What follows belongs to an exercise in optimizing a design on an open flow for small area, a short achievable clock period and few clock cycles per item; a production flow would make more cautious choices. RTL that was checked went through simulation tests only; none was proved equivalent to the original. Some runs may be left out. An edit can pass the tests and still lose a function that they never use. The RTL of runs 9 to 12 was laid out without a check of its function.

<file path="design/flow/design.v">
module Milestone1 (
		input logic Clock,
		input logic Resetn,
		input logic Start,
		output logic Stop,
		output logic   [17:0]   SRAM_address,
		output logic   [15:0]   SRAM_write_data,
		output logic            SRAM_we_n,
		input  logic   [15:0]   SRAM_read_data
);
typedef enum logic [5:0]{
	S_M1IDLE,
	S_LEADIN_0,
	S_LEADIN_1,
	S_LEADIN_2,
	S_LEADIN_3,
	S_LEADIN_4,
	S_LEADIN_5,
	S_LEADIN_6,
	S_LEADIN_7,
	S_LEADIN_8,
	S_LEADIN_9,
	S_LEADIN_10,
	S_LEADIN_11,
	S_LEADIN_12,
	S_CC_0,
	S_CC_1,
	S_CC_2,
	S_CC_3,
	S_CC_4,
	S_CC_5,
	S_LEADOUT_0,
	S_LEADOUT_1,
	S_LEADOUT_2,
	S_LEADOUT_3,
	S_LEADOUT_4,
	S_LEADOUT_5,
	S_FINISH,
	S_LEADOUT_6,
	S_LEADOUT_7
}M1_state_type;
M1_state_type M1_state;
logic [31:0] U_even_up;
logic [31:0] U_odd_up;
logic [31:0] V_even_up;
logic [31:0] V_odd_up;
logic [7:0] Y_even;
logic [7:0] Y_odd;
logic [31:0] RED;
logic [31:0] GREEN;
logic [31:0] BLUE;
logic [8:0]tempblue;
logic [7:0] red_even;
logic [7:0] green_even;
logic [7:0] blue_even;
logic [7:0] red_odd;
logic [7:0] green_odd;
logic [7:0] blue_odd;
logic [47:0] U_shift_register;
logic [47:0] V_shift_register;
logic [7:0] U_nextplacement;
logic [7:0] V_nextplacement;
logic flag1, flag2;  
logic [9:0] colcounter, rowcounter;
logic[31:0] Mult1_op1, Mult1_op2, Mult2_op1, Mult2_op2, Mult3_op1, Mult3_op2;
logic [63:0] Mult1_result_long, Mult2_result_long, Mult3_result_long;
logic [31:0] Mult1_result, Mult2_result, Mult3_result;
assign Mult1_result_long=Mult1_op1*Mult1_op2;
assign Mult1_result=Mult1_result_long[31:0];
assign Mult2_result_long=Mult2_op1*Mult2_op2;
assign Mult2_result=Mult2_result_long[31:0];
assign Mult3_result_long=Mult3_op1*Mult3_op2;
assign Mult3_result=Mult3_result_long[31:0];
logic[17:0] Y_base_address;
logic[17:0] U_base_address;
logic[17:0] V_base_address;
logic[17:0] RGB_base_address;
always @(posedge Clock or negedge Resetn) begin
	if (~Resetn) begin
		M1_state <= S_M1IDLE;
		SRAM_address<=18'd38400;  
		SRAM_write_data<=1'd0;
		SRAM_we_n<=1'd1;
		U_shift_register<=48'd0;
		V_shift_register<=48'd0;
		U_nextplacement<=8'd0;
		V_nextplacement<=8'd0;
		Y_base_address<=18'd0;
		U_base_address<=18'd38400;
		V_base_address<=18'd57600;
		RGB_base_address<=18'd146944;
		tempblue<=1'd0;
		flag1<=1'd0;
		flag2<=1'd0;
		colcounter<=10'd0;
		rowcounter<=10'd0;
		U_even_up<=32'd0;
		U_odd_up<=32'd0;
		V_even_up<=32'd0;
		V_odd_up<=32'd0;
		Y_even<=8'd0;
		Y_odd<=8'd0;
		RED<=32'd0;
		GREEN<=32'd0;
		BLUE<=32'd0;
		Stop<=1'd0;
	end else begin
		case (M1_state)
		S_M1IDLE: begin
				if(Start==1'd1)begin  
					SRAM_address<=U_base_address;
					U_base_address<=U_base_address+18'd1;
					M1_state <= S_LEADIN_0;
				end else begin
					M1_state <= S_M1IDLE;
				end
			end
			S_LEADIN_0: begin  
				SRAM_address<=U_base_address;
				U_base_address<=U_base_address+18'd1;
				M1_state<=S_LEADIN_1;
			end
			S_LEADIN_1: begin  
				SRAM_address <= V_base_address;
				V_base_address<=V_base_address+18'd1;
				M1_state <= S_LEADIN_2;
			end
			S_LEADIN_2: begin  
				U_shift_register[47:40]<=SRAM_read_data[15:8];
				U_shift_register[39:32]<=SRAM_read_data[15:8];
				U_shift_register[31:24]<=SRAM_read_data[15:8];
				U_shift_register[23:16]<=SRAM_read_data[15:8];
				U_shift_register[15:8]<=SRAM_read_data[15:8];
				U_shift_register[7:0]<=SRAM_read_data[7:0];
				SRAM_address <= V_base_address;
				V_base_address<=V_base_address+18'd1;
				M1_state <= S_LEADIN_3;
			end
			S_LEADIN_3:begin
				U_shift_register<= {U_shift_register[31:0],SRAM_read_data};  
				SRAM_address <= Y_base_address;
				Y_base_address<=Y_base_address+18'd1;
				M1_state <= S_LEADIN_4;
			end
			S_LEADIN_4:begin  
				V_shift_register[47:40]<=SRAM_read_data[15:8];
				V_shift_register[39:32]<=SRAM_read_data[15:8];
				V_shift_register[31:24]<=SRAM_read_data[15:8];
				V_shift_register[23:16]<=SRAM_read_data[15:8];
				V_shift_register[15:8]<=SRAM_read_data[15:8];
				V_shift_register[7:0]<=SRAM_read_data[7:0];
				M1_state <= S_LEADIN_5;
			end
			S_LEADIN_5:begin
				V_shift_register<= {V_shift_register[31:0],SRAM_read_data};  
				M1_state <= S_LEADIN_6;
			end
			S_LEADIN_6:begin
				Y_even<=SRAM_read_data[15:8];
				Y_odd<=SRAM_read_data[7:0];
				M1_state <= S_LEADIN_7;
			end
			S_LEADIN_7:begin  
				U_odd_up<=Mult1_result-Mult2_result+Mult3_result+32'd128;
				U_even_up<={24'd0,U_shift_register[31:24]};
				M1_state <= S_LEADIN_8;
				M1_state<=S_LEADIN_8;
			end
			S_LEADIN_8:begin  
				U_odd_up<={8'd0,U_odd_up[31:8]};  
				V_odd_up<=Mult1_result-Mult2_result+Mult3_result+32'd128;
				V_even_up<={24'd0,V_shift_register[31:24]};
				SRAM_address<=U_base_address;
				U_base_address<=U_base_address+18'd1;
				M1_state<=S_LEADIN_9;
			end
			S_LEADIN_9:begin  
				V_odd_up<={8'd0,V_odd_up[31:8]};
				RED <= Mult1_result+Mult2_result;
				GREEN <= Mult1_result-Mult3_result;
				BLUE <= Mult1_result;
				SRAM_address<=V_base_address;
				V_base_address<=V_base_address+18'd1;
				M1_state<=S_LEADIN_10;
			end
			S_LEADIN_10:begin
				GREEN <= GREEN - Mult2_result;
				BLUE<=BLUE +Mult3_result;
				SRAM_address<=Y_base_address;
				Y_base_address<=Y_base_address+18'd1;
				M1_state <=S_LEADIN_11;
			end
			S_LEADIN_11:begin  
				tempblue<=blue_even;
				SRAM_write_data<={red_even,green_even};
				SRAM_address<=RGB_base_address;
				RGB_base_address<=RGB_base_address+18'd1;
				U_shift_register<={U_shift_register[39:0], SRAM_read_data[15:8]};
				U_nextplacement<=SRAM_read_data[7:0];
				RED <= Mult1_result+Mult2_result;
				GREEN <= Mult1_result - Mult3_result;
				BLUE <= Mult1_result;
				SRAM_we_n<=1'd0;	
				M1_state<=S_LEADIN_12;
			end
			S_LEADIN_12:begin  
				SRAM_write_data<={tempblue,red_odd};
				SRAM_address<=RGB_base_address;
				RGB_base_address<=RGB_base_address+18'd1;
				GREEN <= GREEN - Mult2_result;
				BLUE <= BLUE + Mult3_result;
				V_shift_register<={V_shift_register[39:0], SRAM_read_data[15:8]};
				V_nextplacement<=SRAM_read_data[7:0];
				colcounter<=colcounter+10'd1;
				M1_state <= S_CC_0;
			end
			S_CC_0: begin  
				SRAM_write_data<={green_odd,blue_odd};
				SRAM_address<=RGB_base_address;
				RGB_base_address<=RGB_base_address+18'd1;
				U_odd_up<=Mult1_result-Mult2_result+Mult3_result+32'd128;
				U_even_up<={24'd0,U_shift_register[31:24]};
				Y_even<=SRAM_read_data[15:8];
				Y_odd<=SRAM_read_data[7:0];
				M1_state<=S_CC_1;  
			end
			S_CC_1: begin  
				U_odd_up<={8'd0,U_odd_up[31:8]};  
				V_odd_up<=Mult1_result-Mult2_result+Mult3_result+32'd128;
				V_even_up<={24'd0,V_shift_register[31:24]};
				if (flag1==1'd1) begin
				if(colcounter<10'd156) begin
				SRAM_address<=U_base_address;
				U_base_address<=U_base_address+18'd1;
				end
				end
				SRAM_we_n<=1'b1;
				M1_state<=S_CC_2; 
			end
			S_CC_2: begin
				V_odd_up<={8'd0,V_odd_up[31:8]};
				RED <= Mult1_result+Mult2_result;
				GREEN <= Mult1_result-Mult3_result;
				BLUE <= Mult1_result;
				if (flag1==1'd1) begin
				if (colcounter<10'd156) begin
				SRAM_address<=V_base_address;
				V_base_address<=V_base_address+18'd1;
				end
				end
				M1_state<=S_CC_3; 
			end
			S_CC_3: begin
				GREEN <= GREEN - Mult2_result;
				BLUE<=BLUE +Mult3_result;
				SRAM_address<=Y_base_address;
				Y_base_address<=Y_base_address+18'd1;
				M1_state<=S_CC_4; 
			end
			S_CC_4: begin
				tempblue<=blue_even;
				SRAM_write_data<={red_even,green_even};
				SRAM_we_n<=1'd0;
				SRAM_address<=RGB_base_address;
				RGB_base_address<=RGB_base_address+18'd1;
				RED <= Mult1_result+Mult2_result;
				GREEN <= Mult1_result - Mult3_result;
				BLUE <= Mult1_result;
				if (flag1==1'd1)begin
				if(colcounter<10'd156) begin
				U_shift_register<={U_shift_register[39:0], SRAM_read_data[15:8]};
				U_nextplacement<=SRAM_read_data[7:0];
				end
				end else begin
					U_shift_register<={U_shift_register[39:0], U_nextplacement};
				end
				M1_state<=S_CC_5; 
			end
			S_CC_5: begin
				SRAM_write_data<={tempblue,red_odd};
				SRAM_address<=RGB_base_address;
				RGB_base_address<=RGB_base_address+18'd1;
				GREEN <= GREEN - Mult2_result;
				BLUE <= BLUE + Mult3_result;
				if (flag1==1'd1)begin
					if (colcounter<10'd156) begin
					V_shift_register<={V_shift_register[39:0], SRAM_read_data[15:8]};
					V_nextplacement<=SRAM_read_data[7:0];
					flag1<=1'd0;		
					end
				end else begin
					V_shift_register<={V_shift_register[39:0], V_nextplacement};
					flag1<=1'd1;
				end
				colcounter<=colcounter+10'd1;
				if (colcounter<10'd155) begin 
					M1_state<= S_CC_0;
				end else begin
					M1_state <= S_LEADOUT_0; 
				end
			end
			S_LEADOUT_0: begin
				SRAM_address<=RGB_base_address;  
				RGB_base_address<=RGB_base_address+18'd1;
				SRAM_write_data<={green_odd,blue_odd};
				Y_even<=SRAM_read_data[15:8];
				Y_odd<=SRAM_read_data[7:0];
				U_odd_up<=Mult1_result-Mult2_result+Mult3_result+32'd128;
				U_even_up<={24'd0,U_shift_register[31:24]};
				M1_state<=S_LEADOUT_1;
			end
			S_LEADOUT_1: begin
				U_odd_up<={8'd0,U_odd_up[31:8]};  
				V_odd_up<=Mult1_result-Mult2_result+Mult3_result+32'd128;
				V_even_up<={24'd0,V_shift_register[31:24]};
				SRAM_we_n<=1'b1;
				M1_state<=S_LEADOUT_2;
			end
			S_LEADOUT_2: begin
				V_odd_up<={8'd0,V_odd_up[31:8]};
				RED <= Mult1_result+Mult2_result;
				GREEN <= Mult1_result-Mult3_result;
				BLUE <= Mult1_result;
				M1_state<=S_LEADOUT_3;
			end
			S_LEADOUT_3: begin
				GREEN <= GREEN - Mult2_result;
				BLUE<=BLUE +Mult3_result;
				if(colcounter<10'd159) begin
				SRAM_address<=Y_base_address;
				Y_base_address<=Y_base_address+18'd1;
				end
				M1_state<=S_LEADOUT_4;
			end
			S_LEADOUT_4: begin
				tempblue<=blue_even;
				SRAM_write_data<={red_even,green_even};
				SRAM_address<=RGB_base_address;
				RGB_base_address<=RGB_base_address+18'd1;
				RED <= Mult1_result+Mult2_result;
				GREEN <= Mult1_result - Mult3_result;
				BLUE <= Mult1_result;
				SRAM_we_n<=1'd0;	
				U_shift_register<={U_shift_register[39:0],U_shift_register[7:0]};
				M1_state<=S_LEADOUT_5;
			end
			S_LEADOUT_5: begin
				SRAM_write_data<={tempblue,red_odd};
				SRAM_address<=RGB_base_address;
				RGB_base_address<=RGB_base_address+18'd1;
				GREEN <= GREEN - Mult2_result;
				BLUE <= BLUE + Mult3_result;
				V_shift_register<={V_shift_register[39:0], V_shift_register[7:0]};
				colcounter<=colcounter+10'd1;
				if(colcounter==10'd159) begin
					M1_state<=S_LEADOUT_6;
				end else begin
					M1_state<=S_LEADOUT_0;
				end
			end
			S_LEADOUT_6: begin
				SRAM_write_data<={green_odd,blue_odd};
				SRAM_address<=RGB_base_address;
				RGB_base_address<=RGB_base_address+18'd1;
				M1_state<=S_LEADOUT_7;
			end
			S_LEADOUT_7: begin
			SRAM_we_n<=1'd1;
			flag1<=1'd0;
			if(rowcounter==18'd239) begin
				Stop<=1'd1;
				M1_state<=S_FINISH;
			end else begin
				U_shift_register<=48'd0;
				V_shift_register<=48'd0;
				RED<=32'd0;
				BLUE<=32'd0;
				GREEN<=32'd0;
				Y_even<=8'd0;
				Y_odd<=8'd0;
				U_even_up<=32'd0;
				U_odd_up<=32'd0;
				V_even_up<=32'd0;
				V_odd_up<=32'd0;
				rowcounter<=rowcounter+10'd1;
				colcounter<=10'd0;
				SRAM_address<=U_base_address;
				U_base_address<=U_base_address+18'd1;
				M1_state<=S_LEADIN_0;
			end
			end
			S_FINISH: begin
		SRAM_address<=18'd38400;  
		SRAM_write_data<=1'd0;
		SRAM_we_n<=1'd1;
		U_shift_register<=48'd0;
		V_shift_register<=48'd0;
		U_nextplacement<=8'd0;
		V_nextplacement<=8'd0;
		Y_base_address<=18'd0;
		U_base_address<=18'd38400;
		V_base_address<=18'd57600;
		RGB_base_address<=18'd146944;
		tempblue<=1'd0;
		flag1<=1'd0;
		flag2<=1'd0;
		colcounter<=10'd0;
		rowcounter<=10'd0;
		U_even_up<=32'd0;
		U_odd_up<=32'd0;
		V_even_up<=32'd0;
		V_odd_up<=32'd0;
		Y_even<=8'd0;
		Y_odd<=8'd0;
		RED<=32'd0;
		GREEN<=32'd0;
		BLUE<=32'd0;
		Stop<=1'd0;
				M1_state<=S_M1IDLE;
			end
		default: M1_state<=S_M1IDLE;
		endcase
	end
end
always_comb begin
	Mult1_op1=32'd0;
	Mult1_op2=32'd0;
	Mult2_op1=32'd0;
	Mult2_op2=32'd0;
	Mult3_op1=32'd0;
	Mult3_op2=32'd0;
	red_even=8'd0;
	red_odd=8'd0;
	green_even=8'd0;
	green_odd=8'd0;
	blue_even=8'd0;
	blue_odd=8'd0;
	case(M1_state)
	S_LEADIN_7: begin  
	Mult1_op1= U_shift_register[47:40]+U_shift_register[7:0];
	Mult1_op2= 32'd21;
	Mult2_op1=U_shift_register[39:32]+U_shift_register[15:8];
	Mult2_op2=32'd52;
	Mult3_op1=U_shift_register[31:24]+U_shift_register[23:16];
	Mult3_op2=32'd159;
	end
	S_LEADIN_8: begin  
	Mult1_op1= V_shift_register[47:40]+V_shift_register[7:0];
	Mult1_op2= 32'd21;
	Mult2_op1=V_shift_register[39:32]+V_shift_register[15:8];
	Mult2_op2=32'd52;
	Mult3_op1=V_shift_register[31:24]+V_shift_register[23:16];
	Mult3_op2=32'd159;
	end
	S_LEADIN_9: begin  
	Mult1_op1=32'd76284;
	Mult1_op2=Y_even-8'd16;
	Mult2_op1=32'd104595;
	Mult2_op2= V_even_up-32'd128;
	Mult3_op1=32'd25624; 
	Mult3_op2= U_even_up-32'd128;
	end
	S_LEADIN_10: begin  
	Mult2_op1=32'd53281;
	Mult2_op2= V_even_up-32'd128;
	Mult3_op1=32'd132251; 
	Mult3_op2= U_even_up-32'd128;
	end
	S_LEADIN_11: begin  
	if(RED[31])begin
		red_even = 8'd0;
	end else begin
		if(|RED[30:24])begin
			red_even = 8'b11111111;
		end else begin
			red_even = RED[23:16];
		end
	end
	if(GREEN[31])begin
		green_even = 8'd0;
	end else begin
		if(|GREEN[30:24])begin
			green_even = 8'b11111111;
		end else begin
			green_even = GREEN[23:16];
		end
	end
	if(BLUE[31])begin
		blue_even = 8'd0;
	end else begin
		if(|BLUE[30:24])begin
			blue_even = 8'b11111111;
		end else begin
			blue_even = BLUE[23:16];
		end
	end
	Mult1_op1=32'd76284;
	Mult1_op2=Y_odd-8'd16;
	Mult2_op1=32'd104595;
	Mult2_op2= $signed(V_odd_up)-32'd128;
	Mult3_op1=32'd25624; 
	Mult3_op2= $signed(U_odd_up)-32'd128;
	end
	S_LEADIN_12: begin  
	if(RED[31])begin
		red_odd = 8'd0;
	end else begin
		if(|RED[30:24])begin
			red_odd = 8'b11111111;
		end else begin
			red_odd = RED[23:16];
		end
	end
	Mult2_op1=32'd53281;
	Mult2_op2= $signed(V_odd_up)-32'd128;
	Mult3_op1=32'd132251; 
	Mult3_op2= $signed(U_odd_up)-32'd128;
	end
	S_CC_0: begin  
	if(GREEN[31])begin
		green_odd = 8'd0;
	end else begin
		if(|GREEN[30:24])begin
			green_odd = 8'b11111111;
		end else begin
			green_odd = GREEN[23:16];
		end
	end
	if(BLUE[31])begin
		blue_odd = 8'd0;
	end else begin
		if(|BLUE[30:24])begin
			blue_odd = 8'b11111111;
		end else begin
			blue_odd = BLUE[23:16];
		end
	end
	Mult1_op1= U_shift_register[47:40]+U_shift_register[7:0];
	Mult1_op2= 32'd21;
	Mult2_op1=U_shift_register[39:32]+U_shift_register[15:8];
	Mult2_op2=32'd52;
	Mult3_op1=U_shift_register[31:24]+U_shift_register[23:16];
	Mult3_op2=32'd159;
	end
	S_CC_1: begin  
	Mult1_op1= V_shift_register[47:40]+V_shift_register[7:0];
	Mult1_op2= 32'd21;
	Mult2_op1=V_shift_register[39:32]+V_shift_register[15:8];
	Mult2_op2=32'd52;
	Mult3_op1=V_shift_register[31:24]+V_shift_register[23:16];
	Mult3_op2=32'd159;
	end
	S_CC_2: begin  
	Mult1_op1=32'd76284;
	Mult1_op2= Y_even-8'd16;
	Mult2_op1=32'd104595;
	Mult2_op2= V_even_up-32'd128;
	Mult3_op1=32'd25624; 
	Mult3_op2= U_even_up-32'd128;
	end
	S_CC_3: begin  
	Mult2_op1=32'd53281;
	Mult2_op2= V_even_up-32'd128;
	Mult3_op1=32'd132251; 
	Mult3_op2= U_even_up-32'd128;
	end
	S_CC_4: begin  
	if(RED[31])begin
		red_even = 8'd0;
	end else begin
		if(|RED[30:24])begin
			red_even = 8'b11111111;
		end else begin
			red_even = RED[23:16];
		end
	end
	if(GREEN[31])begin
		green_even = 8'd0;
	end else begin
		if(|GREEN[30:24])begin
			green_even = 8'b11111111;
		end else begin
			green_even = GREEN[23:16];
		end
	end
	if(BLUE[31])begin
		blue_even = 8'd0;
	end else begin
		if(|BLUE[30:24])begin
			blue_even = 8'b11111111;
		end else begin
			blue_even = BLUE[23:16];
		end
	end
	Mult1_op1=32'd76284;
	Mult1_op2=Y_odd-8'd16;
	Mult2_op1=32'd104595;
	Mult2_op2= $signed(V_odd_up)-32'd128;
	Mult3_op1=32'd25624; 
	Mult3_op2= $signed(U_odd_up)-32'd128;
	end
	S_CC_5: begin  
	if(RED[31])begin
		red_odd = 8'd0;
	end else begin
		if(|RED[30:24])begin
			red_odd = 8'b11111111;
		end else begin
			red_odd = RED[23:16];
		end
	end
	Mult2_op1=32'd53281;
	Mult2_op2= $signed(V_odd_up)-32'd128;
	Mult3_op1=32'd132251; 
	Mult3_op2= $signed(U_odd_up)-32'd128;
	end
	S_LEADOUT_0: begin  
	if(GREEN[31])begin
		green_odd = 8'd0;
	end else begin
		if(|GREEN[30:24])begin
			green_odd = 8'b11111111;
		end else begin
			green_odd = GREEN[23:16];
		end
	end
	if(BLUE[31])begin
		blue_odd = 8'd0;
	end else begin
		if(|BLUE[30:24])begin
			blue_odd = 8'b11111111;
		end else begin
			blue_odd = BLUE[23:16];
		end
	end
	Mult1_op1= U_shift_register[47:40]+U_shift_register[7:0];
	Mult1_op2= 32'd21;
	Mult2_op1=U_shift_register[39:32]+U_shift_register[15:8];
	Mult2_op2=32'd52;
	Mult3_op1=U_shift_register[31:24]+U_shift_register[23:16];
	Mult3_op2=32'd159;
	end
	S_LEADOUT_1: begin  
	Mult1_op1= V_shift_register[47:40]+V_shift_register[7:0];
	Mult1_op2= 32'd21;
	Mult2_op1=V_shift_register[39:32]+V_shift_register[15:8];
	Mult2_op2=32'd52;
	Mult3_op1=V_shift_register[31:24]+V_shift_register[23:16];
	Mult3_op2=32'd159;
	end
	S_LEADOUT_2: begin  
	Mult1_op1=32'd76284;
	Mult1_op2= Y_even-8'd16;
	Mult2_op1=32'd104595;
	Mult2_op2= V_even_up-32'd128;
	Mult3_op1=32'd25624; 
	Mult3_op2= U_even_up-32'd128;
	end
	S_LEADOUT_3: begin  
	Mult2_op1=32'd53281;
	Mult2_op2= V_even_up-32'd128;
	Mult3_op1=32'd132251; 
	Mult3_op2= U_even_up-32'd128;
	end
	S_LEADOUT_4: begin  
	if(RED[31])begin
		red_even = 8'd0;
	end else begin
		if(|RED[30:24])begin
			red_even = 8'b11111111;
		end else begin
			red_even = RED[23:16];
		end
	end
	if(GREEN[31])begin
		green_even = 8'd0;
	end else begin
		if(|GREEN[30:24])begin
			green_even = 8'b11111111;
		end else begin
			green_even = GREEN[23:16];
		end
	end
	if(BLUE[31])begin
		blue_even = 8'd0;
	end else begin
		if(|BLUE[30:24])begin
			blue_even = 8'b11111111;
		end else begin
			blue_even = BLUE[23:16];
		end
	end
	Mult1_op1=32'd76284;
	Mult1_op2=Y_odd-8'd16;
	Mult2_op1=32'd104595;
	Mult2_op2= $signed(V_odd_up)-32'd128;
	Mult3_op1=32'd25624; 
	Mult3_op2= $signed(U_odd_up)-32'd128;
	end
	S_LEADOUT_5: begin  
	if(RED[31])begin
		red_odd = 8'd0;
	end else begin
		if(|RED[30:24])begin
			red_odd = 8'b11111111;
		end else begin
			red_odd = RED[23:16];
		end
	end
	Mult2_op1=32'd53281;
	Mult2_op2= $signed(V_odd_up)-32'd128;
	Mult3_op1=32'd132251; 
	Mult3_op2= $signed(U_odd_up)-32'd128;
	end
	S_LEADOUT_6: begin
		if(GREEN[31])begin
		green_odd = 8'd0;
	end else begin
		if(|GREEN[30:24])begin
			green_odd = 8'b11111111;
		end else begin
			green_odd = GREEN[23:16];
		end
	end
	if(BLUE[31])begin
		blue_odd = 8'd0;
	end else begin
		if(|BLUE[30:24])begin
			blue_odd = 8'b11111111;
		end else begin
			blue_odd = BLUE[23:16];
		end
	end
	end
	endcase
end
endmodule
</file>
<file path="design/flow/constraint.sdc">
create_clock -name core_clock -period 13.0 [get_ports {Clock}]
set_input_delay 2.6000 -clock core_clock [delete_from_list [all_inputs] [get_ports {Clock}]]
set_output_delay 2.6000 -clock core_clock [all_outputs]
set_load 0.01 [all_outputs]
</file>
<file path="design/flow/run.sh">
#!/bin/bash
# synth_recipe.tcl (not shown) runs the flow's synth.tcl, then flattens the netlist and writes it again
# the make line also repeats each setting of config.mk as NAME=value (left out here)
make -C /OpenROAD-flow-scripts/flow DESIGN_CONFIG=/design/flow/config.mk WORK_HOME=/design/flow/orfs CLKGATE_MAP_FILE= SYNTH_SCRIPT=/design/flow/synth_recipe.tcl finish
</file>
<file path="design/flow/config.mk">
export PLATFORM = sky130hd
export DESIGN_NAME = Milestone1
export DESIGN_NICKNAME = Milestone1
export VERILOG_FILES = /design/flow/design.v
export SDC_FILE = /design/flow/constraint.sdc
export NUM_CORES = 4
export LEC_CHECK = 0
export CAP_MARGIN = 20
export CORE_MARGIN = 2
export CORE_UTILIZATION = 30
export PLACE_DENSITY = 0.5
export SLEW_MARGIN = 20
</file>
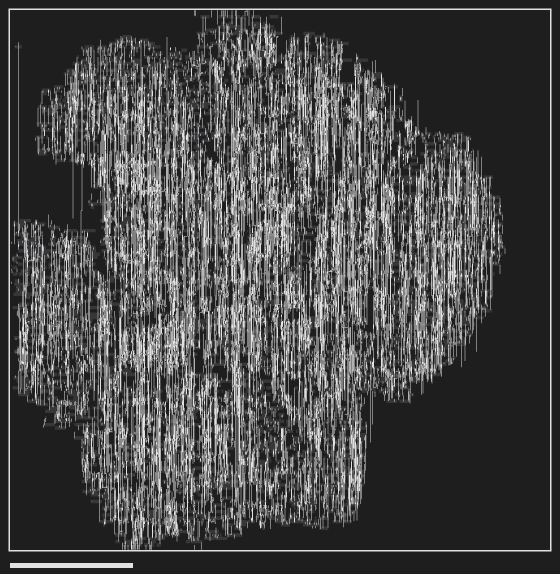
Figure 1: run 1, M2 wires.
Bar = 100 µm.
6649 nets have wire on it. The layer carries 96.2 mm of wire. The layer holds 49% of the routed length.
Vias: 46800
grt met2 use: 0.356
final WL: 198 mm

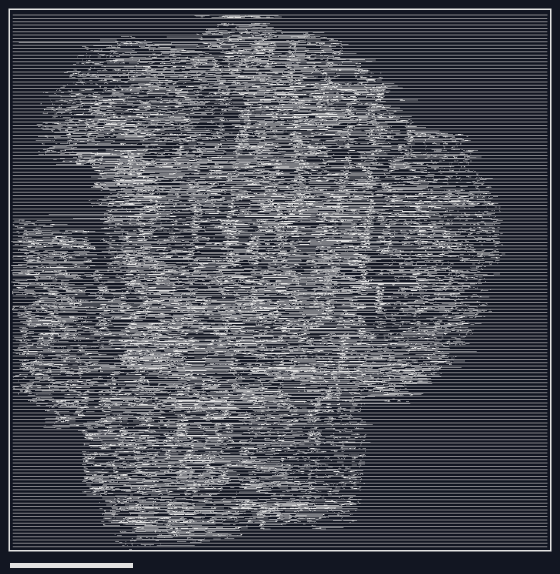
Figure 2: run 1, metal 1.
Bar = 100 µm. Supply wires on this layer in gray.
The layer holds 44% of the routed length. The wires run mostly horizontal. The longest straight run is 111 µm. The layer carries 86.6 mm of wire. 7713 nets have wire on it.

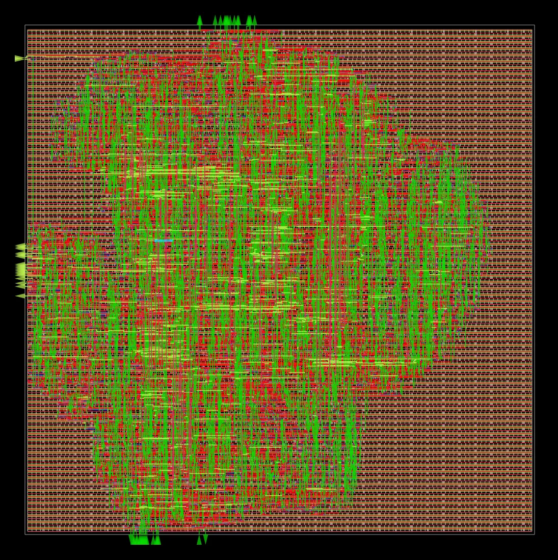
Figure 3: run 1, routing view.
gr usage total: 0.206
DR top layer: met5
met3 wire length: 8.31 mm

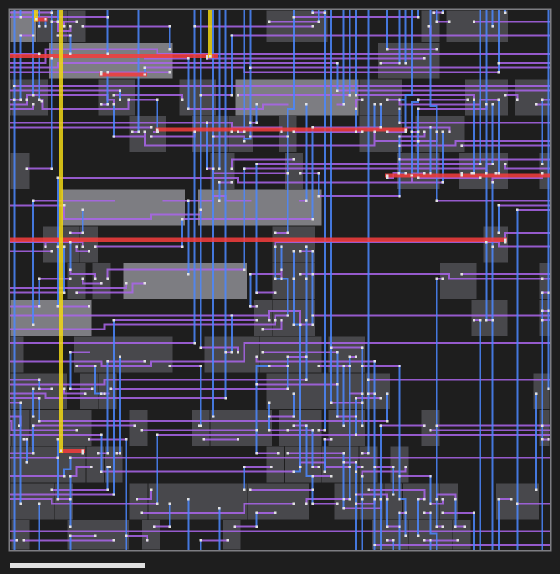
Figure 4: run 1, close-up of the layout.
Bar = 10 µm. Region (200, 112) to (240, 152) µm. Cells in gray, sequential cells in the stronger gray; small squares are vias.
Key: M1 = purple; M2 = blue; M4 = yellow; M3 = red
Most frequent: inv_1 (14), ha_1 (10), nand2_1 (8). Sequential cells in the window: 6. Netlist names of flops here include V_even_up (3), V_odd_up (3). 84 logic cells have their middle in the window.

==> flow_metrics.env, run 1 <==
export IMPL_required_ns=13.53
export IMPL_yosys_area_top_type="fa_1"
export IMPL_cts_made_buffers=53
export IMPL_ff2ff_path_depth=42
export IMPL_start_kind="flip-flop"
export IMPL_post_route_util=0.337
export IMPL_min_to="Y_odd[4]"
export IMPL_r2r_start="M1_state[4]"
export IMPL_avgViaCountPerCell=5.01
export IMPL_synth_seq_cells=430
export IMPL_ys_types=105
export IMPL_die_area_um2=193000
export IMPL_dr_pass1_iters=6
export IMPL_nFillCells=19600
export IMPL_finalClockSkew_ns=0.0553
export IMPL_synth_most_common_cell="inv_1"
export IMPL_grt_pass1_vias=48600
export IMPL_hold_path_depth=2
export IMPL_root_buffer="clkbuf_16"
export IMPL_clk_pin_slew_ns=0.06
export IMPL_overflow=0
export IMPL_cts_tree="yes"
export IMPL_core_um2=188000
export IMPL_status="timing/DRC/antenna clean"
export IMPL_syn_to_final_growth_pct=11.5
export IMPL_path_common_cell="fa_1"
Testbench counts for the RTL of run 1, summed over its fixed seeds: cycles 930,248, frames 4.
run 1: flip-flops by register name (all words and copies together) (netlist names), 32 cells and up:
name and count:
U_shift_register 48, V_shift_register 48, BLUE 32, GREEN 32, U_odd_up 32, V_odd_up 32
run 1: layout make-up:
class / count / share of cell area
clock buffers: 67 / 0.0233
flip-flops and latches: 430 / 0.170
well taps: 2495 / 0.0492
clock inverters: 29 / 0.00683
repair buffers: 179 / 0.0238
multi-input cells: 4896 / 0.652
inverters: 1252 / 0.0741
diodes: 1 / 0.0000395
run 1: worst max-delay path by stage:
stage | endpoint | slack [ns] | cells after the start
floorplan | U_odd_up[28] | 2.16 | 48
global placement | V_odd_up[31] | 1.16 | 41
detailed placement | V_odd_up[28] | 1.12 | 42
CTS | V_odd_up[28] | 1.11 | 42
global route | U_odd_up[28] | 0.12 | 42
finish | V_odd_up[28] | 0.94 | 42
run 1: worst max-delay path: cells and delay by family (launching register included):
kind | cells | cell delay, ns
AOI/OAI and AO/OA | 12 | 3.26
and+or+nand+nor | 11 | 2.39
xor gates and xnor gates | 1 | 0.22
adders and majority gates | 11 | 4.80
buffers and inverters | 7 | 0.85
DFF | 1 | 0.40
run 1: logic make-up (layout without fill, tap and decap cells):
family | Yosys count | after routing | share of synthesized area
muxes | 27 | 27 | 0.00493
and+or+nand+nor | 1686 | 1686 | 0.133
other | 2 | 194 | 0.000132
buffers and inverters | 1476 | 1527 | 0.0981
DFF | 430 | 430 | 0.190
xor gates and xnor gates | 356 | 356 | 0.0552
adders and majority gates | 1218 | 1218 | 0.356
AOI/OAI and AO/OA | 1416 | 1416 | 0.163
run 1: per-stage QoR:
step	std cells	setup WS [ns]
6_report	9349	0.936
5_1_grt	9348	0.115
4_1_cts	9348	1.11
3_5_place_dp	9252	1.12
3_3_place_gp	9252	1.16
2_1_floorplan	6802	2.16
run 1: placed cells by master (no fill, tap or decap), types with 193 or more instances in the layout:
| cell | count |
|---|---|
| ha_1 | 549 |
| a21oi_1 | 394 |
| nor2_1 | 611 |
| fa_1 | 667 |
| xnor2_1 | 235 |
| nand2_1 | 540 |
| dfrtp_1 | 410 |
| o21ai_0 | 318 |
| inv_1 | 1251 |
| conb_1 | 193 |
--- run 2 (changed files replaced; the others as in run 1) ---
==> design/flow/design.v <==
module Milestone1 (
		input logic Clock,
		input logic Resetn,
		input logic Start,
		output logic Stop,
		output logic   [17:0]   SRAM_address,
		output logic   [15:0]   SRAM_write_data,
		output logic            SRAM_we_n,
		input  logic   [15:0]   SRAM_read_data
);
logic        running;       
logic        vrow;          
logic [4:0]  ph;            
logic [6:0]  c;             
logic [14:0] w;             
logic [2:0]  rdp;           
logic [17:0] rgb;           
wire adv     = running | Start;
wire real_r  = ~vrow;
wire lastrow = real_r & (w >= 15'd19120);
wire c76     = (c <= 7'd76);
wire c77     = (c == 7'd77);
wire c78     = (c == 7'd78);
wire c79     = (c == 7'd79);
wire bnd     = c79 & (ph >= 5'd6);    
wire upre    = (real_r & (c76 | c77)) | (c78 & ~lastrow);        
wire vpre    = (real_r & c76) | (c77 & ~lastrow);                
logic        n_rd, n_wr, n_isy, n_isv, n_yb;
logic [1:0]  n_k;
always_comb begin
	n_rd = 1'b0; n_wr = 1'b0; n_isy = 1'b0; n_isv = 1'b0; n_yb = 1'b0; n_k = 2'd0;
	case (ph)
		5'd0: begin n_rd = upre; n_k = 2'd2; end                         
		5'd1: begin n_rd = real_r; n_isy = 1'b1; n_yb = 1'b1; end         
		5'd2, 5'd3, 5'd7, 5'd8: n_wr = real_r;                            
		5'd4: n_wr = real_r;                                              
		5'd5: begin n_rd = vpre; n_isv = 1'b1; n_k = 2'd3; end            
		5'd6: begin
			if (c79) begin n_rd = ~lastrow; n_isv = 1'b1; n_k = 2'd2; end  
			else begin n_rd = real_r; n_isy = 1'b1; n_k = 2'd1; end       
		end
		5'd9: n_wr = real_r;                                              
		5'd10: begin n_rd = ~lastrow; n_k = 2'd2; end                      
		5'd12: begin n_rd = ~lastrow; n_isv = 1'b1; n_k = 2'd3; end        
		5'd13: begin n_rd = ~lastrow; n_isy = 1'b1; n_k = 2'd1; end        
		default: ;
	endcase
end
wire [14:0] wk   = w + {13'd0, n_k};
wire [17:0] a_uv = (n_isv ? 18'd57600 : 18'd38400) + {3'd0, wk};
wire [17:0] a_rd = n_isy ? {2'd0, wk, n_yb} : a_uv;
wire last_wr = lastrow & c79 & (ph == 5'd10);
always_ff @(posedge Clock or negedge Resetn) begin
	if (~Resetn) begin
		running <= 1'b0; vrow <= 1'b1; ph <= 5'd5; c <= 7'd77; w <= 15'h7ffd;
		rdp <= 3'd0; rgb <= 18'd146944;
		SRAM_address <= 18'd0; SRAM_we_n <= 1'b1; Stop <= 1'b0;
	end else begin
		Stop <= 1'b0;
		rdp <= {rdp[1:0], 1'b0};
		SRAM_we_n <= 1'b1;
		if (adv) begin
			running <= 1'b1;
			if (last_wr) begin
				running <= 1'b0; vrow <= 1'b1; ph <= 5'd5; c <= 7'd77; w <= 15'h7ffd;
				rgb <= 18'd146944;
			end else if ((ph == 5'd9 & ~c79) | ph == 5'd16) begin
				ph <= 5'd0;
				w <= w + 15'd1;
				if (c79) begin c <= 7'd0; vrow <= 1'b0; end
				else c <= c + 7'd1;
			end else ph <= ph + 5'd1;
			if (n_wr) begin
				SRAM_address <= rgb; rgb <= rgb + 18'd1; SRAM_we_n <= 1'b0;
			end else if (n_rd) begin
				SRAM_address <= a_rd;
			end
			rdp[0] <= n_rd & ~n_wr;
			if (lastrow & c79 & (ph == 5'd9)) Stop <= 1'b1;
		end
	end
end
logic [15:0] D;                  
logic [7:0]  pu_hi, pu_lo, pv_hi, pv_lo;
logic [7:0]  ch [0:10];          
logic [9:0]  vhold;              
logic [22:0] yt;                 
logic [8:0]  cu, cv;             
logic        nu, nv;
logic [23:0] o;                  
logic [7:0]  b0;
always_ff @(posedge Clock) begin
	if (rdp[2]) D <= SRAM_read_data;
end
logic        sh;
logic [2:0]  src;    
always_comb begin
	sh = 1'b0; src = 3'd0;
	if (bnd) begin
		sh = 1'b1;
		case (ph)
			5'd6:  src = 3'd3;
			5'd7:  src = 3'd2;
			5'd12: src = 3'd4;
			5'd13: src = 3'd1;
			5'd14: src = 3'd3;
			5'd15: src = 3'd2;
			5'd16: src = 3'd4;
			default: src = 3'd0;
		endcase
	end else begin
		case (ph)
			5'd0: begin sh = 1'b1; src = c79 ? 3'd0 : 3'd1; end
			5'd4: begin sh = 1'b1; src = (c78 | c79) ? 3'd0 : 3'd3; end
			5'd5: begin sh = 1'b1; src = (c78 | c79) ? 3'd0 : 3'd2; end
			5'd9: begin sh = 1'b1; src = (c78 | c79) ? 3'd0 : 3'd4; end
			default: ;
		endcase
	end
end
logic [7:0] chin;
always_comb begin
	case (src)
		3'd1: chin = pu_lo;
		3'd2: chin = pu_hi;
		3'd3: chin = pv_hi;
		3'd4: chin = pv_lo;
		default: chin = ch[1];
	endcase
end
wire ldu = ((ph == 5'd4) & upre) | (bnd & (ph == 5'd14));
wire ldv = ((ph == 5'd9) & vpre & ~c79) | (bnd & ((ph == 5'd12) | (ph == 5'd16)));
integer i;
always_ff @(posedge Clock) begin
	if (adv & sh) begin
		ch[0] <= chin;
		for (i = 1; i <= 10; i = i + 1) ch[i] <= ch[i-1];
	end
	if (adv & ldu) begin pu_hi <= D[15:8]; pu_lo <= D[7:0]; end
	if (adv & ldv) begin pv_hi <= D[15:8]; pv_lo <= D[7:0]; end
end
wire [7:0] ta = ch[10], tb = ch[8], tc = ch[6], td = ch[4], te = ch[2], tf = ch[0];
wire signed [18:0] fs = $signed({11'd0, ta} + {11'd0, tf}) * 19'sd21
                      - $signed({11'd0, tb} + {11'd0, te}) * 19'sd52
                      + $signed({11'd0, tc} + {11'd0, td}) * 19'sd159 + 19'sd128;
wire [9:0] fout = {fs[18], fs[16:8]};
wire odd = (ph == 5'd1) | (ph == 5'd6);
wire [7:0] Yv = odd ? D[7:0] : D[15:8];
always_ff @(posedge Clock) begin
	vhold <= fout;
	yt <= 23'd19071 * Yv;
	if (odd) begin
		cu <= fout[8:0]; nu <= fout[9];
		cv <= vhold[8:0]; nv <= vhold[9];
	end else begin
		cu <= {1'b0, ch[5]}; nu <= 1'b0;
		cv <= {1'b0, ch[6]}; nv <= 1'b0;
	end
end
function automatic [7:0] clip(input logic signed [27:0] x);
	clip = x[27] ? 8'd0 : (|x[26:24]) ? 8'd255 : x[23:16];
endfunction
wire signed [27:0] ys = $signed({3'd0, yt, 2'd0});
wire signed [27:0] us = $signed({19'd0, cu});
wire signed [27:0] vs = $signed({19'd0, cv});
wire signed [27:0] Rs = ys + vs * 28'sd104595 - 28'sd14608704;
wire signed [27:0] Gs = ys - us * 28'sd25624 - vs * 28'sd53281 + 28'sd8879296;
wire signed [27:0] Bs = ys + us * 28'sd132251 - 28'sd18148672;
wire [7:0] R8 = nv ? 8'd0 : clip(Rs);
wire [7:0] G8 = (nu | nv) ? 8'd0 : clip(Gs);
wire [7:0] B8 = nu ? 8'd0 : clip(Bs);
wire ldo = (ph == 5'd1) | (ph == 5'd2) | (ph == 5'd6) | (ph == 5'd7);
always_ff @(posedge Clock) begin
	if (ldo) o <= {R8, G8, B8};
	case (ph)
		5'd2, 5'd7: begin SRAM_write_data <= o[23:8]; b0 <= o[7:0]; end
		5'd3, 5'd8: SRAM_write_data <= {b0, o[23:16]};
		5'd4, 5'd9: SRAM_write_data <= o[15:0];
		default: ;
	endcase
end
endmodule
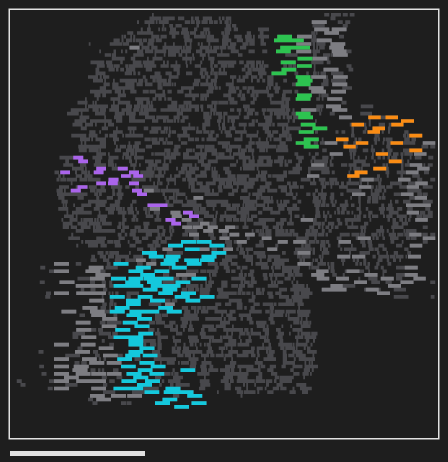
Figure 5: run 2, sequential cells grouped by signal name.
Bar = 100 µm. Other sequential cells in the stronger gray, the rest of the logic in the fainter gray.
Key: o = green [placed flops 24]; ch = cyan [placed flops 88]; rgb = orange [placed flops 18]; yt = purple [placed flops 23, where west]
Another 154 sequential cells are not colored.

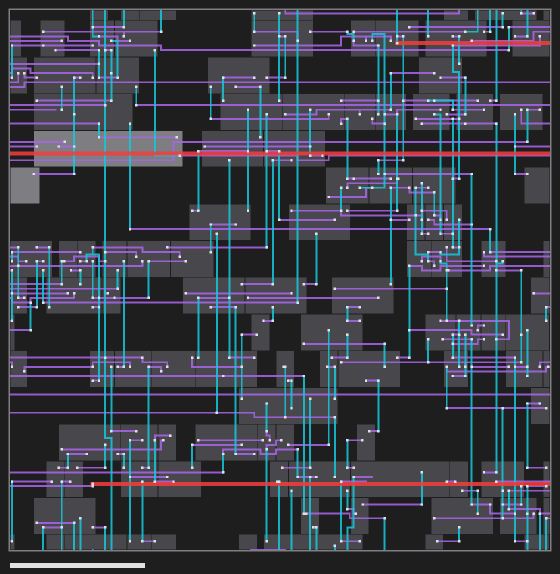
Figure 6: run 2, close-up of the layout.
Bar = 10 µm. Region (139, 75) to (179, 115) µm. Cells in gray, sequential cells in the stronger gray; small squares are vias.
Key: M3 = red; M1 = purple; M2 = cyan
Most frequent: ha_1 (22), inv_1 (15). Netlist names of flops here include ch (1). Sequential cells in the window: 1. 83 logic cells have their middle in the window.

==> flow_metrics.env, run 2 <==
export IMPL_largest_reg_flops=88
export IMPL_clk_pin_slew_ns=0.07
export IMPL_status="timing/DRC/antenna clean"
export IMPL_crit_cells=29
export IMPL_final_common_cell="ha_1"
export IMPL_totalWireLength_mm=71.4
export IMPL_dr_pass1_iters=5
export IMPL_grt_util_met2=0.242
export IMPL_syn_to_final_growth_pct=11.7
export IMPL_synth_fa_ha_area_frac=0.358
export IMPL_synth_mux_area_fraction=0.0208
export IMPL_r2r_start="ch[6][0]"
export IMPL_synth_seq_cells=307
export IMPL_reg_largest_list="ch x88, o x24, yt x23"
export IMPL_yosys_area_share_simple=0.0931
export IMPL_ff2ff_path_depth=29
export IMPL_grt_pass1_vias=21200
export IMPL_top_register="ch"
export IMPL_cts_tree="yes"
export IMPL_post_route_util=0.336
export IMPL_layoutNonFillerInstCount=4326
export IMPL_synth_most_common_cell="ha_1"
export IMPL_finalClockSkew_ns=0.0340
export IMPL_crit_end="nu"
export IMPL_avgViaCountPerCell=4.73
export IMPL_yosys_area_top_type="ha_1"
export IMPL_required_ns=13.46
export IMPL_cts_made_buffers=37
export IMPL_start_kind="flip-flop"
export IMPL_ys_types=84
export IMPL_num_antenna_cells=0
export IMPL_overflow=0
export IMPL_timing_critical_path_buf_inv=4
export IMPL_die_area_um2=101000
Testbench counts for the RTL of run 2, summed over its fixed seeds: cycles 774,824, frames 4.
## run 2: worst reg2reg max path: cells and delay by family, from the launching register on
family	cells	cell delay, ns
simple gates	6	1.07
mux	1	0.22
compound gates	7	1.53
buf+inv	4	0.38
fa+ha+maj	9	3.49
xor+xnor	2	0.59
flops	1	0.42
## run 2: worst min path at each step
stage | slack, ns | startpoint | cells after the start | end
after floorplan | 0.33 | rdp[0] | 0 | rdp[1]
after global placement | 0.33 | rdp[0] | 0 | rdp[1]
after detailed placement | 0.33 | rdp[1] | 0 | rdp[2]
after CTS | 0.36 | rdp[0] | 0 | rdp[1]
after global routing | 0.37 | rdp[0] | 0 | rdp[1]
final | 0.35 | rdp[0] | 0 | rdp[1]
## run 2: cell type report
| type | instances | area, µm² |
|---|---|---|
| clock inverters | 24 | 369 |
| flip-flops and latches | 307 | 8370 |
| well taps | 1287 | 1610 |
| repair buffers | 67 | 636 |
| clock buffers | 44 | 1000 |
| inverters | 489 | 1840 |
| multi-input cells | 2108 | 19100 |
| fillers | 9976 | 65000 |
## run 2: cells by family after synthesis
| family | count (synthesis) |
|---|---|
| AOI/OAI and AO/OA | 577 |
| xor gates and xnor gates | 166 |
| adders and majority gates | 733 |
| buffers and inverters | 531 |
| DFF | 307 |
| muxes | 54 |
| and+or+nand+nor | 578 |
## run 2: per-stage QoR
step	setup WS (ns)	hold WS, ns	area (µm²)
finish	5.18	0.354	33000
floorplan	5.82	0.331	29500
global route	4.54	0.369	33000
CTS	5.12	0.357	33000
global placement	5.27	0.334	31600
detailed placement	5.19	0.335	31600
## run 2: metal layers
| layer | vias up | routed length (µm) |
|---|---|---|
| met2 | 279 | 32700 |
| met3 | 71 | 2440 |
| met4 | 0 | 1530 |
| met1 | 9786 | 34700 |
| li1 | 10300 | - |
| met5 | - | 0 |
--- run 3: outline of the changes from run 2 ---
design/flow/design.v: 182 -> 910 lines; modules unchanged: 0
  Milestone1: edited, 182 -> 910 lines
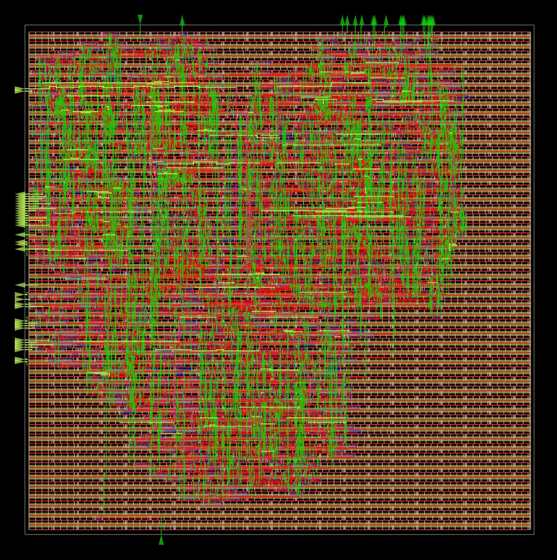
Figure 7: run 3, routing view.
Met2 Wirelength: 28.7 mm
final WL: 59.8 mm
Vias: 16200
Metal-1 WL: 27.8 mm
mean routed wirelength per cell: 17.4 µm

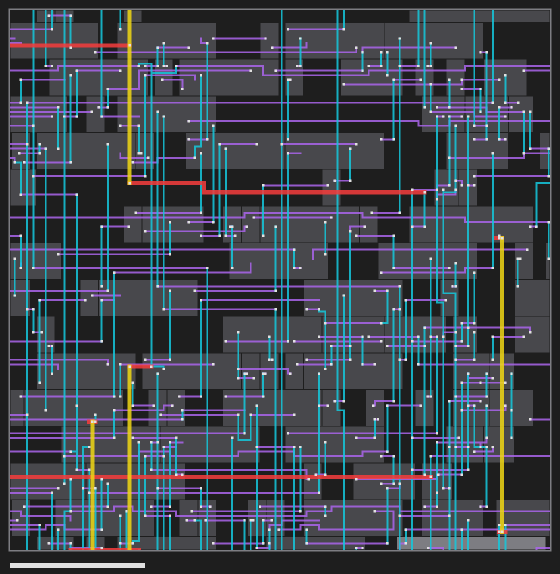
Figure 8: run 3, close-up of the layout.
Bar = 10 µm. Region (125, 67) to (165, 107) µm. Cells in gray, sequential cells in the stronger gray; small squares are vias.
Key: M3 = red; M4 = yellow; M1 = purple; M2 = cyan
Sequential cells in the window: 0. Most frequent: inv_1 (30), fa_1 (29), ha_1 (8). 84 logic cells have their middle in the window.

==> flow_metrics.env, run 3 <==
export IMPL_setup_ws_ns=7.18
export IMPL_num_antenna_cells=0
export IMPL_cts_made_buffers=36
export IMPL_cts_tree="yes"
export IMPL_wl_met3_mm=2.24
export IMPL_place_area_um2=26200
export IMPL_required_ns=13.46
export IMPL_overflow=0
export IMPL_timing_critical_path_buf_inv=4
export IMPL_grt_pass1_vias=17200
export IMPL_die_area_um2=83800
export IMPL_ys_types=92
export IMPL_top_register="ch"
export IMPL_highest_layer="met4"
export IMPL_yosys_area_top_type="edfxtp_1"
export IMPL_finalClockSkew_ns=0.0374
export IMPL_synth_seq_cells=307
export IMPL_root_buffer="clkbuf_16"
export IMPL_r2r_start="ph[0]"
export IMPL_reg_largest_list="ch x88, o x24, yt x23"
export IMPL_synth_most_common_cell="inv_1"
export IMPL_pre_cts_slack_ns=7.20
export IMPL_grt_util_met2=0.252
export IMPL_syn_to_final_growth_pct=12.1
export IMPL_layout_common_cells="457 x inv_1, 259 x fa_1, 226 x ha_1"
export IMPL_core_um2=80700
export IMPL_avgViaCountPerCell=4.70
export IMPL_final_common_cell="inv_1"
export IMPL_clk_pin_slew_ns=0.07
export IMPL_design_area_um2=27400
export IMPL_gr_usage_all_layers=0.147
export IMPL_status="timing/DRC/antenna clean"
Testbench counts for the RTL of run 3, summed over its fixed seeds: cycles 774,824, frames 4.
[run 3: cell types whose count changed after synthesis, moves of 29 or more]
cell / before / now
nor2_1: 147 / 80
xnor2_1: 106 / 50
ha_1: 547 / 226
fa_1: 186 / 259
a21oi_1: 157 / 126
xor2_1: 60 / 31
inv_1: 488 / 457
o21a_1: 40 / 8
[run 3: cell families after synthesis]
kind of cell,after synthesis,share of synthesized area
compound gates,428,0.112
fa+ha+maj,485,0.328
flops,307,0.342
simple gates,430,0.0861
mux,52,0.0231
xor+xnor,81,0.0290
buf+inv,511,0.0801
[run 3: area by class of cell]
type,instances,area [µm²]
fill,8116,53300
multi-input combinational,1476,14200
sequential,307,8370
inverter,459,1720
tap,1060,1330
clock buffer,48,1040
timing repair buffer,67,633
clock inverter,18,166
[run 3: worst register-to-register path, cell delays in order, from the launching register on]
cell	delay [ns]
dfstp_2	0.57
ha_1	0.46
mux2i_1	0.15
buf_4	0.20
nor2_4	0.74
mux2i_1	0.68
inv_1	0.23
fa_1	0.55
inv_1	0.04
ha_1	0.26
inv_1	0.04
ha_1	0.34
nand2_1	0.06
o21ai_0	0.31
nor2b_1	0.19
a21oi_1	0.07
a31oi_1	0.37
a21o_1	0.17
a21oi_1	0.07
xnor2_1	0.21
[run 3: stage by stage]
step | hold slack, ns | utilization | cells
finish | 0.338 | 0.340 | 3435
global route | 0.346 | 0.340 | 3435
CTS | 0.340 | 0.340 | 3435
detailed placement | 0.336 | 0.325 | 3369
global placement | 0.337 | 0.325 | 3369
floorplan | 0.331 | - | 2294
[run 3: path summary, 6_finish.rpt]
check	to	slack, ns	cells after the start
hold reg to reg	rdp[2]	0.34	0
hold / removal	rdp[2]	0.34	0
setup / recovery	yt[20]	7.18	19
setup reg to reg	yt[20]	7.18	19
min in group asynchronous	rdp[2]	2.26	2
max in group asynchronous	ph[4]	10.18	2
## Run 4: large edit since run 3, in outline
design/flow/design.v: 910 -> 680 lines; modules unchanged: 0
  Milestone1: edited, 910 -> 680 lines
==> design/flow/flow/run.sh (new file) <==
#!/bin/bash
set -euo pipefail
export SETUP_SLACK_MARGIN=9.3
export BUFFER_PORTS_ARGS="-buffer_cell sky130_fd_sc_hd__buf_4"
bash standard.sh > standard.log 2>&1
==> design/flow/standard.sh (new file) <==
#!/bin/bash
# synth_recipe.tcl (not shown) runs the flow's synth.tcl, then flattens the netlist and writes it again
# the make line also repeats each setting of config.mk as NAME=value (left out here)
make -C /OpenROAD-flow-scripts/flow DESIGN_CONFIG=/design/flow/config.mk WORK_HOME=/design/flow/orfs CLKGATE_MAP_FILE= SYNTH_SCRIPT=/design/flow/synth_recipe.tcl "${@:-finish}"
removed: design/flow/run.sh
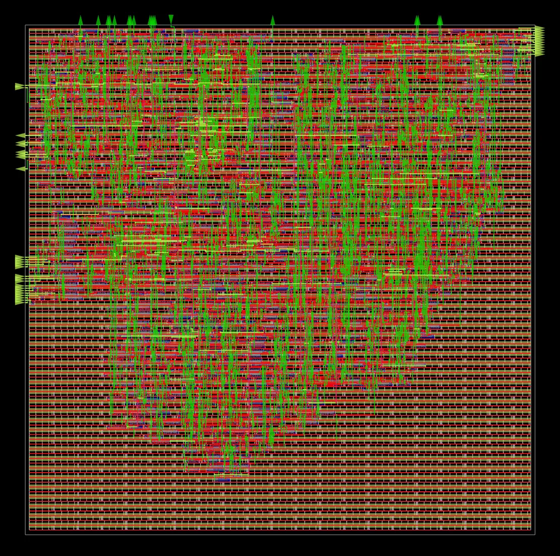
Figure 9: run 4, routing view.
final WL: 61.7 mm
Metal-1 WL: 28.5 mm

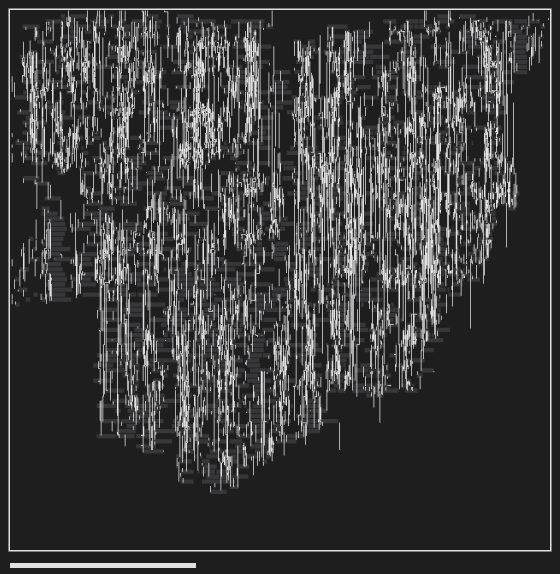
Figure 10: run 4, M2 wires.
Bar = 100 µm.
The layer holds 48% of the routed length. 2419 nets have wire on it. The wires run mostly vertical. The layer carries 29.4 mm of wire. The longest straight run is 101 µm.
Vias: 16700
grt met2 use: 0.247

==> flow_metrics.env, run 4 <==
export IMPL_status="timing/DRC/antenna clean"
export IMPL_layout_common_cells="360 x inv_1, 251 x ha_1, 160 x edfxtp_1"
export IMPL_final_common_cell="inv_1"
export IMPL_die_area_um2=84300
export IMPL_reg_largest_list="ch x88, o x24, yt x23"
export IMPL_syn_to_final_growth_pct=18.8
export IMPL_crit_end="o[10]"
export IMPL_hold_path_depth=0
export IMPL_r2r_start="yt[15]"
export IMPL_place_area_um2=26500
export IMPL_start_kind="flip-flop"
export IMPL_clk_pin_slew_ns=0.06
export IMPL_synth_most_common_cell="inv_1"
export IMPL_root_buffer="clkbuf_16"
export IMPL_avgViaCountPerCell=4.73
export IMPL_layoutNonFillerInstCount=3524
export IMPL_design_area_um2=29200
export IMPL_cts_made_buffers=45
export IMPL_gr_usage_all_layers=0.147
export IMPL_post_route_util=0.358
export IMPL_reg2reg_to="o[10]"
export IMPL_largest_reg_flops=88
export IMPL_min_to="rdp[1]"
export IMPL_ff2ff_path_depth=15
export IMPL_wl_per_cell_um=17.5
export IMPL_setup_ws_ns=8.74
Testbench counts for the RTL of run 4, summed over its fixed seeds: cycles 774,832, frames 4.
[run 4: changes by cell type in the layout (fill, tap and decap cells not counted), moves of 28 or more]
cell | before | now
fa_1 | 259 | 119
inv_1 | 457 | 360
buf_4 | 13 | 95
clkdlybuf4s50_1 | 53 | 0
dfxtp_1 | 53 | 99
nand2_1 | 162 | 120
fa_2 | 0 | 40
inv_2 | 1 | 35
buf_6 | 0 | 28
[run 4: metal layers]
| layer | up-vias | share of wire |
|---|---|---|
| met5 | - | 0 |
| met4 | 0 | 0.024 |
| met3 | 94 | 0.036 |
| met2 | 320 | 0.48 |
| met1 | 8197 | 0.46 |
| li1 | 8042 | - |
[run 4: repair_timing]
item	in CTS	in global routing
hold buffers	0	0
setup buffers	44	16
gates resized for setup	142	76
pin swaps	61	71
endpoints found under the setup margin	75	81
[run 4: cells by family (layout without fill, tap and decap cells)]
group                    after synthesis  after routing  synth area share
AND/OR/NAND/NOR                      416            416            0.0837
buffers and inverters                446            604            0.0689
adder cells (fa/ha/maj)              428            428             0.266
AO/OA/AOI/OAI                        455            455             0.122
multiplexers                          38             38            0.0164
flip-flops                           381            381             0.395
XOR/XNOR                             132            132            0.0476
[run 4: cell type report]
type,instances,area [µm²]
fill,7963,52300
clock buffer,60,1260
multi-input combinational,1469,14000
clock inverter,23,293
timing repair buffer,124,1050
tap,1070,1340
inverter,397,1500
sequential,381,9790
[run 4: critical path, stage by stage (launching register included)]
cell	delay, ns
dfxtp_2	0.42
inv_1	0.09
fa_1	0.54
inv_1	0.05
fa_1	0.48
fa_1	0.47
ha_1	0.24
or2_2	0.31
nand2b_1	0.17
o22ai_2	0.15
nor3_2	0.08
or4_4	0.43
o211ai_1	0.16
a2111oi_4	0.11
buf_4	0.18
o21a_1	0.11
==> run 4 -> run 5 <==
==> design/flow/run.sh (new file) <==
#!/bin/bash
# synth_recipe.tcl (not shown) runs the flow's synth.tcl, then flattens the netlist and writes it again
# the make line also repeats each setting of config.mk as NAME=value (left out here)
make -C /OpenROAD-flow-scripts/flow DESIGN_CONFIG=/design/flow/config.mk WORK_HOME=/design/flow/orfs CLKGATE_MAP_FILE= SYNTH_SCRIPT=/design/flow/synth_recipe.tcl finish
removed: design/flow/flow/run.sh
removed: design/flow/standard.sh
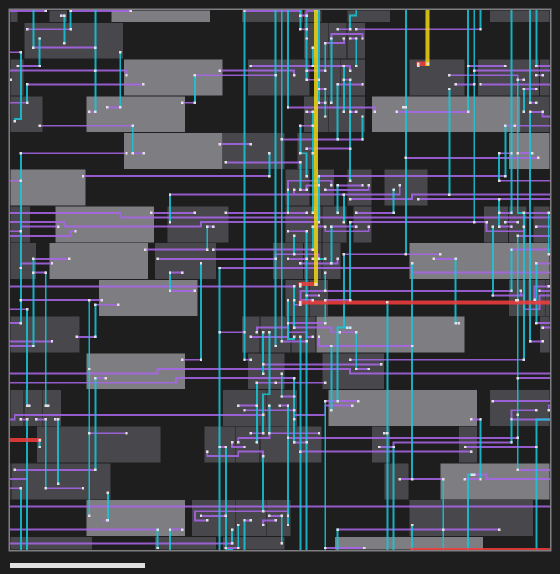
Figure 11: run 5, close-up of the layout.
Bar = 10 µm. Region (125, 67) to (165, 107) µm. Cells in gray, sequential cells in the stronger gray; small squares are vias.
Key: M3 = red; M2 = cyan; M4 = yellow; M1 = purple
Netlist names of flops here include ch (5), fb (5), fa (4). 71 logic cells have their middle in the window. Most frequent: dfxtp_1 (9), ha_1 (8). Sequential cells in the window: 14.

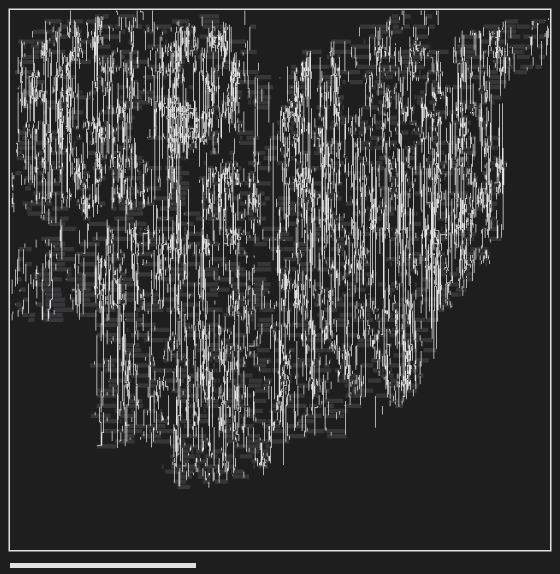
Figure 12: run 5, M2 wires.
Bar = 100 µm.
The wires run mostly vertical. The layer holds 46% of the routed length.

==> flow_metrics.env, run 5 <==
export IMPL_status="timing/DRC/antenna clean"
export IMPL_cts_made_buffers=44
export IMPL_gr_usage_all_layers=0.143
export IMPL_synth_seq_cells=381
export IMPL_dr_pass1_iters=5
export IMPL_wl_per_cell_um=17.1
export IMPL_clk_pin_slew_ns=0.06
export IMPL_multi_input_area_share=0.475
export IMPL_grt_pass1_vias=17200
export IMPL_place_area_um2=26300
export IMPL_clock_area_frac=0.0514
export IMPL_start_kind="flip-flop"
export IMPL_core_um2=81600
export IMPL_nMultiInputCombCells=1469
export IMPL_dp_cells=3379
export IMPL_largest_reg_flops=88
export IMPL_finalClockSkew_ns=0.0284
export IMPL_required_ns=13.44
export IMPL_syn_to_final_growth_pct=12.9
export IMPL_ys_types=83
export IMPL_num_antenna_cells=0
export IMPL_layoutNonFillerInstCount=3461
export IMPL_post_route_util=0.340
export IMPL_min_delay_start="rdp[0]"
export IMPL_totalWireLength_mm=59.4
export IMPL_seq_area_um2=9730
export IMPL_bufAreaShareNonClock=0.0215
export IMPL_root_buffer="clkbuf_16"
export IMPL_design_area_um2=27800
export IMPL_top_register="ch"
export IMPL_buffers=62
export IMPL_nFillCells=8113
export IMPL_layout_common_cells="397 x inv_1, 269 x ha_1, 160 x edfxtp_1"
export IMPL_seq_cells=381
export IMPL_taps=1070
export IMPL_rrSetupSlack_ns=7.92
export IMPL_hold_path_depth=0
export IMPL_avgViaCountPerCell=4.72
export IMPL_final_common_cell="inv_1"
-- run 5: changes by cell type in the layout (fill, tap and decap cells not counted), moves of 28 or more --
cell / before / now
a21oi_1: 101 / 132
a21oi_2: 30 / 1
buf_4: 95 / 9
buf_6: 28 / 0
clkdlybuf4s50_1: 0 / 53
dfxtp_1: 99 / 129
fa_1: 119 / 159
fa_2: 40 / 0
inv_1: 360 / 397
inv_2: 35 / 0
-- run 5: kinds of logic after synthesis --
logic type,after synthesis,synth area share
flops,381,0.395
compound gates,455,0.122
mux,38,0.0164
simple gates,416,0.0837
xor+xnor,132,0.0476
fa+ha+maj,428,0.266
buf+inv,446,0.0689
-- run 5: how the worst max path moves through the flow --
stage | end | slack, ns | startpoint | cells past startpoint
after global routing | o[13] | 7.63 | cv[1] | 14
after floorplan | o[10] | 8.49 | cv[2] | 14
after CTS | o[13] | 7.86 | cv[1] | 14
final | o[13] | 7.92 | cv[1] | 14
after detailed placement | o[13] | 7.93 | cv[1] | 14
after global placement | o[8] | 8.03 | cv[1] | 14
-- run 5: through the flow --
| stage | hold slack, ns | setup WS [ns] |
|---|---|---|
| floorplan | 0.331 | 8.49 |
| global placement | 0.337 | 8.03 |
| detailed placement | 0.336 | 7.93 |
| CTS | 0.349 | 7.86 |
| global route | 0.355 | 7.63 |
| finish | 0.347 | 7.92 |
-- run 5: layer usage --
layer  global-route usage  routed length (µm)
met1                0.196               28300
met2                0.235               27300
met3               0.0218                2360
met4               0.0405                1460
met5                    0                   0
-- run 5: critical path: stages (launching register included) --
cell and delay (ns):
dfxtp_1 0.50, inv_1 0.11, fa_1 0.42, fa_1 0.44, fa_1 0.50, ha_1 0.33, a21o_1 0.19, a21o_1 0.17
a221o_1 0.41, nor4_2 0.30, nor3_1 0.15, or4_1 0.51, o21ai_1 0.12, mux2i_1 0.56, o21a_1 0.23
==> run 5 -> run 6 <==
--- a/design/flow/design.v
+++ b/design/flow/design.v
@@ -19,5 +19,5 @@
 logic        a_rd, a_wr, a_isy, a_isv, a_yb;    
 logic [1:0]  a_k;
-logic        k_odd, k_sh, k_ldu, k_ldv, k_ldo;
+logic        k_odd, k_eveny, k_sh, k_ldu, k_ldv, k_ldo;
 logic [5:0]  k_src;         
 logic [2:0]  k_wsel;        
@@ -83,7 +83,16 @@
 	d_ldv = ((phN == 5'd9) & vpre) | (e79 & ((phN == 5'd12) | (phN == 5'd15)));
 end
-wire [14:0] wk   = w + {13'd0, a_k};
-wire [17:0] a_uv = (a_isv ? 18'd57600 : 18'd38400) + {3'd0, wk};
-wire [17:0] a_ad = a_isy ? {2'd0, wk, a_yb} : a_uv;
+wire [17:0] a_x = a_isy ? {{2{vrow}}, w, 1'b0} : {{3{vrow}}, w};
+logic [17:0] a_c;
+always_comb begin
+	case ({a_isy, a_isv, a_k[0]})
+		3'b100: a_c = 18'd1;            
+		3'b101: a_c = 18'd2;            
+		3'b010: a_c = 18'd57602;
+		3'b011: a_c = 18'd57603;
+		default: a_c = 18'd38402;
+	endcase
+end
+wire [17:0] a_ad = a_x + a_c;
 wire go = running & ~last_wr;
 always_ff @(posedge Clock or negedge Resetn) begin
@@ -93,5 +102,5 @@
 		SRAM_address <= 18'd0; SRAM_we_n <= 1'b1; Stop <= 1'b0;
 		a_rd <= 1'b0; a_wr <= 1'b0; a_isy <= 1'b0; a_isv <= 1'b0; a_yb <= 1'b0; a_k <= 2'd0;
-		k_odd <= 1'b0; k_sh <= 1'b0; k_ldu <= 1'b0; k_ldv <= 1'b0; k_ldo <= 1'b0;
+		k_odd <= 1'b0; k_eveny <= 1'b1; k_sh <= 1'b0; k_ldu <= 1'b0; k_ldv <= 1'b0; k_ldo <= 1'b0;
 		k_src <= 6'd0; k_wsel <= 3'd0;
 	end else begin
@@ -107,5 +116,5 @@
 		end
 		a_rd <= go & d_rd; a_wr <= go & d_wr; a_isy <= d_isy; a_isv <= d_isv; a_yb <= d_yb; a_k <= d_k;
-		k_odd <= d_odd; k_sh <= go & d_sh; k_ldu <= go & d_ldu; k_ldv <= go & d_ldv; k_ldo <= go & d_ldo;
+		k_odd <= d_odd; k_eveny <= ~d_odd; k_sh <= go & d_sh; k_ldu <= go & d_ldu; k_ldv <= go & d_ldv; k_ldo <= go & d_ldo;
 		k_src <= d_src; k_wsel <= d_wsel;
 		rdp <= {rdp[1:0], a_rd};
@@ -122,5 +131,4 @@
 logic [7:0]  pu_hi, pu_lo, pv_hi, pv_lo;
 logic [7:0]  ch [0:10];          
-logic [18:0] fa, fb;             
 logic [9:0]  vhold;              
 logic [22:0] yt;                 
@@ -128,5 +136,4 @@
 logic [10:0] cu3, cv3;           
 logic        nu, nv;
-logic [23:0] o;                  
 logic [7:0]  b0;
 always_ff @(posedge Clock) begin
@@ -147,7 +154,10 @@
 	if (k_ldv) begin pv_hi <= D[15:8]; pv_lo <= D[7:0]; end
 end
-wire [8:0] fA = {1'b0, ch[10]} + {1'b0, ch[0]};
-wire [8:0] fB = {1'b0, ch[8]} + {1'b0, ch[2]};
-wire [8:0] fC = {1'b0, ch[6]} + {1'b0, ch[4]} + 9'd1;
+logic [8:0] fA, fB, fC;
+always_ff @(posedge Clock) begin
+	fA <= {1'b0, ch[9]} + {1'b0, chin};
+	fB <= {1'b0, ch[7]} + {1'b0, ch[1]};
+	fC <= {1'b0, ch[5]} + {1'b0, ch[3]} + 9'd1;
+end
 wire fl_1 = fA[5] ^ fA[3] ^ fA[1];
 wire fl_2 = (fA[5] & fA[3]) | (fA[5] & fA[1]) | (fA[3] & fA[1]);
@@ -288,15 +298,16 @@
 wire [18:0] fl_a = {1'b1, 1'b1, fl_136, fl_134, fl_132, fl_130, fl_128, fl_126, fl_124, fl_122, fl_120, fl_118, fl_116, fl_114, fl_112, fl_110, fl_108, fl_107, fA[0]};
 wire [18:0] fl_b = {1'b0, 1'b0, 1'b1, fl_135, fl_133, fl_131, fl_129, fl_127, fl_125, fl_123, fl_121, fl_119, fl_117, fl_115, fl_113, fl_111, fl_109, 1'b1, ~fC[0]};
+logic [18:0] fa, fb;             
 always_ff @(posedge Clock) begin
 	fa <= fl_a; fb <= fl_b;
 end
 wire [18:0] fs = fa + fb;
-wire [9:0]  fout = {fs[18], fs[16:8]};
-wire [10:0] f3 = {2'd0, fs[16:8]} + {1'b0, fs[16:8], 1'b0};
+wire [9:0]  fr = {fs[18], fs[16:8]};    
+wire [10:0] f3 = {2'd0, fr[8:0]} + {1'b0, fr[8:0], 1'b0};
 wire [7:0]  eu = ch[6], ev = ch[7];
 wire [10:0] eu3 = {3'd0, eu} + {2'd0, eu, 1'b0};
 wire [10:0] ev3 = {3'd0, ev} + {2'd0, ev, 1'b0};
 wire [10:0] vh3 = {2'd0, vhold[8:0]} + {1'b0, vhold[8:0], 1'b0};
-wire [7:0] Yv = k_odd ? D[7:0] : D[15:8];
+wire [7:0] Yv = k_eveny ? D[15:8] : D[7:0];
 wire ym_1 = Yv[7] ^ Yv[5];
 wire ym_2 = Yv[7] & Yv[5];
@@ -329,8 +340,8 @@
 wire [22:0] ytn = ym_a + ym_b;
 always_ff @(posedge Clock) begin
-	vhold <= fout;
+	vhold <= fr;
 	yt <= ytn;
 	if (k_odd) begin
-		cu <= fout[8:0]; cu3 <= f3; nu <= fout[9];
+		cu <= fr[8:0]; cu3 <= f3; nu <= fr[9];
 		cv <= vhold[8:0]; cv3 <= vh3; nv <= vhold[9];
 	end else begin
@@ -339,7 +350,4 @@
 	end
 end
-function automatic [7:0] clip(input logic [27:0] x);
-	clip = x[27] ? 8'd0 : (|x[26:24]) ? 8'd255 : x[23:16];
-endfunction
 wire clr_1 = yt[5] ^ cv3[7];
 wire clr_2 = yt[5] & cv3[7];
@@ -669,12 +677,17 @@
 wire [27:0] clb_b = {1'b0, 1'b1, clb_87, clb_85, clb_83, clb_81, clb_79, clb_77, clb_75, clb_73, clb_71, clb_69, clb_67, clb_65, clb_63, clb_61, clb_59, clb_57, clb_55, clb_53, clb_51, clb_49, clb_47, clb_45, cu3[3], cu3[2], 1'b0, 1'b0};
 wire [27:0] Bs = clb_a + clb_b;
-wire [7:0] R8 = nv ? 8'd0 : clip(Rs);
-wire [7:0] G8 = (nu | nv) ? 8'd0 : clip(Gs);
-wire [7:0] B8 = nu ? 8'd0 : clip(Bs);
+logic [29:0] o;                  
+wire [9:0] Rq = {Rs[27] | nv, |Rs[26:24], Rs[23:16]};
+wire [9:0] Gq = {Gs[27] | nu | nv, |Gs[26:24], Gs[23:16]};
+wire [9:0] Bq = {Bs[27] | nu, |Bs[26:24], Bs[23:16]};
+function automatic [7:0] clip(input logic [9:0] q);
+	clip = q[9] ? 8'd0 : q[8] ? 8'd255 : q[7:0];
+endfunction
+wire [7:0] oR = clip(o[29:20]), oG = clip(o[19:10]), oB = clip(o[9:0]);
 always_ff @(posedge Clock) begin
-	if (k_ldo) o <= {R8, G8, B8};
-	b0 <= o[7:0];
-	SRAM_write_data <= ({16{k_wsel[0]}} & o[23:8]) | ({16{k_wsel[1]}} & {b0, o[23:16]})
-	                 | ({16{k_wsel[2]}} & o[15:0]);
+	if (k_ldo) o <= {Rq, Gq, Bq};
+	b0 <= oB;
+	SRAM_write_data <= ({16{k_wsel[0]}} & {oR, oG}) | ({16{k_wsel[1]}} & {b0, oR})
+	                 | ({16{k_wsel[2]}} & {oG, oB});
 end
 endmodule
==> design/flow/flow/run.sh (new file) <==
#!/bin/bash
set -euo pipefail
export SETUP_SLACK_MARGIN=9.3
export BUFFER_PORTS_ARGS="-buffer_cell sky130_fd_sc_hd__buf_4"
bash standard.sh > standard.log 2>&1
==> design/flow/standard.sh (new file) <==
#!/bin/bash
# synth_recipe.tcl (not shown) runs the flow's synth.tcl, then flattens the netlist and writes it again
# the make line also repeats each setting of config.mk as NAME=value (left out here)
make -C /OpenROAD-flow-scripts/flow DESIGN_CONFIG=/design/flow/config.mk WORK_HOME=/design/flow/orfs CLKGATE_MAP_FILE= SYNTH_SCRIPT=/design/flow/synth_recipe.tcl "${@:-finish}"
removed: design/flow/run.sh
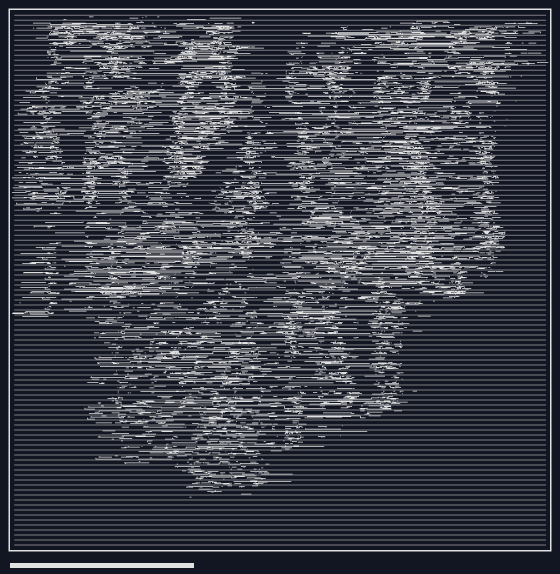
Figure 13: run 6, metal 1.
Bar = 100 µm. Supply wires on this layer in gray.
The longest straight run is 74.1 µm. The layer holds 47% of the routed length.
met1 Use GR: 0.197
final WL: 61.5 mm
Vias: 16800

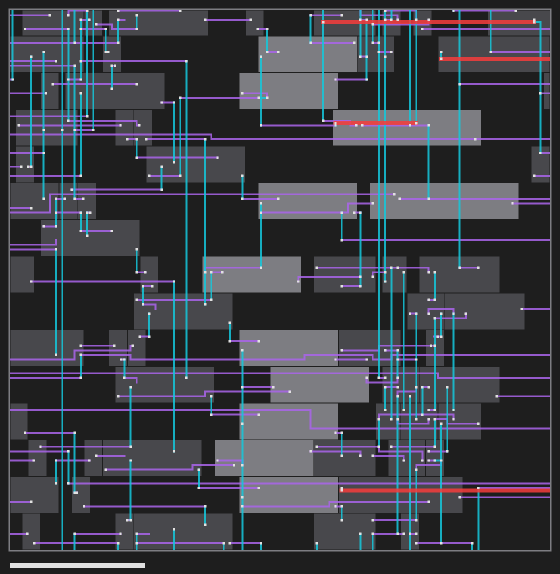
Figure 14: run 6, close-up of the layout.
Bar = 10 µm. Region (127, 68) to (167, 108) µm. Cells in gray, sequential cells in the stronger gray; small squares are vias.
Key: M3 = red; M2 = cyan; M1 = purple
64 logic cells have their middle in the window. Netlist names of flops here include fb (5), fa (4), ch (2). Most frequent: inv_1 (18), fa_1 (10), dfxtp_1 (9). Sequential cells in the window: 11.

==> flow_metrics.env, run 6 <==
export IMPL_rrSetupSlack_ns=9.07
export IMPL_setup_ws_ns=9.07
export IMPL_design_area_um2=29700
export IMPL_synth_xor_xnor_area_share=0.0462
export IMPL_max_freq_ghz=0.254
export IMPL_wl_per_cell_um=17.1
export IMPL_netlist_instances=2356
export IMPL_pre_cts_slack_ns=8.80
export IMPL_layout_common_cells="389 x inv_1, 259 x ha_1, 158 x edfxtp_1"
export IMPL_required_ns=13.35
export IMPL_die_area_um2=86400
export IMPL_dr_pass1_iters=5
export IMPL_num_antenna_cells=0
export IMPL_status="timing/DRC/antenna clean"
export IMPL_grt_pass1_vias=17900
export IMPL_startpoint="yt[12]"
export IMPL_crit_end="o[16]"
export IMPL_synth_top_family_by_area="adder cells"
export IMPL_top_register="ch"
export IMPL_root_buffer="clkbuf_16"
export IMPL_synth_seq_cells=405
export IMPL_synth_seq_area_share=0.404
export IMPL_cpLargestDelayFamily="adder cells"
export IMPL_yosys_area_top_type="edfxtp_1"
export IMPL_finalClockSkew_ns=0.0505
export IMPL_cp_slowest_cell="fa_1"
export IMPL_dp_cells=3444
export IMPL_clk_pin_slew_ns=0.06
export IMPL_cts_tree="yes"
export IMPL_final_common_cell="inv_1"
export IMPL_core_um2=83400
export IMPL_worstPathCellList="inv_4 > fa_1 > inv_1 > fa_1 > fa_1 > ha_4 > nand3_2 > a211oi_2 > nand2_2 > a21oi_4 > o211ai_1 > a21boi_2 > nor4_2 > a311o_1"
export IMPL_cts_hold_buf=0
export IMPL_path_common_cell="fa_1"
export IMPL_ff2ff_path_depth=14
export IMPL_cap_violations=0
export IMPL_crit_cells=14
export IMPL_ys_types=87
export IMPL_r2r_start="yt[12]"
export IMPL_reg_largest_list="ch x80, o x30, yt x23"
export IMPL_synth_fa_ha_area_frac=0.258
export IMPL_synth_most_common_cell="inv_1"
export IMPL_syn_to_final_growth_pct=17.7
export IMPL_overflow=0
export IMPL_yosys_area_share_simple=0.0869
export IMPL_reg2reg_to="o[16]"
export IMPL_max_stage_delay_ns=0.56
export IMPL_layoutNonFillerInstCount=3593
export IMPL_cts_made_buffers=48
export IMPL_hold_path_depth=0
export IMPL_largest_reg_flops=80
export IMPL_place_area_um2=26800
export IMPL_timing_critical_path_buf_inv=2
export IMPL_synth_mux_area_fraction=0.0222
export IMPL_synth_compound_area_share=0.113
export IMPL_gr_usage_all_layers=0.145
Testbench counts for the RTL of run 6, summed over its fixed seeds: cycles 774,832, frames 4.
## run 6: changes by cell type in the layout (fill, tap and decap cells not counted), moves of 11 or more
cell,before,now
a21o_1,50,37
a21oi_1,132,91
a21oi_2,1,16
a22oi_1,26,37
buf_4,9,96
buf_6,0,20
clkdlybuf4s50_1,53,0
dfxtp_2,0,20
inv_2,0,11
nand2_1,120,133
nor2_1,107,120
o21a_1,29,12
## run 6: worst min-delay path by stage
stage                      start  slack, ns  endpoint
after floorplan           rdp[0]       0.33    rdp[1]
after global placement    rdp[1]       0.34    rdp[2]
after detailed placement  rdp[1]       0.34    rdp[2]
after CTS                 rdp[1]       0.35    rdp[2]
after global routing      rdp[0]       0.36    rdp[1]
final                     rdp[1]       0.35    rdp[2]
## run 6: logic make-up (layout without fill, tap and decap cells)
logic type,after synthesis,count (layout)
xor gates and xnor gates,132,132
adders and majority gates,426,426
AOI/OAI and AO/OA,433,433
and+or+nand+nor,454,454
DFF,405,405
buffers and inverters,453,610
muxes,53,53
## run 6: stage by stage
stage,hold slack (ns),utilization
2_1_floorplan,0.331,-
3_3_place_gp,0.337,0.322
3_5_place_dp,0.338,0.322
4_1_cts,0.352,0.350
5_1_grt,0.361,0.356
6_report,0.349,0.356
## run 6: routing by layer
metal | vias up | GRT usage | share of wire
met5 | - | 0 | 0
met1 | 8179 | 0.197 | 0.47
met4 | 0 | 0.0449 | 0.028
met3 | 99 | 0.0215 | 0.040
li1 | 8209 | - | -
met2 | 354 | 0.239 | 0.46
## run 6: worst register-to-register path, stage by stage, from the launching register on
cell	delay (ns)
dfxtp_2	0.35
inv_4	0.05
fa_1	0.53
inv_1	0.05
fa_1	0.56
fa_1	0.47
ha_4	0.31
nand3_2	0.07
a211oi_2	0.27
nand2_2	0.12
a21oi_4	0.16
o211ai_1	0.16
a21boi_2	0.24
nor4_2	0.08
a311o_1	0.27
## run 6: timing repair
action,in CTS,in global routing
pin swaps,34,42
setup buffers,29,29
resized for setup,92,67
endpoints found under the setup margin,54,56
## run 6: area by class of cell
cell class,count,area [µm²]
clock buffer,58,1270
clock inverter,32,532
fill,8153,53700
inverter,402,1510
multi-input combinational,1498,13800
sequential,405,10200
tap,1080,1350
timing repair buffer,118,973
--- run 7: outline of the changes from run 6 ---
design/flow/design.v: 693 -> 667 lines; modules unchanged: 0
  Milestone1: edited, 693 -> 667 lines
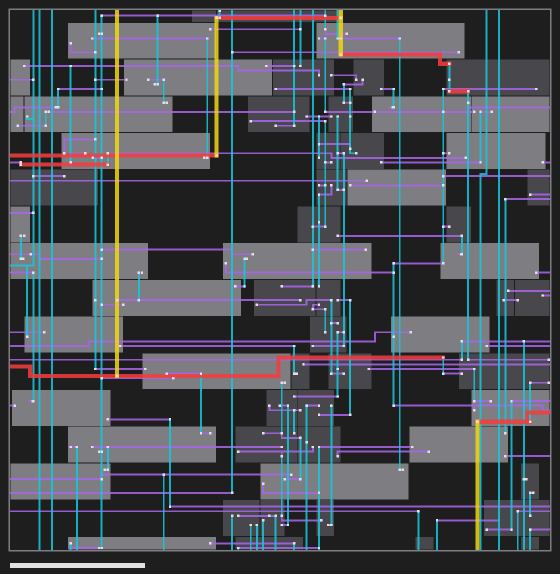
Figure 15: run 7, close-up of the layout.
Bar = 10 µm. Region (125, 67) to (165, 107) µm. Cells in gray, sequential cells in the stronger gray; small squares are vias.
Key: M2 = cyan; M3 = red; M4 = yellow; M1 = purple
Netlist names of flops here include ch (12), fC (5), fB (4). 50 logic cells have their middle in the window. Most frequent: edfxtp_1 (12), dfxtp_1 (10), ha_1 (5). Sequential cells in the window: 22.

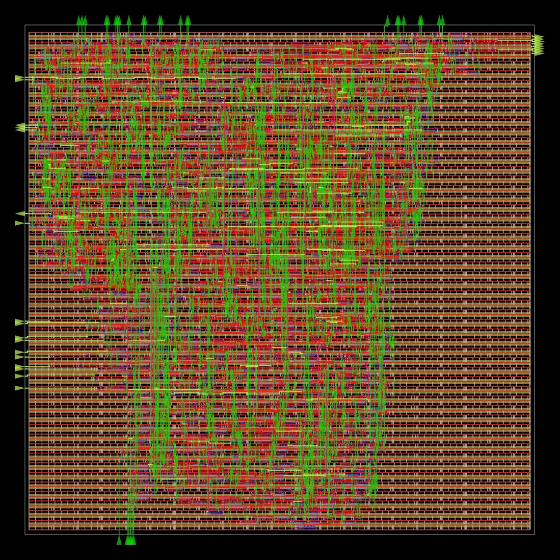
Figure 16: run 7, routing view.
final WL: 58.5 mm
met3 wire length: 2.56 mm
gr usage total: 0.139

==> flow_metrics.env, run 7 <==
export IMPL_required_ns=10.40
export IMPL_layout_common_cells="353 x inv_1, 243 x ha_1, 177 x dfxtp_1"
export IMPL_overflow=0
export IMPL_largest_reg_flops=80
export IMPL_clk_path_buf_depth=3
export IMPL_netlist_instances=2272
export IMPL_wl_per_cell_um=16.9
export IMPL_ff2ff_path_depth=14
export IMPL_yosys_area_top_type="dfxtp_1"
export IMPL_multi_input_area_um2=13200
export IMPL_min_delay_start="rdp[0]"
export IMPL_cpLargestDelayFamily="flip-flops"
export IMPL_dr_pass1_iters=7
export IMPL_synth_seq_area_share=0.413
export IMPL_cap_violations=0
export IMPL_worstPathCellList="buf_6"
export IMPL_hold_path_depth=0
export IMPL_root_buffer="clkbuf_16"
export IMPL_ios=55
export IMPL_synth_seq_cells=416
export IMPL_timing_critical_path_buf_inv=1
export IMPL_clk_pin_slew_ns=0.06
export IMPL_start_util=0.304
export IMPL_start_kind="flip-flop"
export IMPL_avgViaCountPerCell=4.62
export IMPL_r2r_start="k_eveny"
export IMPL_grt_pass1_vias=16800
export IMPL_cp_slowest_cell="dfstp_2"
export IMPL_num_antenna_cells=0
export IMPL_reg2reg_to="yt[20]"
export IMPL_core_um2=80700
export IMPL_seq_area_um2=10200
export IMPL_vias=16000
export IMPL_dieHeight_um=290
export IMPL_cts_tree="yes"
export IMPL_status="timing/DRC/antenna clean"
export IMPL_ys_types=87
export IMPL_synth_most_common_cell="inv_1"
export IMPL_top_register="ch"
export IMPL_layoutNonFillerInstCount=3460
export IMPL_rrSetupSlack_ns=9.36
export IMPL_min_to="rdp[1]"
export IMPL_max_freq_ghz=0.263
export IMPL_finalClockSkew_ns=0.0263
export IMPL_final_common_cell="inv_1"
export IMPL_reg_largest_list="ch x80, o x30, yt x23"
Testbench counts for the RTL of run 7, summed over its fixed seeds: cycles 774,832, frames 4.
[run 7: kinds of logic after synthesis]
logic type / share of synthesized area
AO/OA/AOI/OAI: 0.109
XOR/XNOR: 0.0477
adder cells (fa/ha/maj): 0.256
buffers and inverters: 0.0639
flip-flops: 0.413
multiplexers: 0.0231
AND/OR/NAND/NOR: 0.0875
[run 7: how the worst max path moves through the flow]
stage                           end  cells past startpoint  slack (ns)  startpoint
after floorplan              yt[18]                     12        9.30     k_eveny
after global placement       yt[20]                     11        8.93     k_eveny
after detailed placement     yt[20]                     12        8.81     k_eveny
after CTS                 SRAM_we_n                      1        9.16   SRAM_we_n
after global routing      SRAM_we_n                      1        9.15   SRAM_we_n
final                     SRAM_we_n                      1        9.20   SRAM_we_n
[run 7: worst reg2reg max path: cells and delay by family (launching register included)]
family / cells / cell delay, ns
DFF: 1 / 0.73
and+or+nand+nor: 1 / 0.11
buffers and inverters: 3 / 0.31
adders and majority gates: 3 / 1.03
AOI/OAI and AO/OA: 6 / 1.04
muxes: 1 / 0.33
[run 7: layout make-up]
cell class,count,share of cell area
tap,1060,0.0466
sequential,416,0.357
inverter,363,0.0479
clock buffer,67,0.0485
clock inverter,18,0.00734
multi-input combinational,1445,0.465
timing repair buffer,91,0.0272
[run 7: metal layers]
layer	routed length [µm]	GRT usage	vias up
met3	2560	0.0277	90
met4	1750	0.0461	0
met1	26500	0.180	7818
met2	27700	0.233	242
met5	0	0	-
li1	-	-	7831
[run 7: repair_timing]
action,4_1_cts,5_1_grt
gates resized for setup,60,69
pin swaps,11,33
hold endpoints to repair,0,0
hold buffers,0,0
buffers inserted,14,18
setup endpoints to repair,41,46
[run 7: metrics by stage]
step / hold slack (ns) / utilization / instance area (µm²) / setup WS (ns)
floorplan: 0.331 / - / 24500 / 9.30
global placement: 0.337 / 0.323 / 26100 / 8.93
detailed placement: 0.340 / 0.323 / 26100 / 8.81
CTS: 0.353 / 0.347 / 28000 / 9.16
global route: 0.366 / 0.353 / 28500 / 9.15
finish: 0.349 / 0.353 / 28500 / 9.20
==> run 7 -> run 8 <==
==> design/flow/flow/run.sh (replaced) <==
#!/bin/bash
set -euo pipefail
export SETUP_SLACK_MARGIN=9.3
export TNS_END_PERCENT=10
export BUFFER_PORTS_ARGS="-buffer_cell sky130_fd_sc_hd__buf_4"
bash standard.sh > standard.log 2>&1
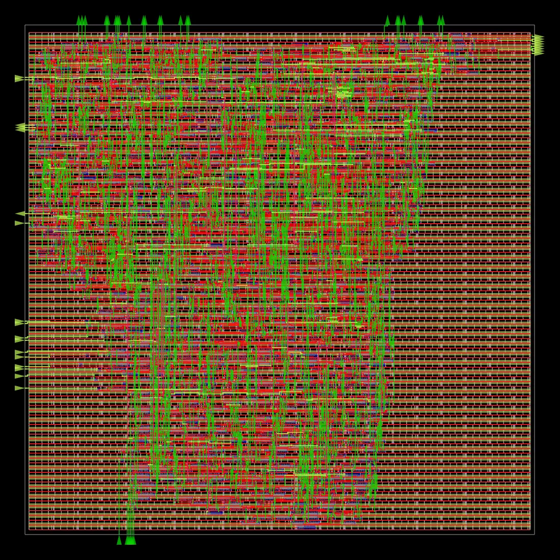
Figure 17: run 8, routing view.
gr usage total: 0.139
Metal-1 WL: 26.3 mm
DR top layer: met4
mean routed wirelength per cell: 16.9 µm
Vias: 15900

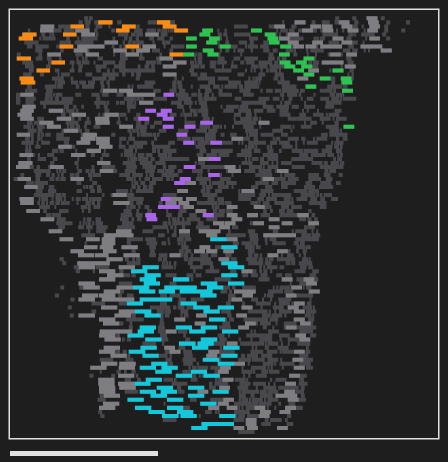
Figure 18: run 8, sequential cells grouped by signal name.
Bar = 100 µm. Other sequential cells in the stronger gray, the rest of the logic in the fainter gray.
Key: rgb = orange [placed flops 18, where north-west]; o = green [placed flops 30]; yt = purple [placed flops 23]; ch = cyan [placed flops 80, where south]
fin util: 0.348
sequential share of cell area: 0.362

==> flow_metrics.env, run 8 <==
export IMPL_status="timing/DRC/antenna clean"
export IMPL_timing_critical_path_buf_inv=1
export IMPL_dr_pass1_iters=6
export IMPL_hold_violations=0
export IMPL_yosys_area_top_type_share=0.158
export IMPL_start_util=0.304
export IMPL_synth_seq_area_share=0.413
export IMPL_pre_cts_slack_ns=8.81
export IMPL_finalClockSkew_ns=0.0251
export IMPL_seq_area_um2=10100
export IMPL_overflow=0
export IMPL_grt_pass1_vias=16700
export IMPL_yosys_area_top_type="dfxtp_1"
export IMPL_cts_made_buffers=47
export IMPL_required_ns=10.40
export IMPL_synth_most_common_cell="inv_1"
export IMPL_nFillCells=8061
export IMPL_num_antenna_cells=0
export IMPL_cap_violations=0
export IMPL_totalWireLength_mm=58.0
export IMPL_cts_tree="yes"
export IMPL_final_common_cell="inv_1"
export IMPL_start_kind="flip-flop"
export IMPL_largest_reg_flops=80
export IMPL_holdCritPathClass="reg2reg"
export IMPL_max_freq_ghz=0.263
export IMPL_whs_ns=0.349
export IMPL_clk_pin_slew_ns=0.06
export IMPL_multi_input_area_um2=13100
export IMPL_cts_hold_buf=0
export IMPL_avgViaCountPerCell=4.63
export IMPL_reg_largest_list="ch x80, o x30, yt x23"
export IMPL_setup_ws_ns=9.20
export IMPL_root_buffer="clkbuf_16"
export IMPL_clk_path_buf_depth=3
export IMPL_worstPathCellList="buf_6"
export IMPL_syn_to_final_growth_pct=14.3
export IMPL_fin_setup_tns_ns=0
export IMPL_max_stage_delay_ns=0.52
export IMPL_top_register="ch"
export IMPL_maxSlewHeadroom=0.281
export IMPL_ios=55
export IMPL_netlist_instances=2272
export IMPL_antenna_found_initial=0
export IMPL_ys_types=87
export IMPL_rows=104
export IMPL_cpLargestDelayFamily="flip-flops"
export IMPL_dieHeight_um=290
export IMPL_die_area_um2=84000
export IMPL_synth_seq_cells=416
export IMPL_path_class="reg2out"
export IMPL_cp_slowest_cell="dfstp_2"
export IMPL_layout_common_cells="362 x inv_1, 250 x ha_1, 183 x dfxtp_1"
export IMPL_core_um2=80700
[run 8: cells by family after synthesis]
kind of cell | Yosys count | share of synthesized area
buf+inv | 411 | 0.0639
flops | 416 | 0.413
mux | 53 | 0.0231
simple gates | 451 | 0.0875
compound gates | 402 | 0.109
fa+ha+maj | 408 | 0.256
xor+xnor | 131 | 0.0477
[run 8: what timing repair did]
item	in CTS	in global routing
endpoints found under the hold margin	0	0
buffers inserted	10	3
resized for setup	35	30
setup endpoints to repair	41	47
pin swaps	10	10
[run 8: final cells by class]
class | instances | area share
timing repair buffer | 72 | 0.0194
clock inverter | 18 | 0.00745
sequential | 416 | 0.362
clock buffer | 67 | 0.0493
tap | 1060 | 0.0473
inverter | 363 | 0.0486
multi-input combinational | 1445 | 0.466
[run 8: worst paths after layout]
| kind | start | end | slack (ns) | depth (start not counted) |
|---|---|---|---|---|
| min in group asynchronous | Resetn | SRAM_address[12] | 1.97 | 1 |
| worst min-delay path | rdp[0] | rdp[1] | 0.35 | 0 |
| worst max-delay path | SRAM_we_n | SRAM_we_n | 9.20 | 1 |
| max in group asynchronous | Resetn | k_sh | 9.83 | 2 |
| worst min register to register | rdp[0] | rdp[1] | 0.35 | 0 |
| worst max register to register | k_eveny | yt[20] | 9.23 | 12 |
[run 8: metrics by stage]
step / utilization / instance area [µm²] / std cells
final: 0.348 / 28000 / 3441
after global routing: 0.348 / 28000 / 3441
after CTS: 0.346 / 27900 / 3438
after detailed placement: 0.323 / 26100 / 3343
after global placement: 0.323 / 26100 / 3343
after floorplan: - / 24500 / 2272
[run 8: metal layers]
layer | vias to the layer above | part of all wire | global-route usage
met5 | - | 0 | 0
met4 | 0 | 0.031 | 0.0461
li1 | 7790 | - | -
met1 | 7762 | 0.45 | 0.179
met3 | 94 | 0.044 | 0.0272
met2 | 274 | 0.47 | 0.233
==> run 8 -> run 9 <==
--- a/design/flow/design.v
+++ b/design/flow/design.v
@@ -19,5 +19,5 @@
 logic        a_rd, a_wr, a_isy, a_isv, a_yb;    
 logic [1:0]  a_k;
-logic        k_odd, k_eveny, k_sh, k_ldu, k_ldv, k_ldo;
+logic        k_odd, k_eveny, k_sh, k_ldu, k_ldv;
 logic [5:0]  k_src;         
 logic [2:0]  k_wsel;        
@@ -108,5 +108,5 @@
 		SRAM_address <= 18'd0; SRAM_we_n <= 1'b1; Stop <= 1'b0;
 		a_rd <= 1'b0; a_wr <= 1'b0; a_isy <= 1'b0; a_isv <= 1'b0; a_yb <= 1'b0; a_k <= 2'd0;
-		k_odd <= 1'b0; k_eveny <= 1'b1; k_sh <= 1'b0; k_ldu <= 1'b0; k_ldv <= 1'b0; k_ldo <= 1'b0;
+		k_odd <= 1'b0; k_eveny <= 1'b1; k_sh <= 1'b0; k_ldu <= 1'b0; k_ldv <= 1'b0;
 		k_src <= 6'd0; k_wsel <= 3'd0;
 	end else begin
@@ -124,5 +124,5 @@
 		end
 		a_rd <= go & d_rd; a_wr <= go & d_wr; a_isy <= d_isy; a_isv <= d_isv; a_yb <= d_yb; a_k <= d_k;
-		k_odd <= d_odd; k_eveny <= ~d_odd; k_sh <= go & d_sh; k_ldu <= go & d_ldu; k_ldv <= go & d_ldv; k_ldo <= go & d_ldo;
+		k_odd <= d_odd; k_eveny <= ~d_odd; k_sh <= go & d_sh; k_ldu <= go & d_ldu; k_ldv <= go & d_ldv;
 		k_src <= d_src; k_wsel <= d_wsel;
 		rdp <= {rdp[1:0], a_rd};
@@ -314,7 +314,7 @@
 wire [10:0] f3 = {2'd0, fr[8:0]} + {1'b0, fr[8:0], 1'b0};
 wire [7:0]  eu = ch[6], ev = ch[7];
+wire [8:0]  vsel = k_odd ? vhold[8:0] : {1'b0, ev};
+wire [10:0] vs3 = {2'd0, vsel} + {1'b0, vsel, 1'b0};
 wire [10:0] eu3 = {3'd0, eu} + {2'd0, eu, 1'b0};
-wire [10:0] ev3 = {3'd0, ev} + {2'd0, ev, 1'b0};
-wire [10:0] vh3 = {2'd0, vhold[8:0]} + {1'b0, vhold[8:0], 1'b0};
 wire [7:0] Yv = k_eveny ? D[15:8] : D[7:0];
 wire ym_1 = Yv[5] ^ Yv[3];
@@ -358,8 +358,8 @@
 	if (k_odd) begin
 		cu <= fr[8:0]; cu3 <= f3; nu <= fr[9];
-		cv <= vhold[8:0]; cv3 <= vh3; nv <= vhold[9];
+		cv <= vhold[8:0]; cv3 <= vs3; nv <= vhold[9];
 	end else begin
 		cu <= {1'b0, eu}; cu3 <= eu3; nu <= 1'b0;
-		cv <= {1'b0, ev}; cv3 <= ev3; nv <= 1'b0;
+		cv <= {1'b0, ev}; cv3 <= vs3; nv <= 1'b0;
 	end
 end
--- a/design/flow/config.mk
+++ b/design/flow/config.mk
@@ -8,5 +8,5 @@
 export CAP_MARGIN = 20
 export CORE_MARGIN = 2
-export CORE_UTILIZATION = 30
-export PLACE_DENSITY = 0.5
+export CORE_UTILIZATION = 55
+export PLACE_DENSITY = 0.75
 export SLEW_MARGIN = 20
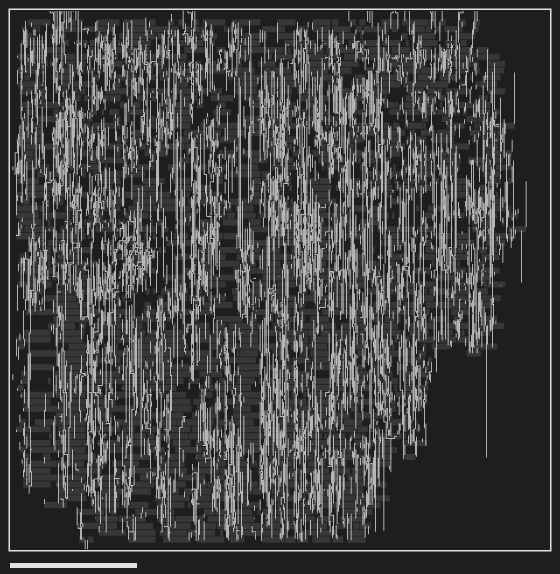
Figure 19: run 9, M2 wires.
Bar = 50 µm.
The wires run mostly vertical. The longest straight run is 100 µm. 2304 nets have wire on it. The layer carries 25.2 mm of wire. The layer holds 47% of the routed length.
grt met2 use: 0.398
final WL: 53.5 mm
Vias: 15900

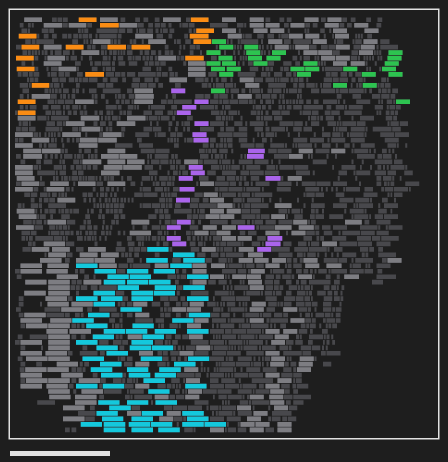
Figure 20: run 9, sequential cells grouped by signal name.
Bar = 50 µm. Other sequential cells in the stronger gray, the rest of the logic in the fainter gray.
Key: yt = purple [placed flops 23]; ch = cyan [placed flops 80]; o = green [placed flops 30]; rgb = orange [placed flops 18, where north-west]
Another 265 sequential cells are not colored.

==> flow_metrics.env, run 9 <==
export IMPL_cp_slowest_cell="fa_1"
export IMPL_multi_input_area_um2=12700
export IMPL_synth_seq_cells=416
export IMPL_cpLargestDelayFamily="adder cells"
export IMPL_gr_usage_all_layers=0.243
export IMPL_timing_critical_path_buf_inv=3
export IMPL_core_um2=43100
export IMPL_dp_cells=2799
export IMPL_antenna_found_initial=0
export IMPL_start_util=0.557
export IMPL_reg_largest_list="ch x80, o x30, yt x23"
export IMPL_path_class="reg2reg"
export IMPL_yosys_area_top_type_share=0.162
export IMPL_design_area_um2=26900
export IMPL_place_area_um2=25000
export IMPL_layout_common_cells="340 x inv_1, 233 x ha_1, 176 x dfxtp_1"
export IMPL_worstPathCellList="fa_1 > inv_1 > fa_1 > inv_1 > fa_1 > inv_2 > ha_4 > nand4_1 > o311ai_4 > nand3_2 > and2_4 > o31ai_4 > o211ai_2 > a211o_1"
export IMPL_path_common_cell="fa_1"
export IMPL_finalClockSkew_ns=0.0208
export IMPL_grt_pass1_wl_mm=84.8
export IMPL_num_antenna_cells=0
export IMPL_seq_area_um2=10200
export IMPL_layoutNonFillerInstCount=2888
export IMPL_maxSlewHeadroom=0.315
export IMPL_root_buffer="clkbuf_16"
export IMPL_overflow=0
export IMPL_max_freq_ghz=0.262
export IMPL_required_ns=13.46
export IMPL_synth_seq_area_share=0.421
export IMPL_drc=0
export IMPL_final_common_cell="inv_1"
export IMPL_die_area_um2=45300
export IMPL_cts_made_buffers=43
export IMPL_avgViaCountPerCell=5.49
export IMPL_start_kind="flip-flop"
export IMPL_holdCritPathClass="reg2reg"
export IMPL_ios=55
export IMPL_netlist_instances=2209
export IMPL_ys_types=77
export IMPL_top_register="ch"
export IMPL_cts_tree="yes"
export IMPL_dr_pass1_iters=5
export IMPL_status="timing/DRC/antenna clean"
export IMPL_dieHeight_um=213
export IMPL_synth_most_common_cell="inv_1"
export IMPL_cts_hold_buf=0
export IMPL_syn_to_final_growth_pct=12.0
run 9: kinds of logic (layout without fill, tap and decap cells):
family                   after synthesis  count (layout)  share of synthesized area
adder cells (fa/ha/maj)              398             398                      0.256
multiplexers                          50              50                     0.0219
buffers and inverters                403             497                     0.0635
XOR/XNOR                             125             125                     0.0456
flip-flops                           416             416                      0.421
AND/OR/NAND/NOR                      438             438                     0.0870
AO/OA/AOI/OAI                        379             379                      0.105
run 9: layout make-up:
type                    instances  area share
multi-input cells            1390       0.473
well taps                     585      0.0272
clock buffers                  63      0.0469
repair buffers                 72      0.0201
clock inverters                15     0.00623
flip-flops and latches        416       0.378
inverters                     347      0.0485
run 9: metrics by stage:
stage / setup WS (ns) / utilization / hold WS, ns
6_report: 9.18 / 0.625 / 0.354
4_1_cts: 9.05 / 0.614 / 0.358
2_1_floorplan: 9.28 / - / 0.331
3_3_place_gp: 8.78 / 0.580 / 0.335
5_1_grt: 9.04 / 0.625 / 0.359
3_5_place_dp: 8.74 / 0.580 / 0.337
run 9: what timing repair did:
action	4_1_cts	5_1_grt
buffers inserted	1	10
setup endpoints to repair	48	57
pin swaps	2	27
resized for setup	15	76
run 9: final timing paths:
check                      startpoint          endpoint  cells after the start
setup reg to reg                cu[0]             o[19]                     14
hold reg to reg                rdp[0]            rdp[1]                      0
min in group asynchronous      Resetn  SRAM_address[14]                      1
setup / recovery                cu[0]             o[19]                     14
max in group asynchronous      Resetn              k_sh                      2
hold / removal                 rdp[0]            rdp[1]                      0
run 9: routing by layer:
layer  wire [µm]  global-route usage  vias to the layer above
li1            -                   -                     7558
met1       23800               0.330                     7808
met2       25200               0.398                      397
met3        2690              0.0390                      101
met4        1740              0.0801                        0
met5           0                   0                        -
==> run 9 -> run 10 <==
--- a/design/flow/design.v
+++ b/design/flow/design.v
@@ -17,4 +17,6 @@
 logic [17:0] rgb;           
 logic        lastrow;       
+logic        we;            
+assign SRAM_we_n = ~we;
 logic        a_rd, a_wr, a_isy, a_isv, a_yb;    
 logic [1:0]  a_k;
@@ -106,5 +108,5 @@
 		fle76 <= 1'b0; fe77 <= 1'b1; fe78 <= 1'b0; fe79 <= 1'b0;
 		rdp <= 3'd0; rgb <= 18'd146944; lastrow <= 1'b0;
-		SRAM_address <= 18'd0; SRAM_we_n <= 1'b1; Stop <= 1'b0;
+		SRAM_address <= 18'd0; we <= 1'b0; Stop <= 1'b0;
 		a_rd <= 1'b0; a_wr <= 1'b0; a_isy <= 1'b0; a_isv <= 1'b0; a_yb <= 1'b0; a_k <= 2'd0;
 		k_odd <= 1'b0; k_eveny <= 1'b1; k_sh <= 1'b0; k_ldu <= 1'b0; k_ldv <= 1'b0;
@@ -127,5 +129,5 @@
 		k_src <= d_src; k_wsel <= d_wsel;
 		rdp <= {rdp[1:0], a_rd};
-		SRAM_we_n <= ~a_wr;
+		we <= a_wr;
 		if (a_wr) begin
 			SRAM_address <= rgb; rgb <= rgb + 18'd1;
--- a/design/flow/config.mk
+++ b/design/flow/config.mk
@@ -6,7 +6,8 @@
 export NUM_CORES = 4
 export LEC_CHECK = 0
+export ABC_AREA = 1
 export CAP_MARGIN = 20
 export CORE_MARGIN = 2
-export CORE_UTILIZATION = 55
-export PLACE_DENSITY = 0.75
+export CORE_UTILIZATION = 30
+export PLACE_DENSITY = 0.5
 export SLEW_MARGIN = 20
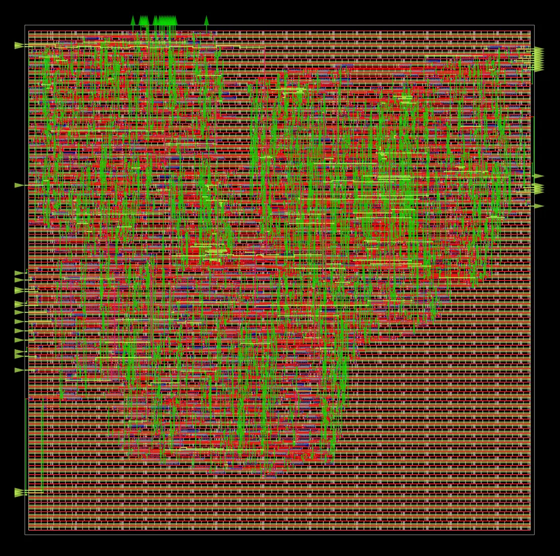
Figure 21: run 10, routing view.
met3 wire length: 2.27 mm
gr usage total: 0.148
Metal-1 WL: 32.0 mm

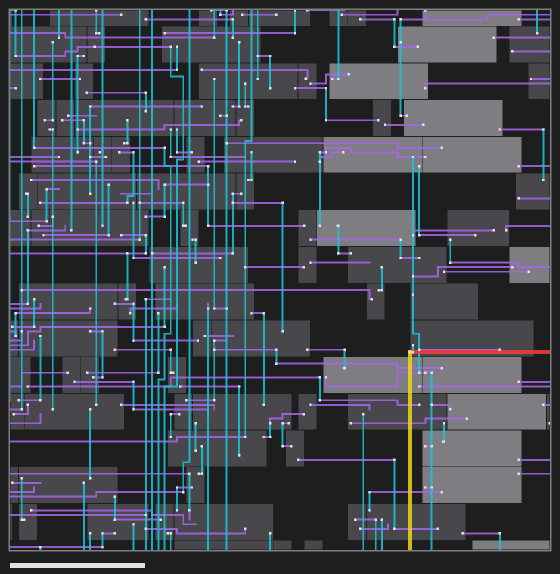
Figure 22: run 10, close-up of the layout.
Bar = 10 µm. Region (130, 70) to (170, 110) µm. Cells in gray, sequential cells in the stronger gray; small squares are vias.
Key: M2 = cyan; M4 = yellow; M1 = purple; M3 = red
Netlist names of flops here include fa (7), fb (4). Sequential cells in the window: 11. 70 logic cells have their middle in the window. Most frequent: inv_1 (30), fa_1 (21), dfxtp_1 (11).

==> flow_metrics.env, run 10 <==
export IMPL_status="timing/DRC/antenna clean"
export IMPL_finalClockSkew_ns=0.0441
export IMPL_start_kind="flip-flop"
export IMPL_syn_to_final_growth_pct=13.8
export IMPL_ff2ff_path_depth=13
export IMPL_crit_cells=1
export IMPL_synth_most_common_cell="nand2_1"
export IMPL_setup_ws_ns=9.22
export IMPL_cap_violations=0
export IMPL_layout_common_cells="560 x nand2_1, 525 x inv_1, 242 x ha_1"
export IMPL_seq_area_um2=10100
export IMPL_hold_path_depth=0
export IMPL_multi_input_area_um2=14000
export IMPL_fin_setup_tns_ns=0
export IMPL_yosys_area_top_type_share=0.148
export IMPL_cts_made_buffers=48
export IMPL_synth_seq_area_share=0.385
export IMPL_num_antenna_cells=0
export IMPL_dieHeight_um=300
export IMPL_final_common_cell="nand2_1"
export IMPL_grt_use_met3=0.0198
export IMPL_use_met1=0.204
export IMPL_rrSetupSlack_ns=9.42
export IMPL_holdCritPathClass="reg2reg"
export IMPL_root_buffer="clkbuf_16"
export IMPL_antenna_found_initial=1
==> run 10: changes by cell type in the layout (fill, tap and decap cells not counted), moves of 17 or more <==
cell     change
nor2_1      +99
o21ai_0     +63
mux2i_1     -26
nor2b_1     -20
a21oi_1     +50
xnor2_1     -61
inv_1      +185
mux2_2      -21
xor2_1      +19
nand2_1    +452
nand3_1    +105
nand4_1     +17
==> run 10: cell type report <==
type / count / area share
multi-input cells: 1979 / 0.469
flip-flops and latches: 416 / 0.339
inverters: 540 / 0.0679
well taps: 1155 / 0.0483
clock buffers: 63 / 0.0461
repair buffers: 59 / 0.0152
clock inverters: 26 / 0.0151
==> run 10: final timing paths <==
kind / startpoint / end
worst max-delay path: SRAM_address[3] / SRAM_address[3]
worst min-delay path: rdp[1] / rdp[2]
worst max register to register: cu[0] / o[16]
worst min register to register: rdp[1] / rdp[2]
max in group asynchronous: Resetn / k_wsel[2]
min in group asynchronous: Resetn / c[1]
==> run 10: repair_timing <==
action | in CTS | in global routing
gates resized for setup | 1 | 27
buffers inserted | 1 | 0
endpoints found under the setup margin | 29 | 41
pin swaps | 0 | 0
==> run 10: kinds of logic after synthesis <==
logic type / share of synthesized area
buf+inv: 0.0838
flops: 0.385
xor+xnor: 0.0260
compound gates: 0.0940
fa+ha+maj: 0.234
simple gates: 0.177
==> run 10: per-layer routing <==
metal  up-vias  part of all wire
met3        76             0.035
met5         -                 0
met2       270              0.46
li1       9760                 -
met1      8807              0.49
met4         0             0.019
==> run 10: per-stage QoR <==
stage / utilization / cells / cell area (µm²)
2_1_floorplan: - / 2975 / 26300
3_3_place_gp: 0.323 / 4148 / 28000
3_5_place_dp: 0.323 / 4148 / 28000
4_1_cts: 0.344 / 4238 / 29800
5_1_grt: 0.345 / 4238 / 29900
6_report: 0.345 / 4238 / 29900
==> run 10 -> run 11 <==
--- a/design/flow/config.mk
+++ b/design/flow/config.mk
@@ -10,4 +10,6 @@
 export CORE_MARGIN = 2
 export CORE_UTILIZATION = 30
+export CTS_CLUSTER_DIAMETER = 150
+export CTS_CLUSTER_SIZE = 30
 export PLACE_DENSITY = 0.5
 export SLEW_MARGIN = 20
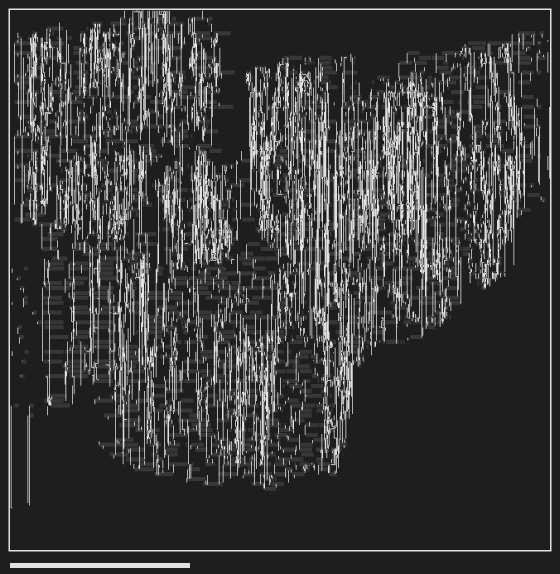
Figure 23: run 11, M2 wires.
Bar = 100 µm.
The longest straight run is 110 µm. The layer carries 29.8 mm of wire.
Vias: 18600
final WL: 64.8 mm
grt met2 use: 0.246

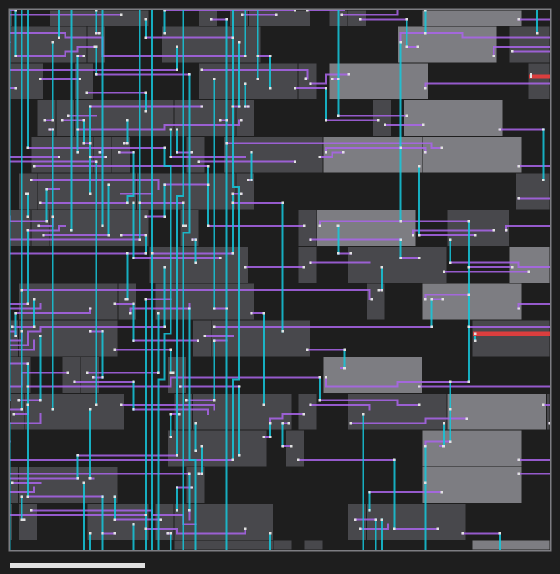
Figure 24: run 11, close-up of the layout.
Bar = 10 µm. Region (130, 70) to (170, 110) µm. Cells in gray, sequential cells in the stronger gray; small squares are vias.
Key: M3 = red; M1 = purple; M2 = cyan
Sequential cells in the window: 11. Most frequent: inv_1 (30), fa_1 (21), dfxtp_1 (11). Netlist names of flops here include fa (7), fb (4). 69 logic cells have their middle in the window.

==> flow_metrics.env, run 11 <==
export IMPL_holdCritPathClass="reg2reg"
export IMPL_gr_usage_all_layers=0.145
export IMPL_required_ns=10.40
export IMPL_timing_critical_path_buf_inv=1
export IMPL_layoutNonFillerInstCount=4180
export IMPL_wl_per_cell_um=15.5
export IMPL_reg2reg_to="o[17]"
export IMPL_dieHeight_um=300
export IMPL_worstPathCellList="buf_6"
export IMPL_num_antenna_cells=0
export IMPL_cts_tree="yes"
export IMPL_start_util=0.303
export IMPL_syn_to_final_growth_pct=8.95
export IMPL_synth_most_common_cell="nand2_1"
export IMPL_synth_seq_cells=416
export IMPL_crit_cells=1
export IMPL_synth_fa_ha_area_frac=0.234
export IMPL_hold_path_depth=0
export IMPL_cts_made_buffers=18
export IMPL_ys_types=58
export IMPL_max_stage_delay_ns=0.45
export IMPL_maxSlewHeadroom=0.300
export IMPL_grt_pass1_wl_mm=104
export IMPL_status="timing/DRC/antenna clean"
export IMPL_drc=0
export IMPL_largest_reg_flops=80
export IMPL_cts_hold_buf=0
export IMPL_yosys_area_share_simple=0.177
export IMPL_synth_xor_xnor_area_share=0.0260
export IMPL_layout_common_cells="560 x nand2_1, 524 x inv_1, 242 x ha_1"
export IMPL_finalClockSkew_ns=0.0294
export IMPL_cap_violations=0
export IMPL_netlist_instances=2975
export IMPL_top_register="ch"
export IMPL_synth_seq_area_share=0.385
export IMPL_clk_path_buf_depth=3
export IMPL_cp_slowest_cell="dfrtp_1"
export IMPL_max_freq_ghz=0.265
export IMPL_r2r_start="yt[12]"
export IMPL_die_area_um2=90000
export IMPL_core_um2=86800
export IMPL_overflow=0
export IMPL_hold_violations=0
export IMPL_ios=55
export IMPL_final_common_cell="nand2_1"
export IMPL_crit_end="SRAM_address[0]"
export IMPL_grt_pass1_vias=19000
export IMPL_synth_compound_area_share=0.0940
export IMPL_synth_top_family_by_area="adder cells"
export IMPL_ff2ff_path_depth=13
export IMPL_yosys_area_top_type_share=0.148
export IMPL_reg_largest_list="ch x80, o x30, yt x23"
run 11: changes by cell type in the layout (fill, tap and decap cells not counted), sizes merged:
cell and delta:
bufinv -9, clkinv -8, inv -3, clkbuf -38
run 11: worst min path at each step:
stage                     slack [ns]    from     end
after floorplan                 0.33  rdp[0]  rdp[1]
after global placement          0.34  rdp[0]  rdp[1]
after detailed placement        0.34  rdp[0]  rdp[1]
after CTS                       0.38  rdp[0]  rdp[1]
after global routing            0.39  rdp[0]  rdp[1]
final                           0.38  rdp[0]  rdp[1]
run 11: metrics by stage:
step | instance area (µm²) | hold WS (ns) | worst slack [ns]
2_1_floorplan | 26300 | 0.331 | 9.66
3_3_place_gp | 28000 | 0.339 | 9.08
3_5_place_dp | 28000 | 0.342 | 9.02
4_1_cts | 28500 | 0.381 | 9.17
5_1_grt | 28600 | 0.389 | 9.14
6_report | 28600 | 0.378 | 9.23
run 11: cell type report:
cell class | instances | area, µm²
tap | 1155 | 1450
clock inverter | 5 | 56.3
timing repair buffer | 59 | 458
clock buffer | 25 | 477
timing repair inverter | 1 | 5.00
multi-input combinational | 1979 | 14000
sequential | 416 | 10100
inverter | 540 | 2040
fill | 9078 | 58100
run 11: kinds of logic after synthesis:
family,after synthesis
xor gates and xnor gates,78
and+or+nand+nor,1076
buffers and inverters,580
adders and majority gates,398
AOI/OAI and AO/OA,427
DFF,416
run 11: timing repair:
item                       4_1_cts  5_1_grt
gates resized for setup          3       28
buffers inserted                 1        0
hold endpoints to repair         0        0
setup endpoints to repair       29       41
gates cloned                     0        1
run 11: metal layers:
layer	up-vias	global-route usage	part of all wire
li1	9662	-	-
met1	8679	0.204	0.49
met2	252	0.246	0.46
met3	42	0.0147	0.032
met4	0	0.0218	0.015
met5	-	0	0
==> run 11 -> run 12 <==
--- a/design/flow/design.v
+++ b/design/flow/design.v
@@ -130,9 +130,6 @@
 		rdp <= {rdp[1:0], a_rd};
 		we <= a_wr;
-		if (a_wr) begin
-			SRAM_address <= rgb; rgb <= rgb + 18'd1;
-		end else if (a_rd) begin
-			SRAM_address <= a_ad;
-		end
+		SRAM_address <= a_rd ? a_ad : rgb;
+		if (a_wr) rgb <= rgb + 18'd1;
 		if (~running) rgb <= 18'd146944;
 	end
--- a/design/flow/config.mk
+++ b/design/flow/config.mk
@@ -6,10 +6,9 @@
 export NUM_CORES = 4
 export LEC_CHECK = 0
-export ABC_AREA = 1
 export CAP_MARGIN = 20
 export CORE_MARGIN = 2
 export CORE_UTILIZATION = 30
-export CTS_CLUSTER_DIAMETER = 150
-export CTS_CLUSTER_SIZE = 30
+export CTS_CLUSTER_DIAMETER = 140
+export CTS_CLUSTER_SIZE = 24
 export PLACE_DENSITY = 0.5
 export SLEW_MARGIN = 20
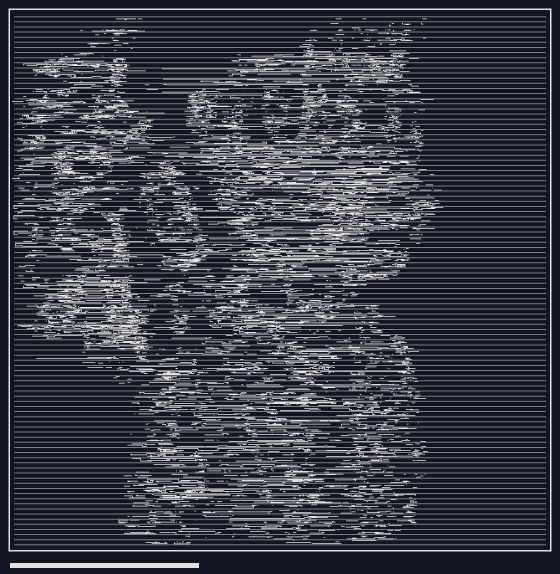
Figure 25: run 12, metal 1.
Bar = 100 µm. Supply wires on this layer in gray.
The longest straight run is 74.5 µm. 2525 nets have wire on it. The layer carries 25.0 mm of wire.
Vias: 15300
met1 Use GR: 0.176
final WL: 55.5 mm

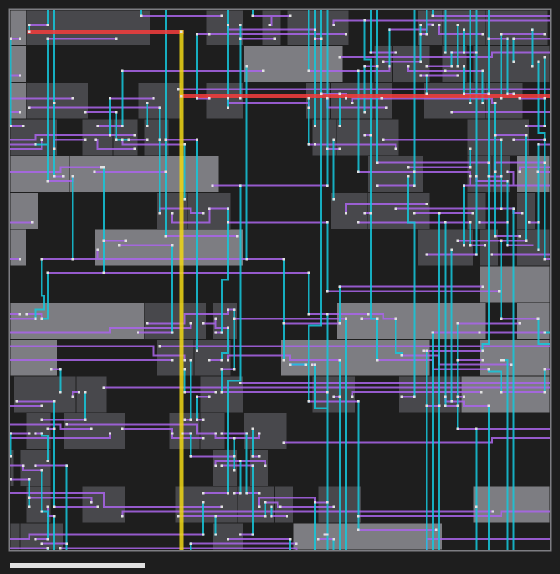
Figure 26: run 12, close-up of the layout.
Bar = 10 µm. Region (123, 66) to (163, 106) µm. Cells in gray, sequential cells in the stronger gray; small squares are vias.
Key: M2 = cyan; M1 = purple; M4 = yellow; M3 = red
72 logic cells have their middle in the window. Sequential cells in the window: 10. Netlist names of flops here include ch (6), fC (3). Most frequent: ha_1 (13), xnor2_1 (9), a21oi_1 (8).

==> flow_metrics.env, run 12 <==
export IMPL_grt_pass1_vias=16200
export IMPL_layout_common_cells="344 x inv_1, 238 x ha_1, 182 x dfxtp_1"
export IMPL_status="timing/DRC/antenna clean"
export IMPL_dieHeight_um=286
export IMPL_final_common_cell="inv_1"
export IMPL_reg_largest_list="ch x80, o x30, yt x23"
export IMPL_drc=0
export IMPL_multi_input_area_um2=12500
export IMPL_cts_made_buffers=21
export IMPL_fin_setup_tns_ns=0
export IMPL_clk_path_buf_depth=3
export IMPL_hold_violations=0
export IMPL_largest_reg_flops=80
export IMPL_rows=103
export IMPL_cts_hold_buf=0
export IMPL_grt_pass1_wl_mm=88.8
export IMPL_netlist_instances=2191
export IMPL_ys_types=79
export IMPL_synth_seq_area_share=0.423
export IMPL_required_ns=13.45
export IMPL_top_register="ch"
export IMPL_antenna_found_initial=0
export IMPL_worstPathCellList="inv_2 > fa_1 > inv_1 > fa_1 > inv_1 > fa_1 > inv_2 > ha_4 > or3_4 > o41ai_4 > a21oi_2 > a221o_1 > a41o_1 > a31o_1 > mux2i_1"
export IMPL_synth_most_common_cell="inv_1"
export IMPL_synth_fa_ha_area_frac=0.257
export IMPL_cts_tree="yes"
export IMPL_nFillCells=7968
export IMPL_synth_xor_xnor_area_share=0.0431
export IMPL_gr_usage_all_layers=0.137
==> run 12: cell types whose count changed after synthesis, sizes merged, moves of 19 or more <==
cell and delta:
nand2 -498, inv -185, nand3 -103, nor2 -98
o21ai -79, xnor2 +63, a21oi -46, mux2 +31
xor2 -26, mux2i +21, nor2b +20, nand4 -19
==> run 12: per-stage QoR <==
step                      area [µm²]  instances  setup slack, ns  utilization  hold WS [ns]
after floorplan                23900       2191             9.29            -         0.331
after global placement         25500       3249             8.65        0.323         0.337
after detailed placement       25500       3249             8.68        0.323         0.338
after CTS                      26400       3300             9.00        0.334         0.360
after global routing           26500       3305             8.86        0.335         0.370
final                          26500       3306             9.03        0.335         0.356
==> run 12: path summary, 6_finish.rpt <==
| kind | startpoint | endpoint | slack [ns] | depth (start not counted) |
|---|---|---|---|---|
| max | yt[11] | o[18] | 9.03 | 15 |
| min in group asynchronous | Resetn | rgb[8] | 1.96 | 1 |
| min reg2reg | rdp[1] | rdp[2] | 0.36 | 0 |
| min | rdp[1] | rdp[2] | 0.36 | 0 |
| max in group asynchronous | Resetn | k_sh | 9.81 | 2 |
| max reg2reg | yt[11] | o[18] | 9.03 | 15 |
==> run 12: layer usage <==
layer / vias to the layer above / global-route usage / routed length [µm] / share of wire
li1: 7473 / - / - / -
met1: 7582 / 0.176 / 25000 / 0.45
met2: 212 / 0.240 / 27200 / 0.49
met3: 77 / 0.0155 / 1750 / 0.031
met4: 0 / 0.0403 / 1620 / 0.029
met5: - / 0 / 0 / 0
==> run 12: repair_timing <==
item,in CTS,in global routing
setup endpoints to repair,46,54
setup buffers,16,5
gates resized for setup,42,16
pin swaps,8,7
==> run 12: area by class of cell <==
cell class	instances	share of cell area
Tap cell	1050	0.0496
Clock inverter	3	0.00109
Antenna cell	1	0.0000945
Sequential cell	416	0.383
Timing Repair Buffer	80	0.0227
Inverter	355	0.0504
Clock buffer	32	0.0214
Multi-Input combinational cell	1369	0.472

==> layout pictures side by side <==
M2 wires.
Bar = 100 µm.
Plate I
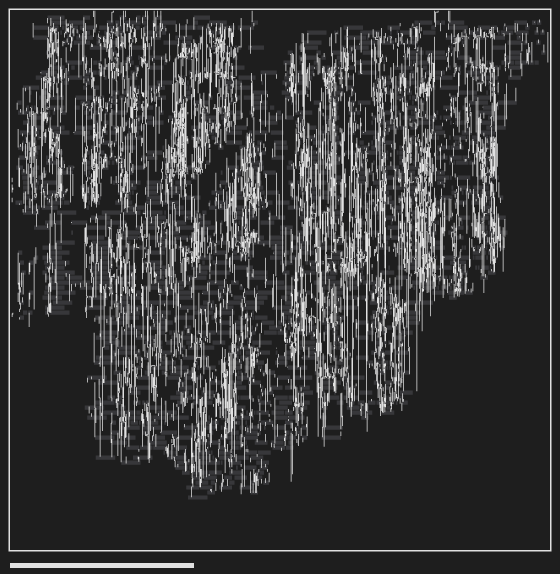
Plate II
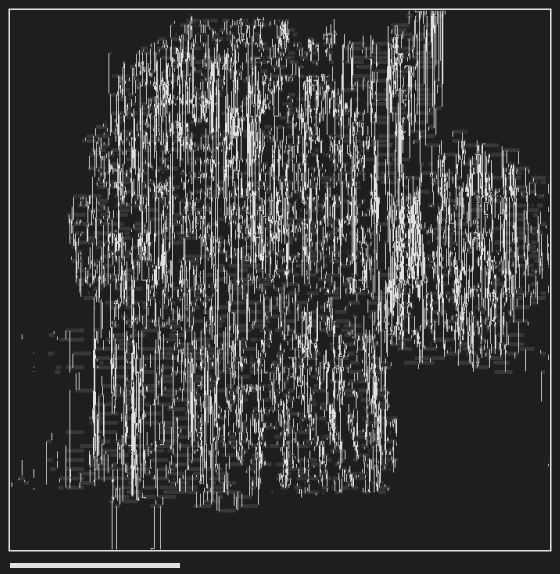
Plate III
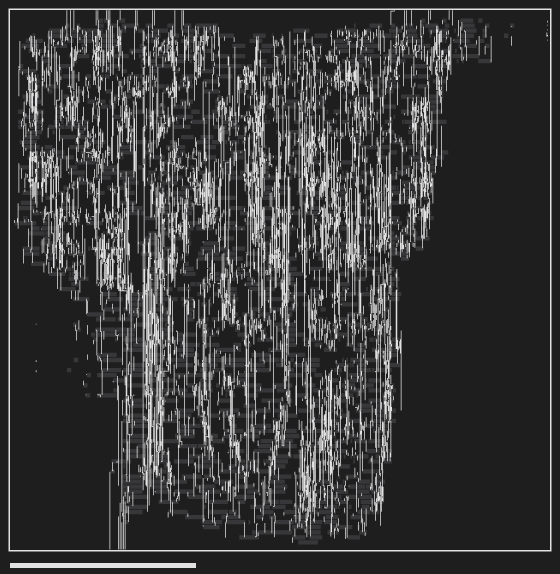
The one with the largest die is Plate II.
run 7: Plate III
run 6: Plate I
run 2: Plate II

Key to Plate I:
The wires run mostly vertical. The layer holds 46% of the routed length. The layer carries 28.6 mm of wire. 2416 nets have wire on it. The longest straight run is 118 µm.


==> layout pictures side by side <==
Routing view.
image #1
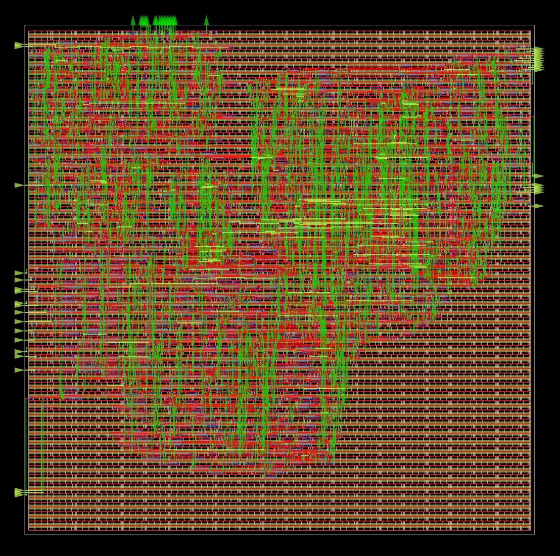
image #2
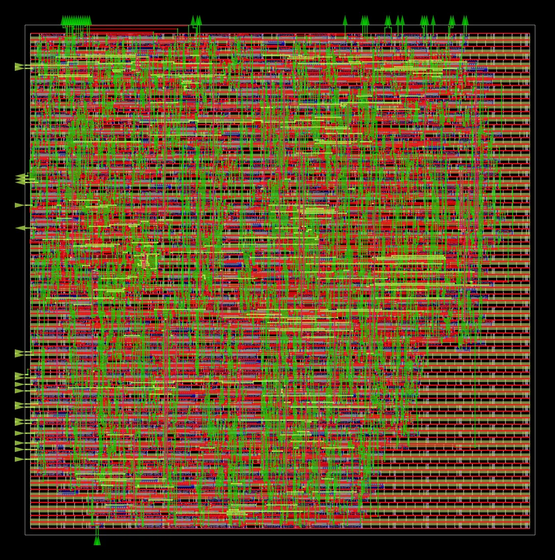
image #3
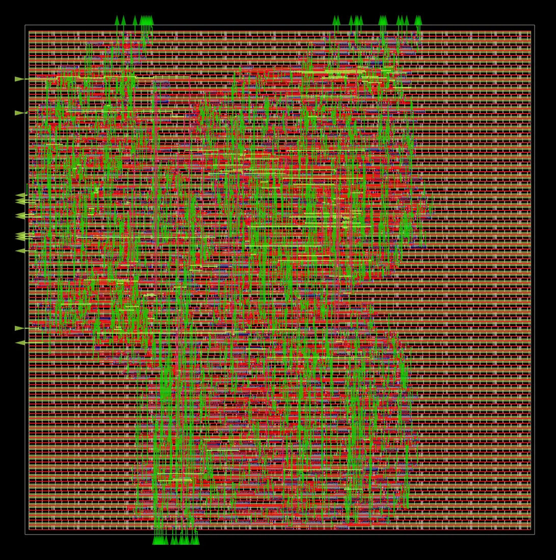
image #4
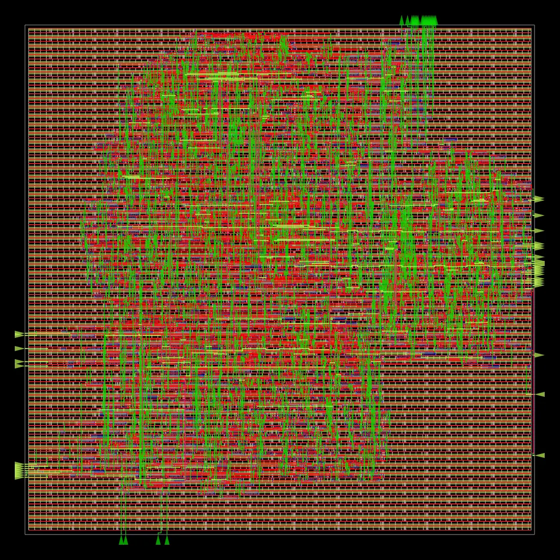
- highest track usage: image #2
- image #2 = run 9
- image #3 = run 12
- image #1 = run 11
- image #4 = run 2

==> re-timing with driven ports <==
Ports are ideal in the flow. The routed layouts listed here were re-timed in OpenROAD. Step 1, drivers: a clkbuf_16 drives Clock and a buf_2 each remaining input, both assumed. Step 2, shift: input delay + t, output delay - t, t = (earliest + latest rising clock arrival at the registers) / 2. This alone moves slack from input paths to output paths. a / b / c = ideal / step 1 / step 2; a / b = the first two.
run | shift t [ns] | slack for setup (ns) | worst setup path at the end | worst data-port slew with drivers (ns)
run 1 | 0.736 | 0.936 / 0.936 / 0.936 | register to register | 0.05
run 2 | 0.641 | 5.185 / 5.185 / 5.185 | register to register | 0.05
run 3 | 0.613 | 7.182 / 7.182 / 7.182 | register to register | 0.04
run 4 | 0.641 | 8.739 / 8.739 / 8.739 | register to register | 0.04
run 5 | 0.641 | 7.923 / 7.923 / 7.923 | register to register | 0.04
run 6 | 0.656 | 9.069 / 9.069 / 9.069 | register to register | 0.05
run 7 | 0.631 | 9.198 / 9.137 / 9.223 | input, reset recovery | 0.05
run 8 | 0.631 | 9.204 / 9.143 / 9.231 | input, reset recovery | 0.05
run 9 | 0.621 | 9.182 / 9.170 / 9.182 | register to register | 0.03
run 10 | 0.664 | 9.222 / 9.152 / 9.322 | input, reset recovery | 0.06
run 11 | 0.625 | 9.229 / 9.166 / 9.346 | input, reset recovery | 0.06
run 12 | 0.617 | 9.033 / 9.033 / 9.033 | register to register | 0.04
After both steps setup and hold are still met in every run listed. Setup slack includes reset recovery checks.
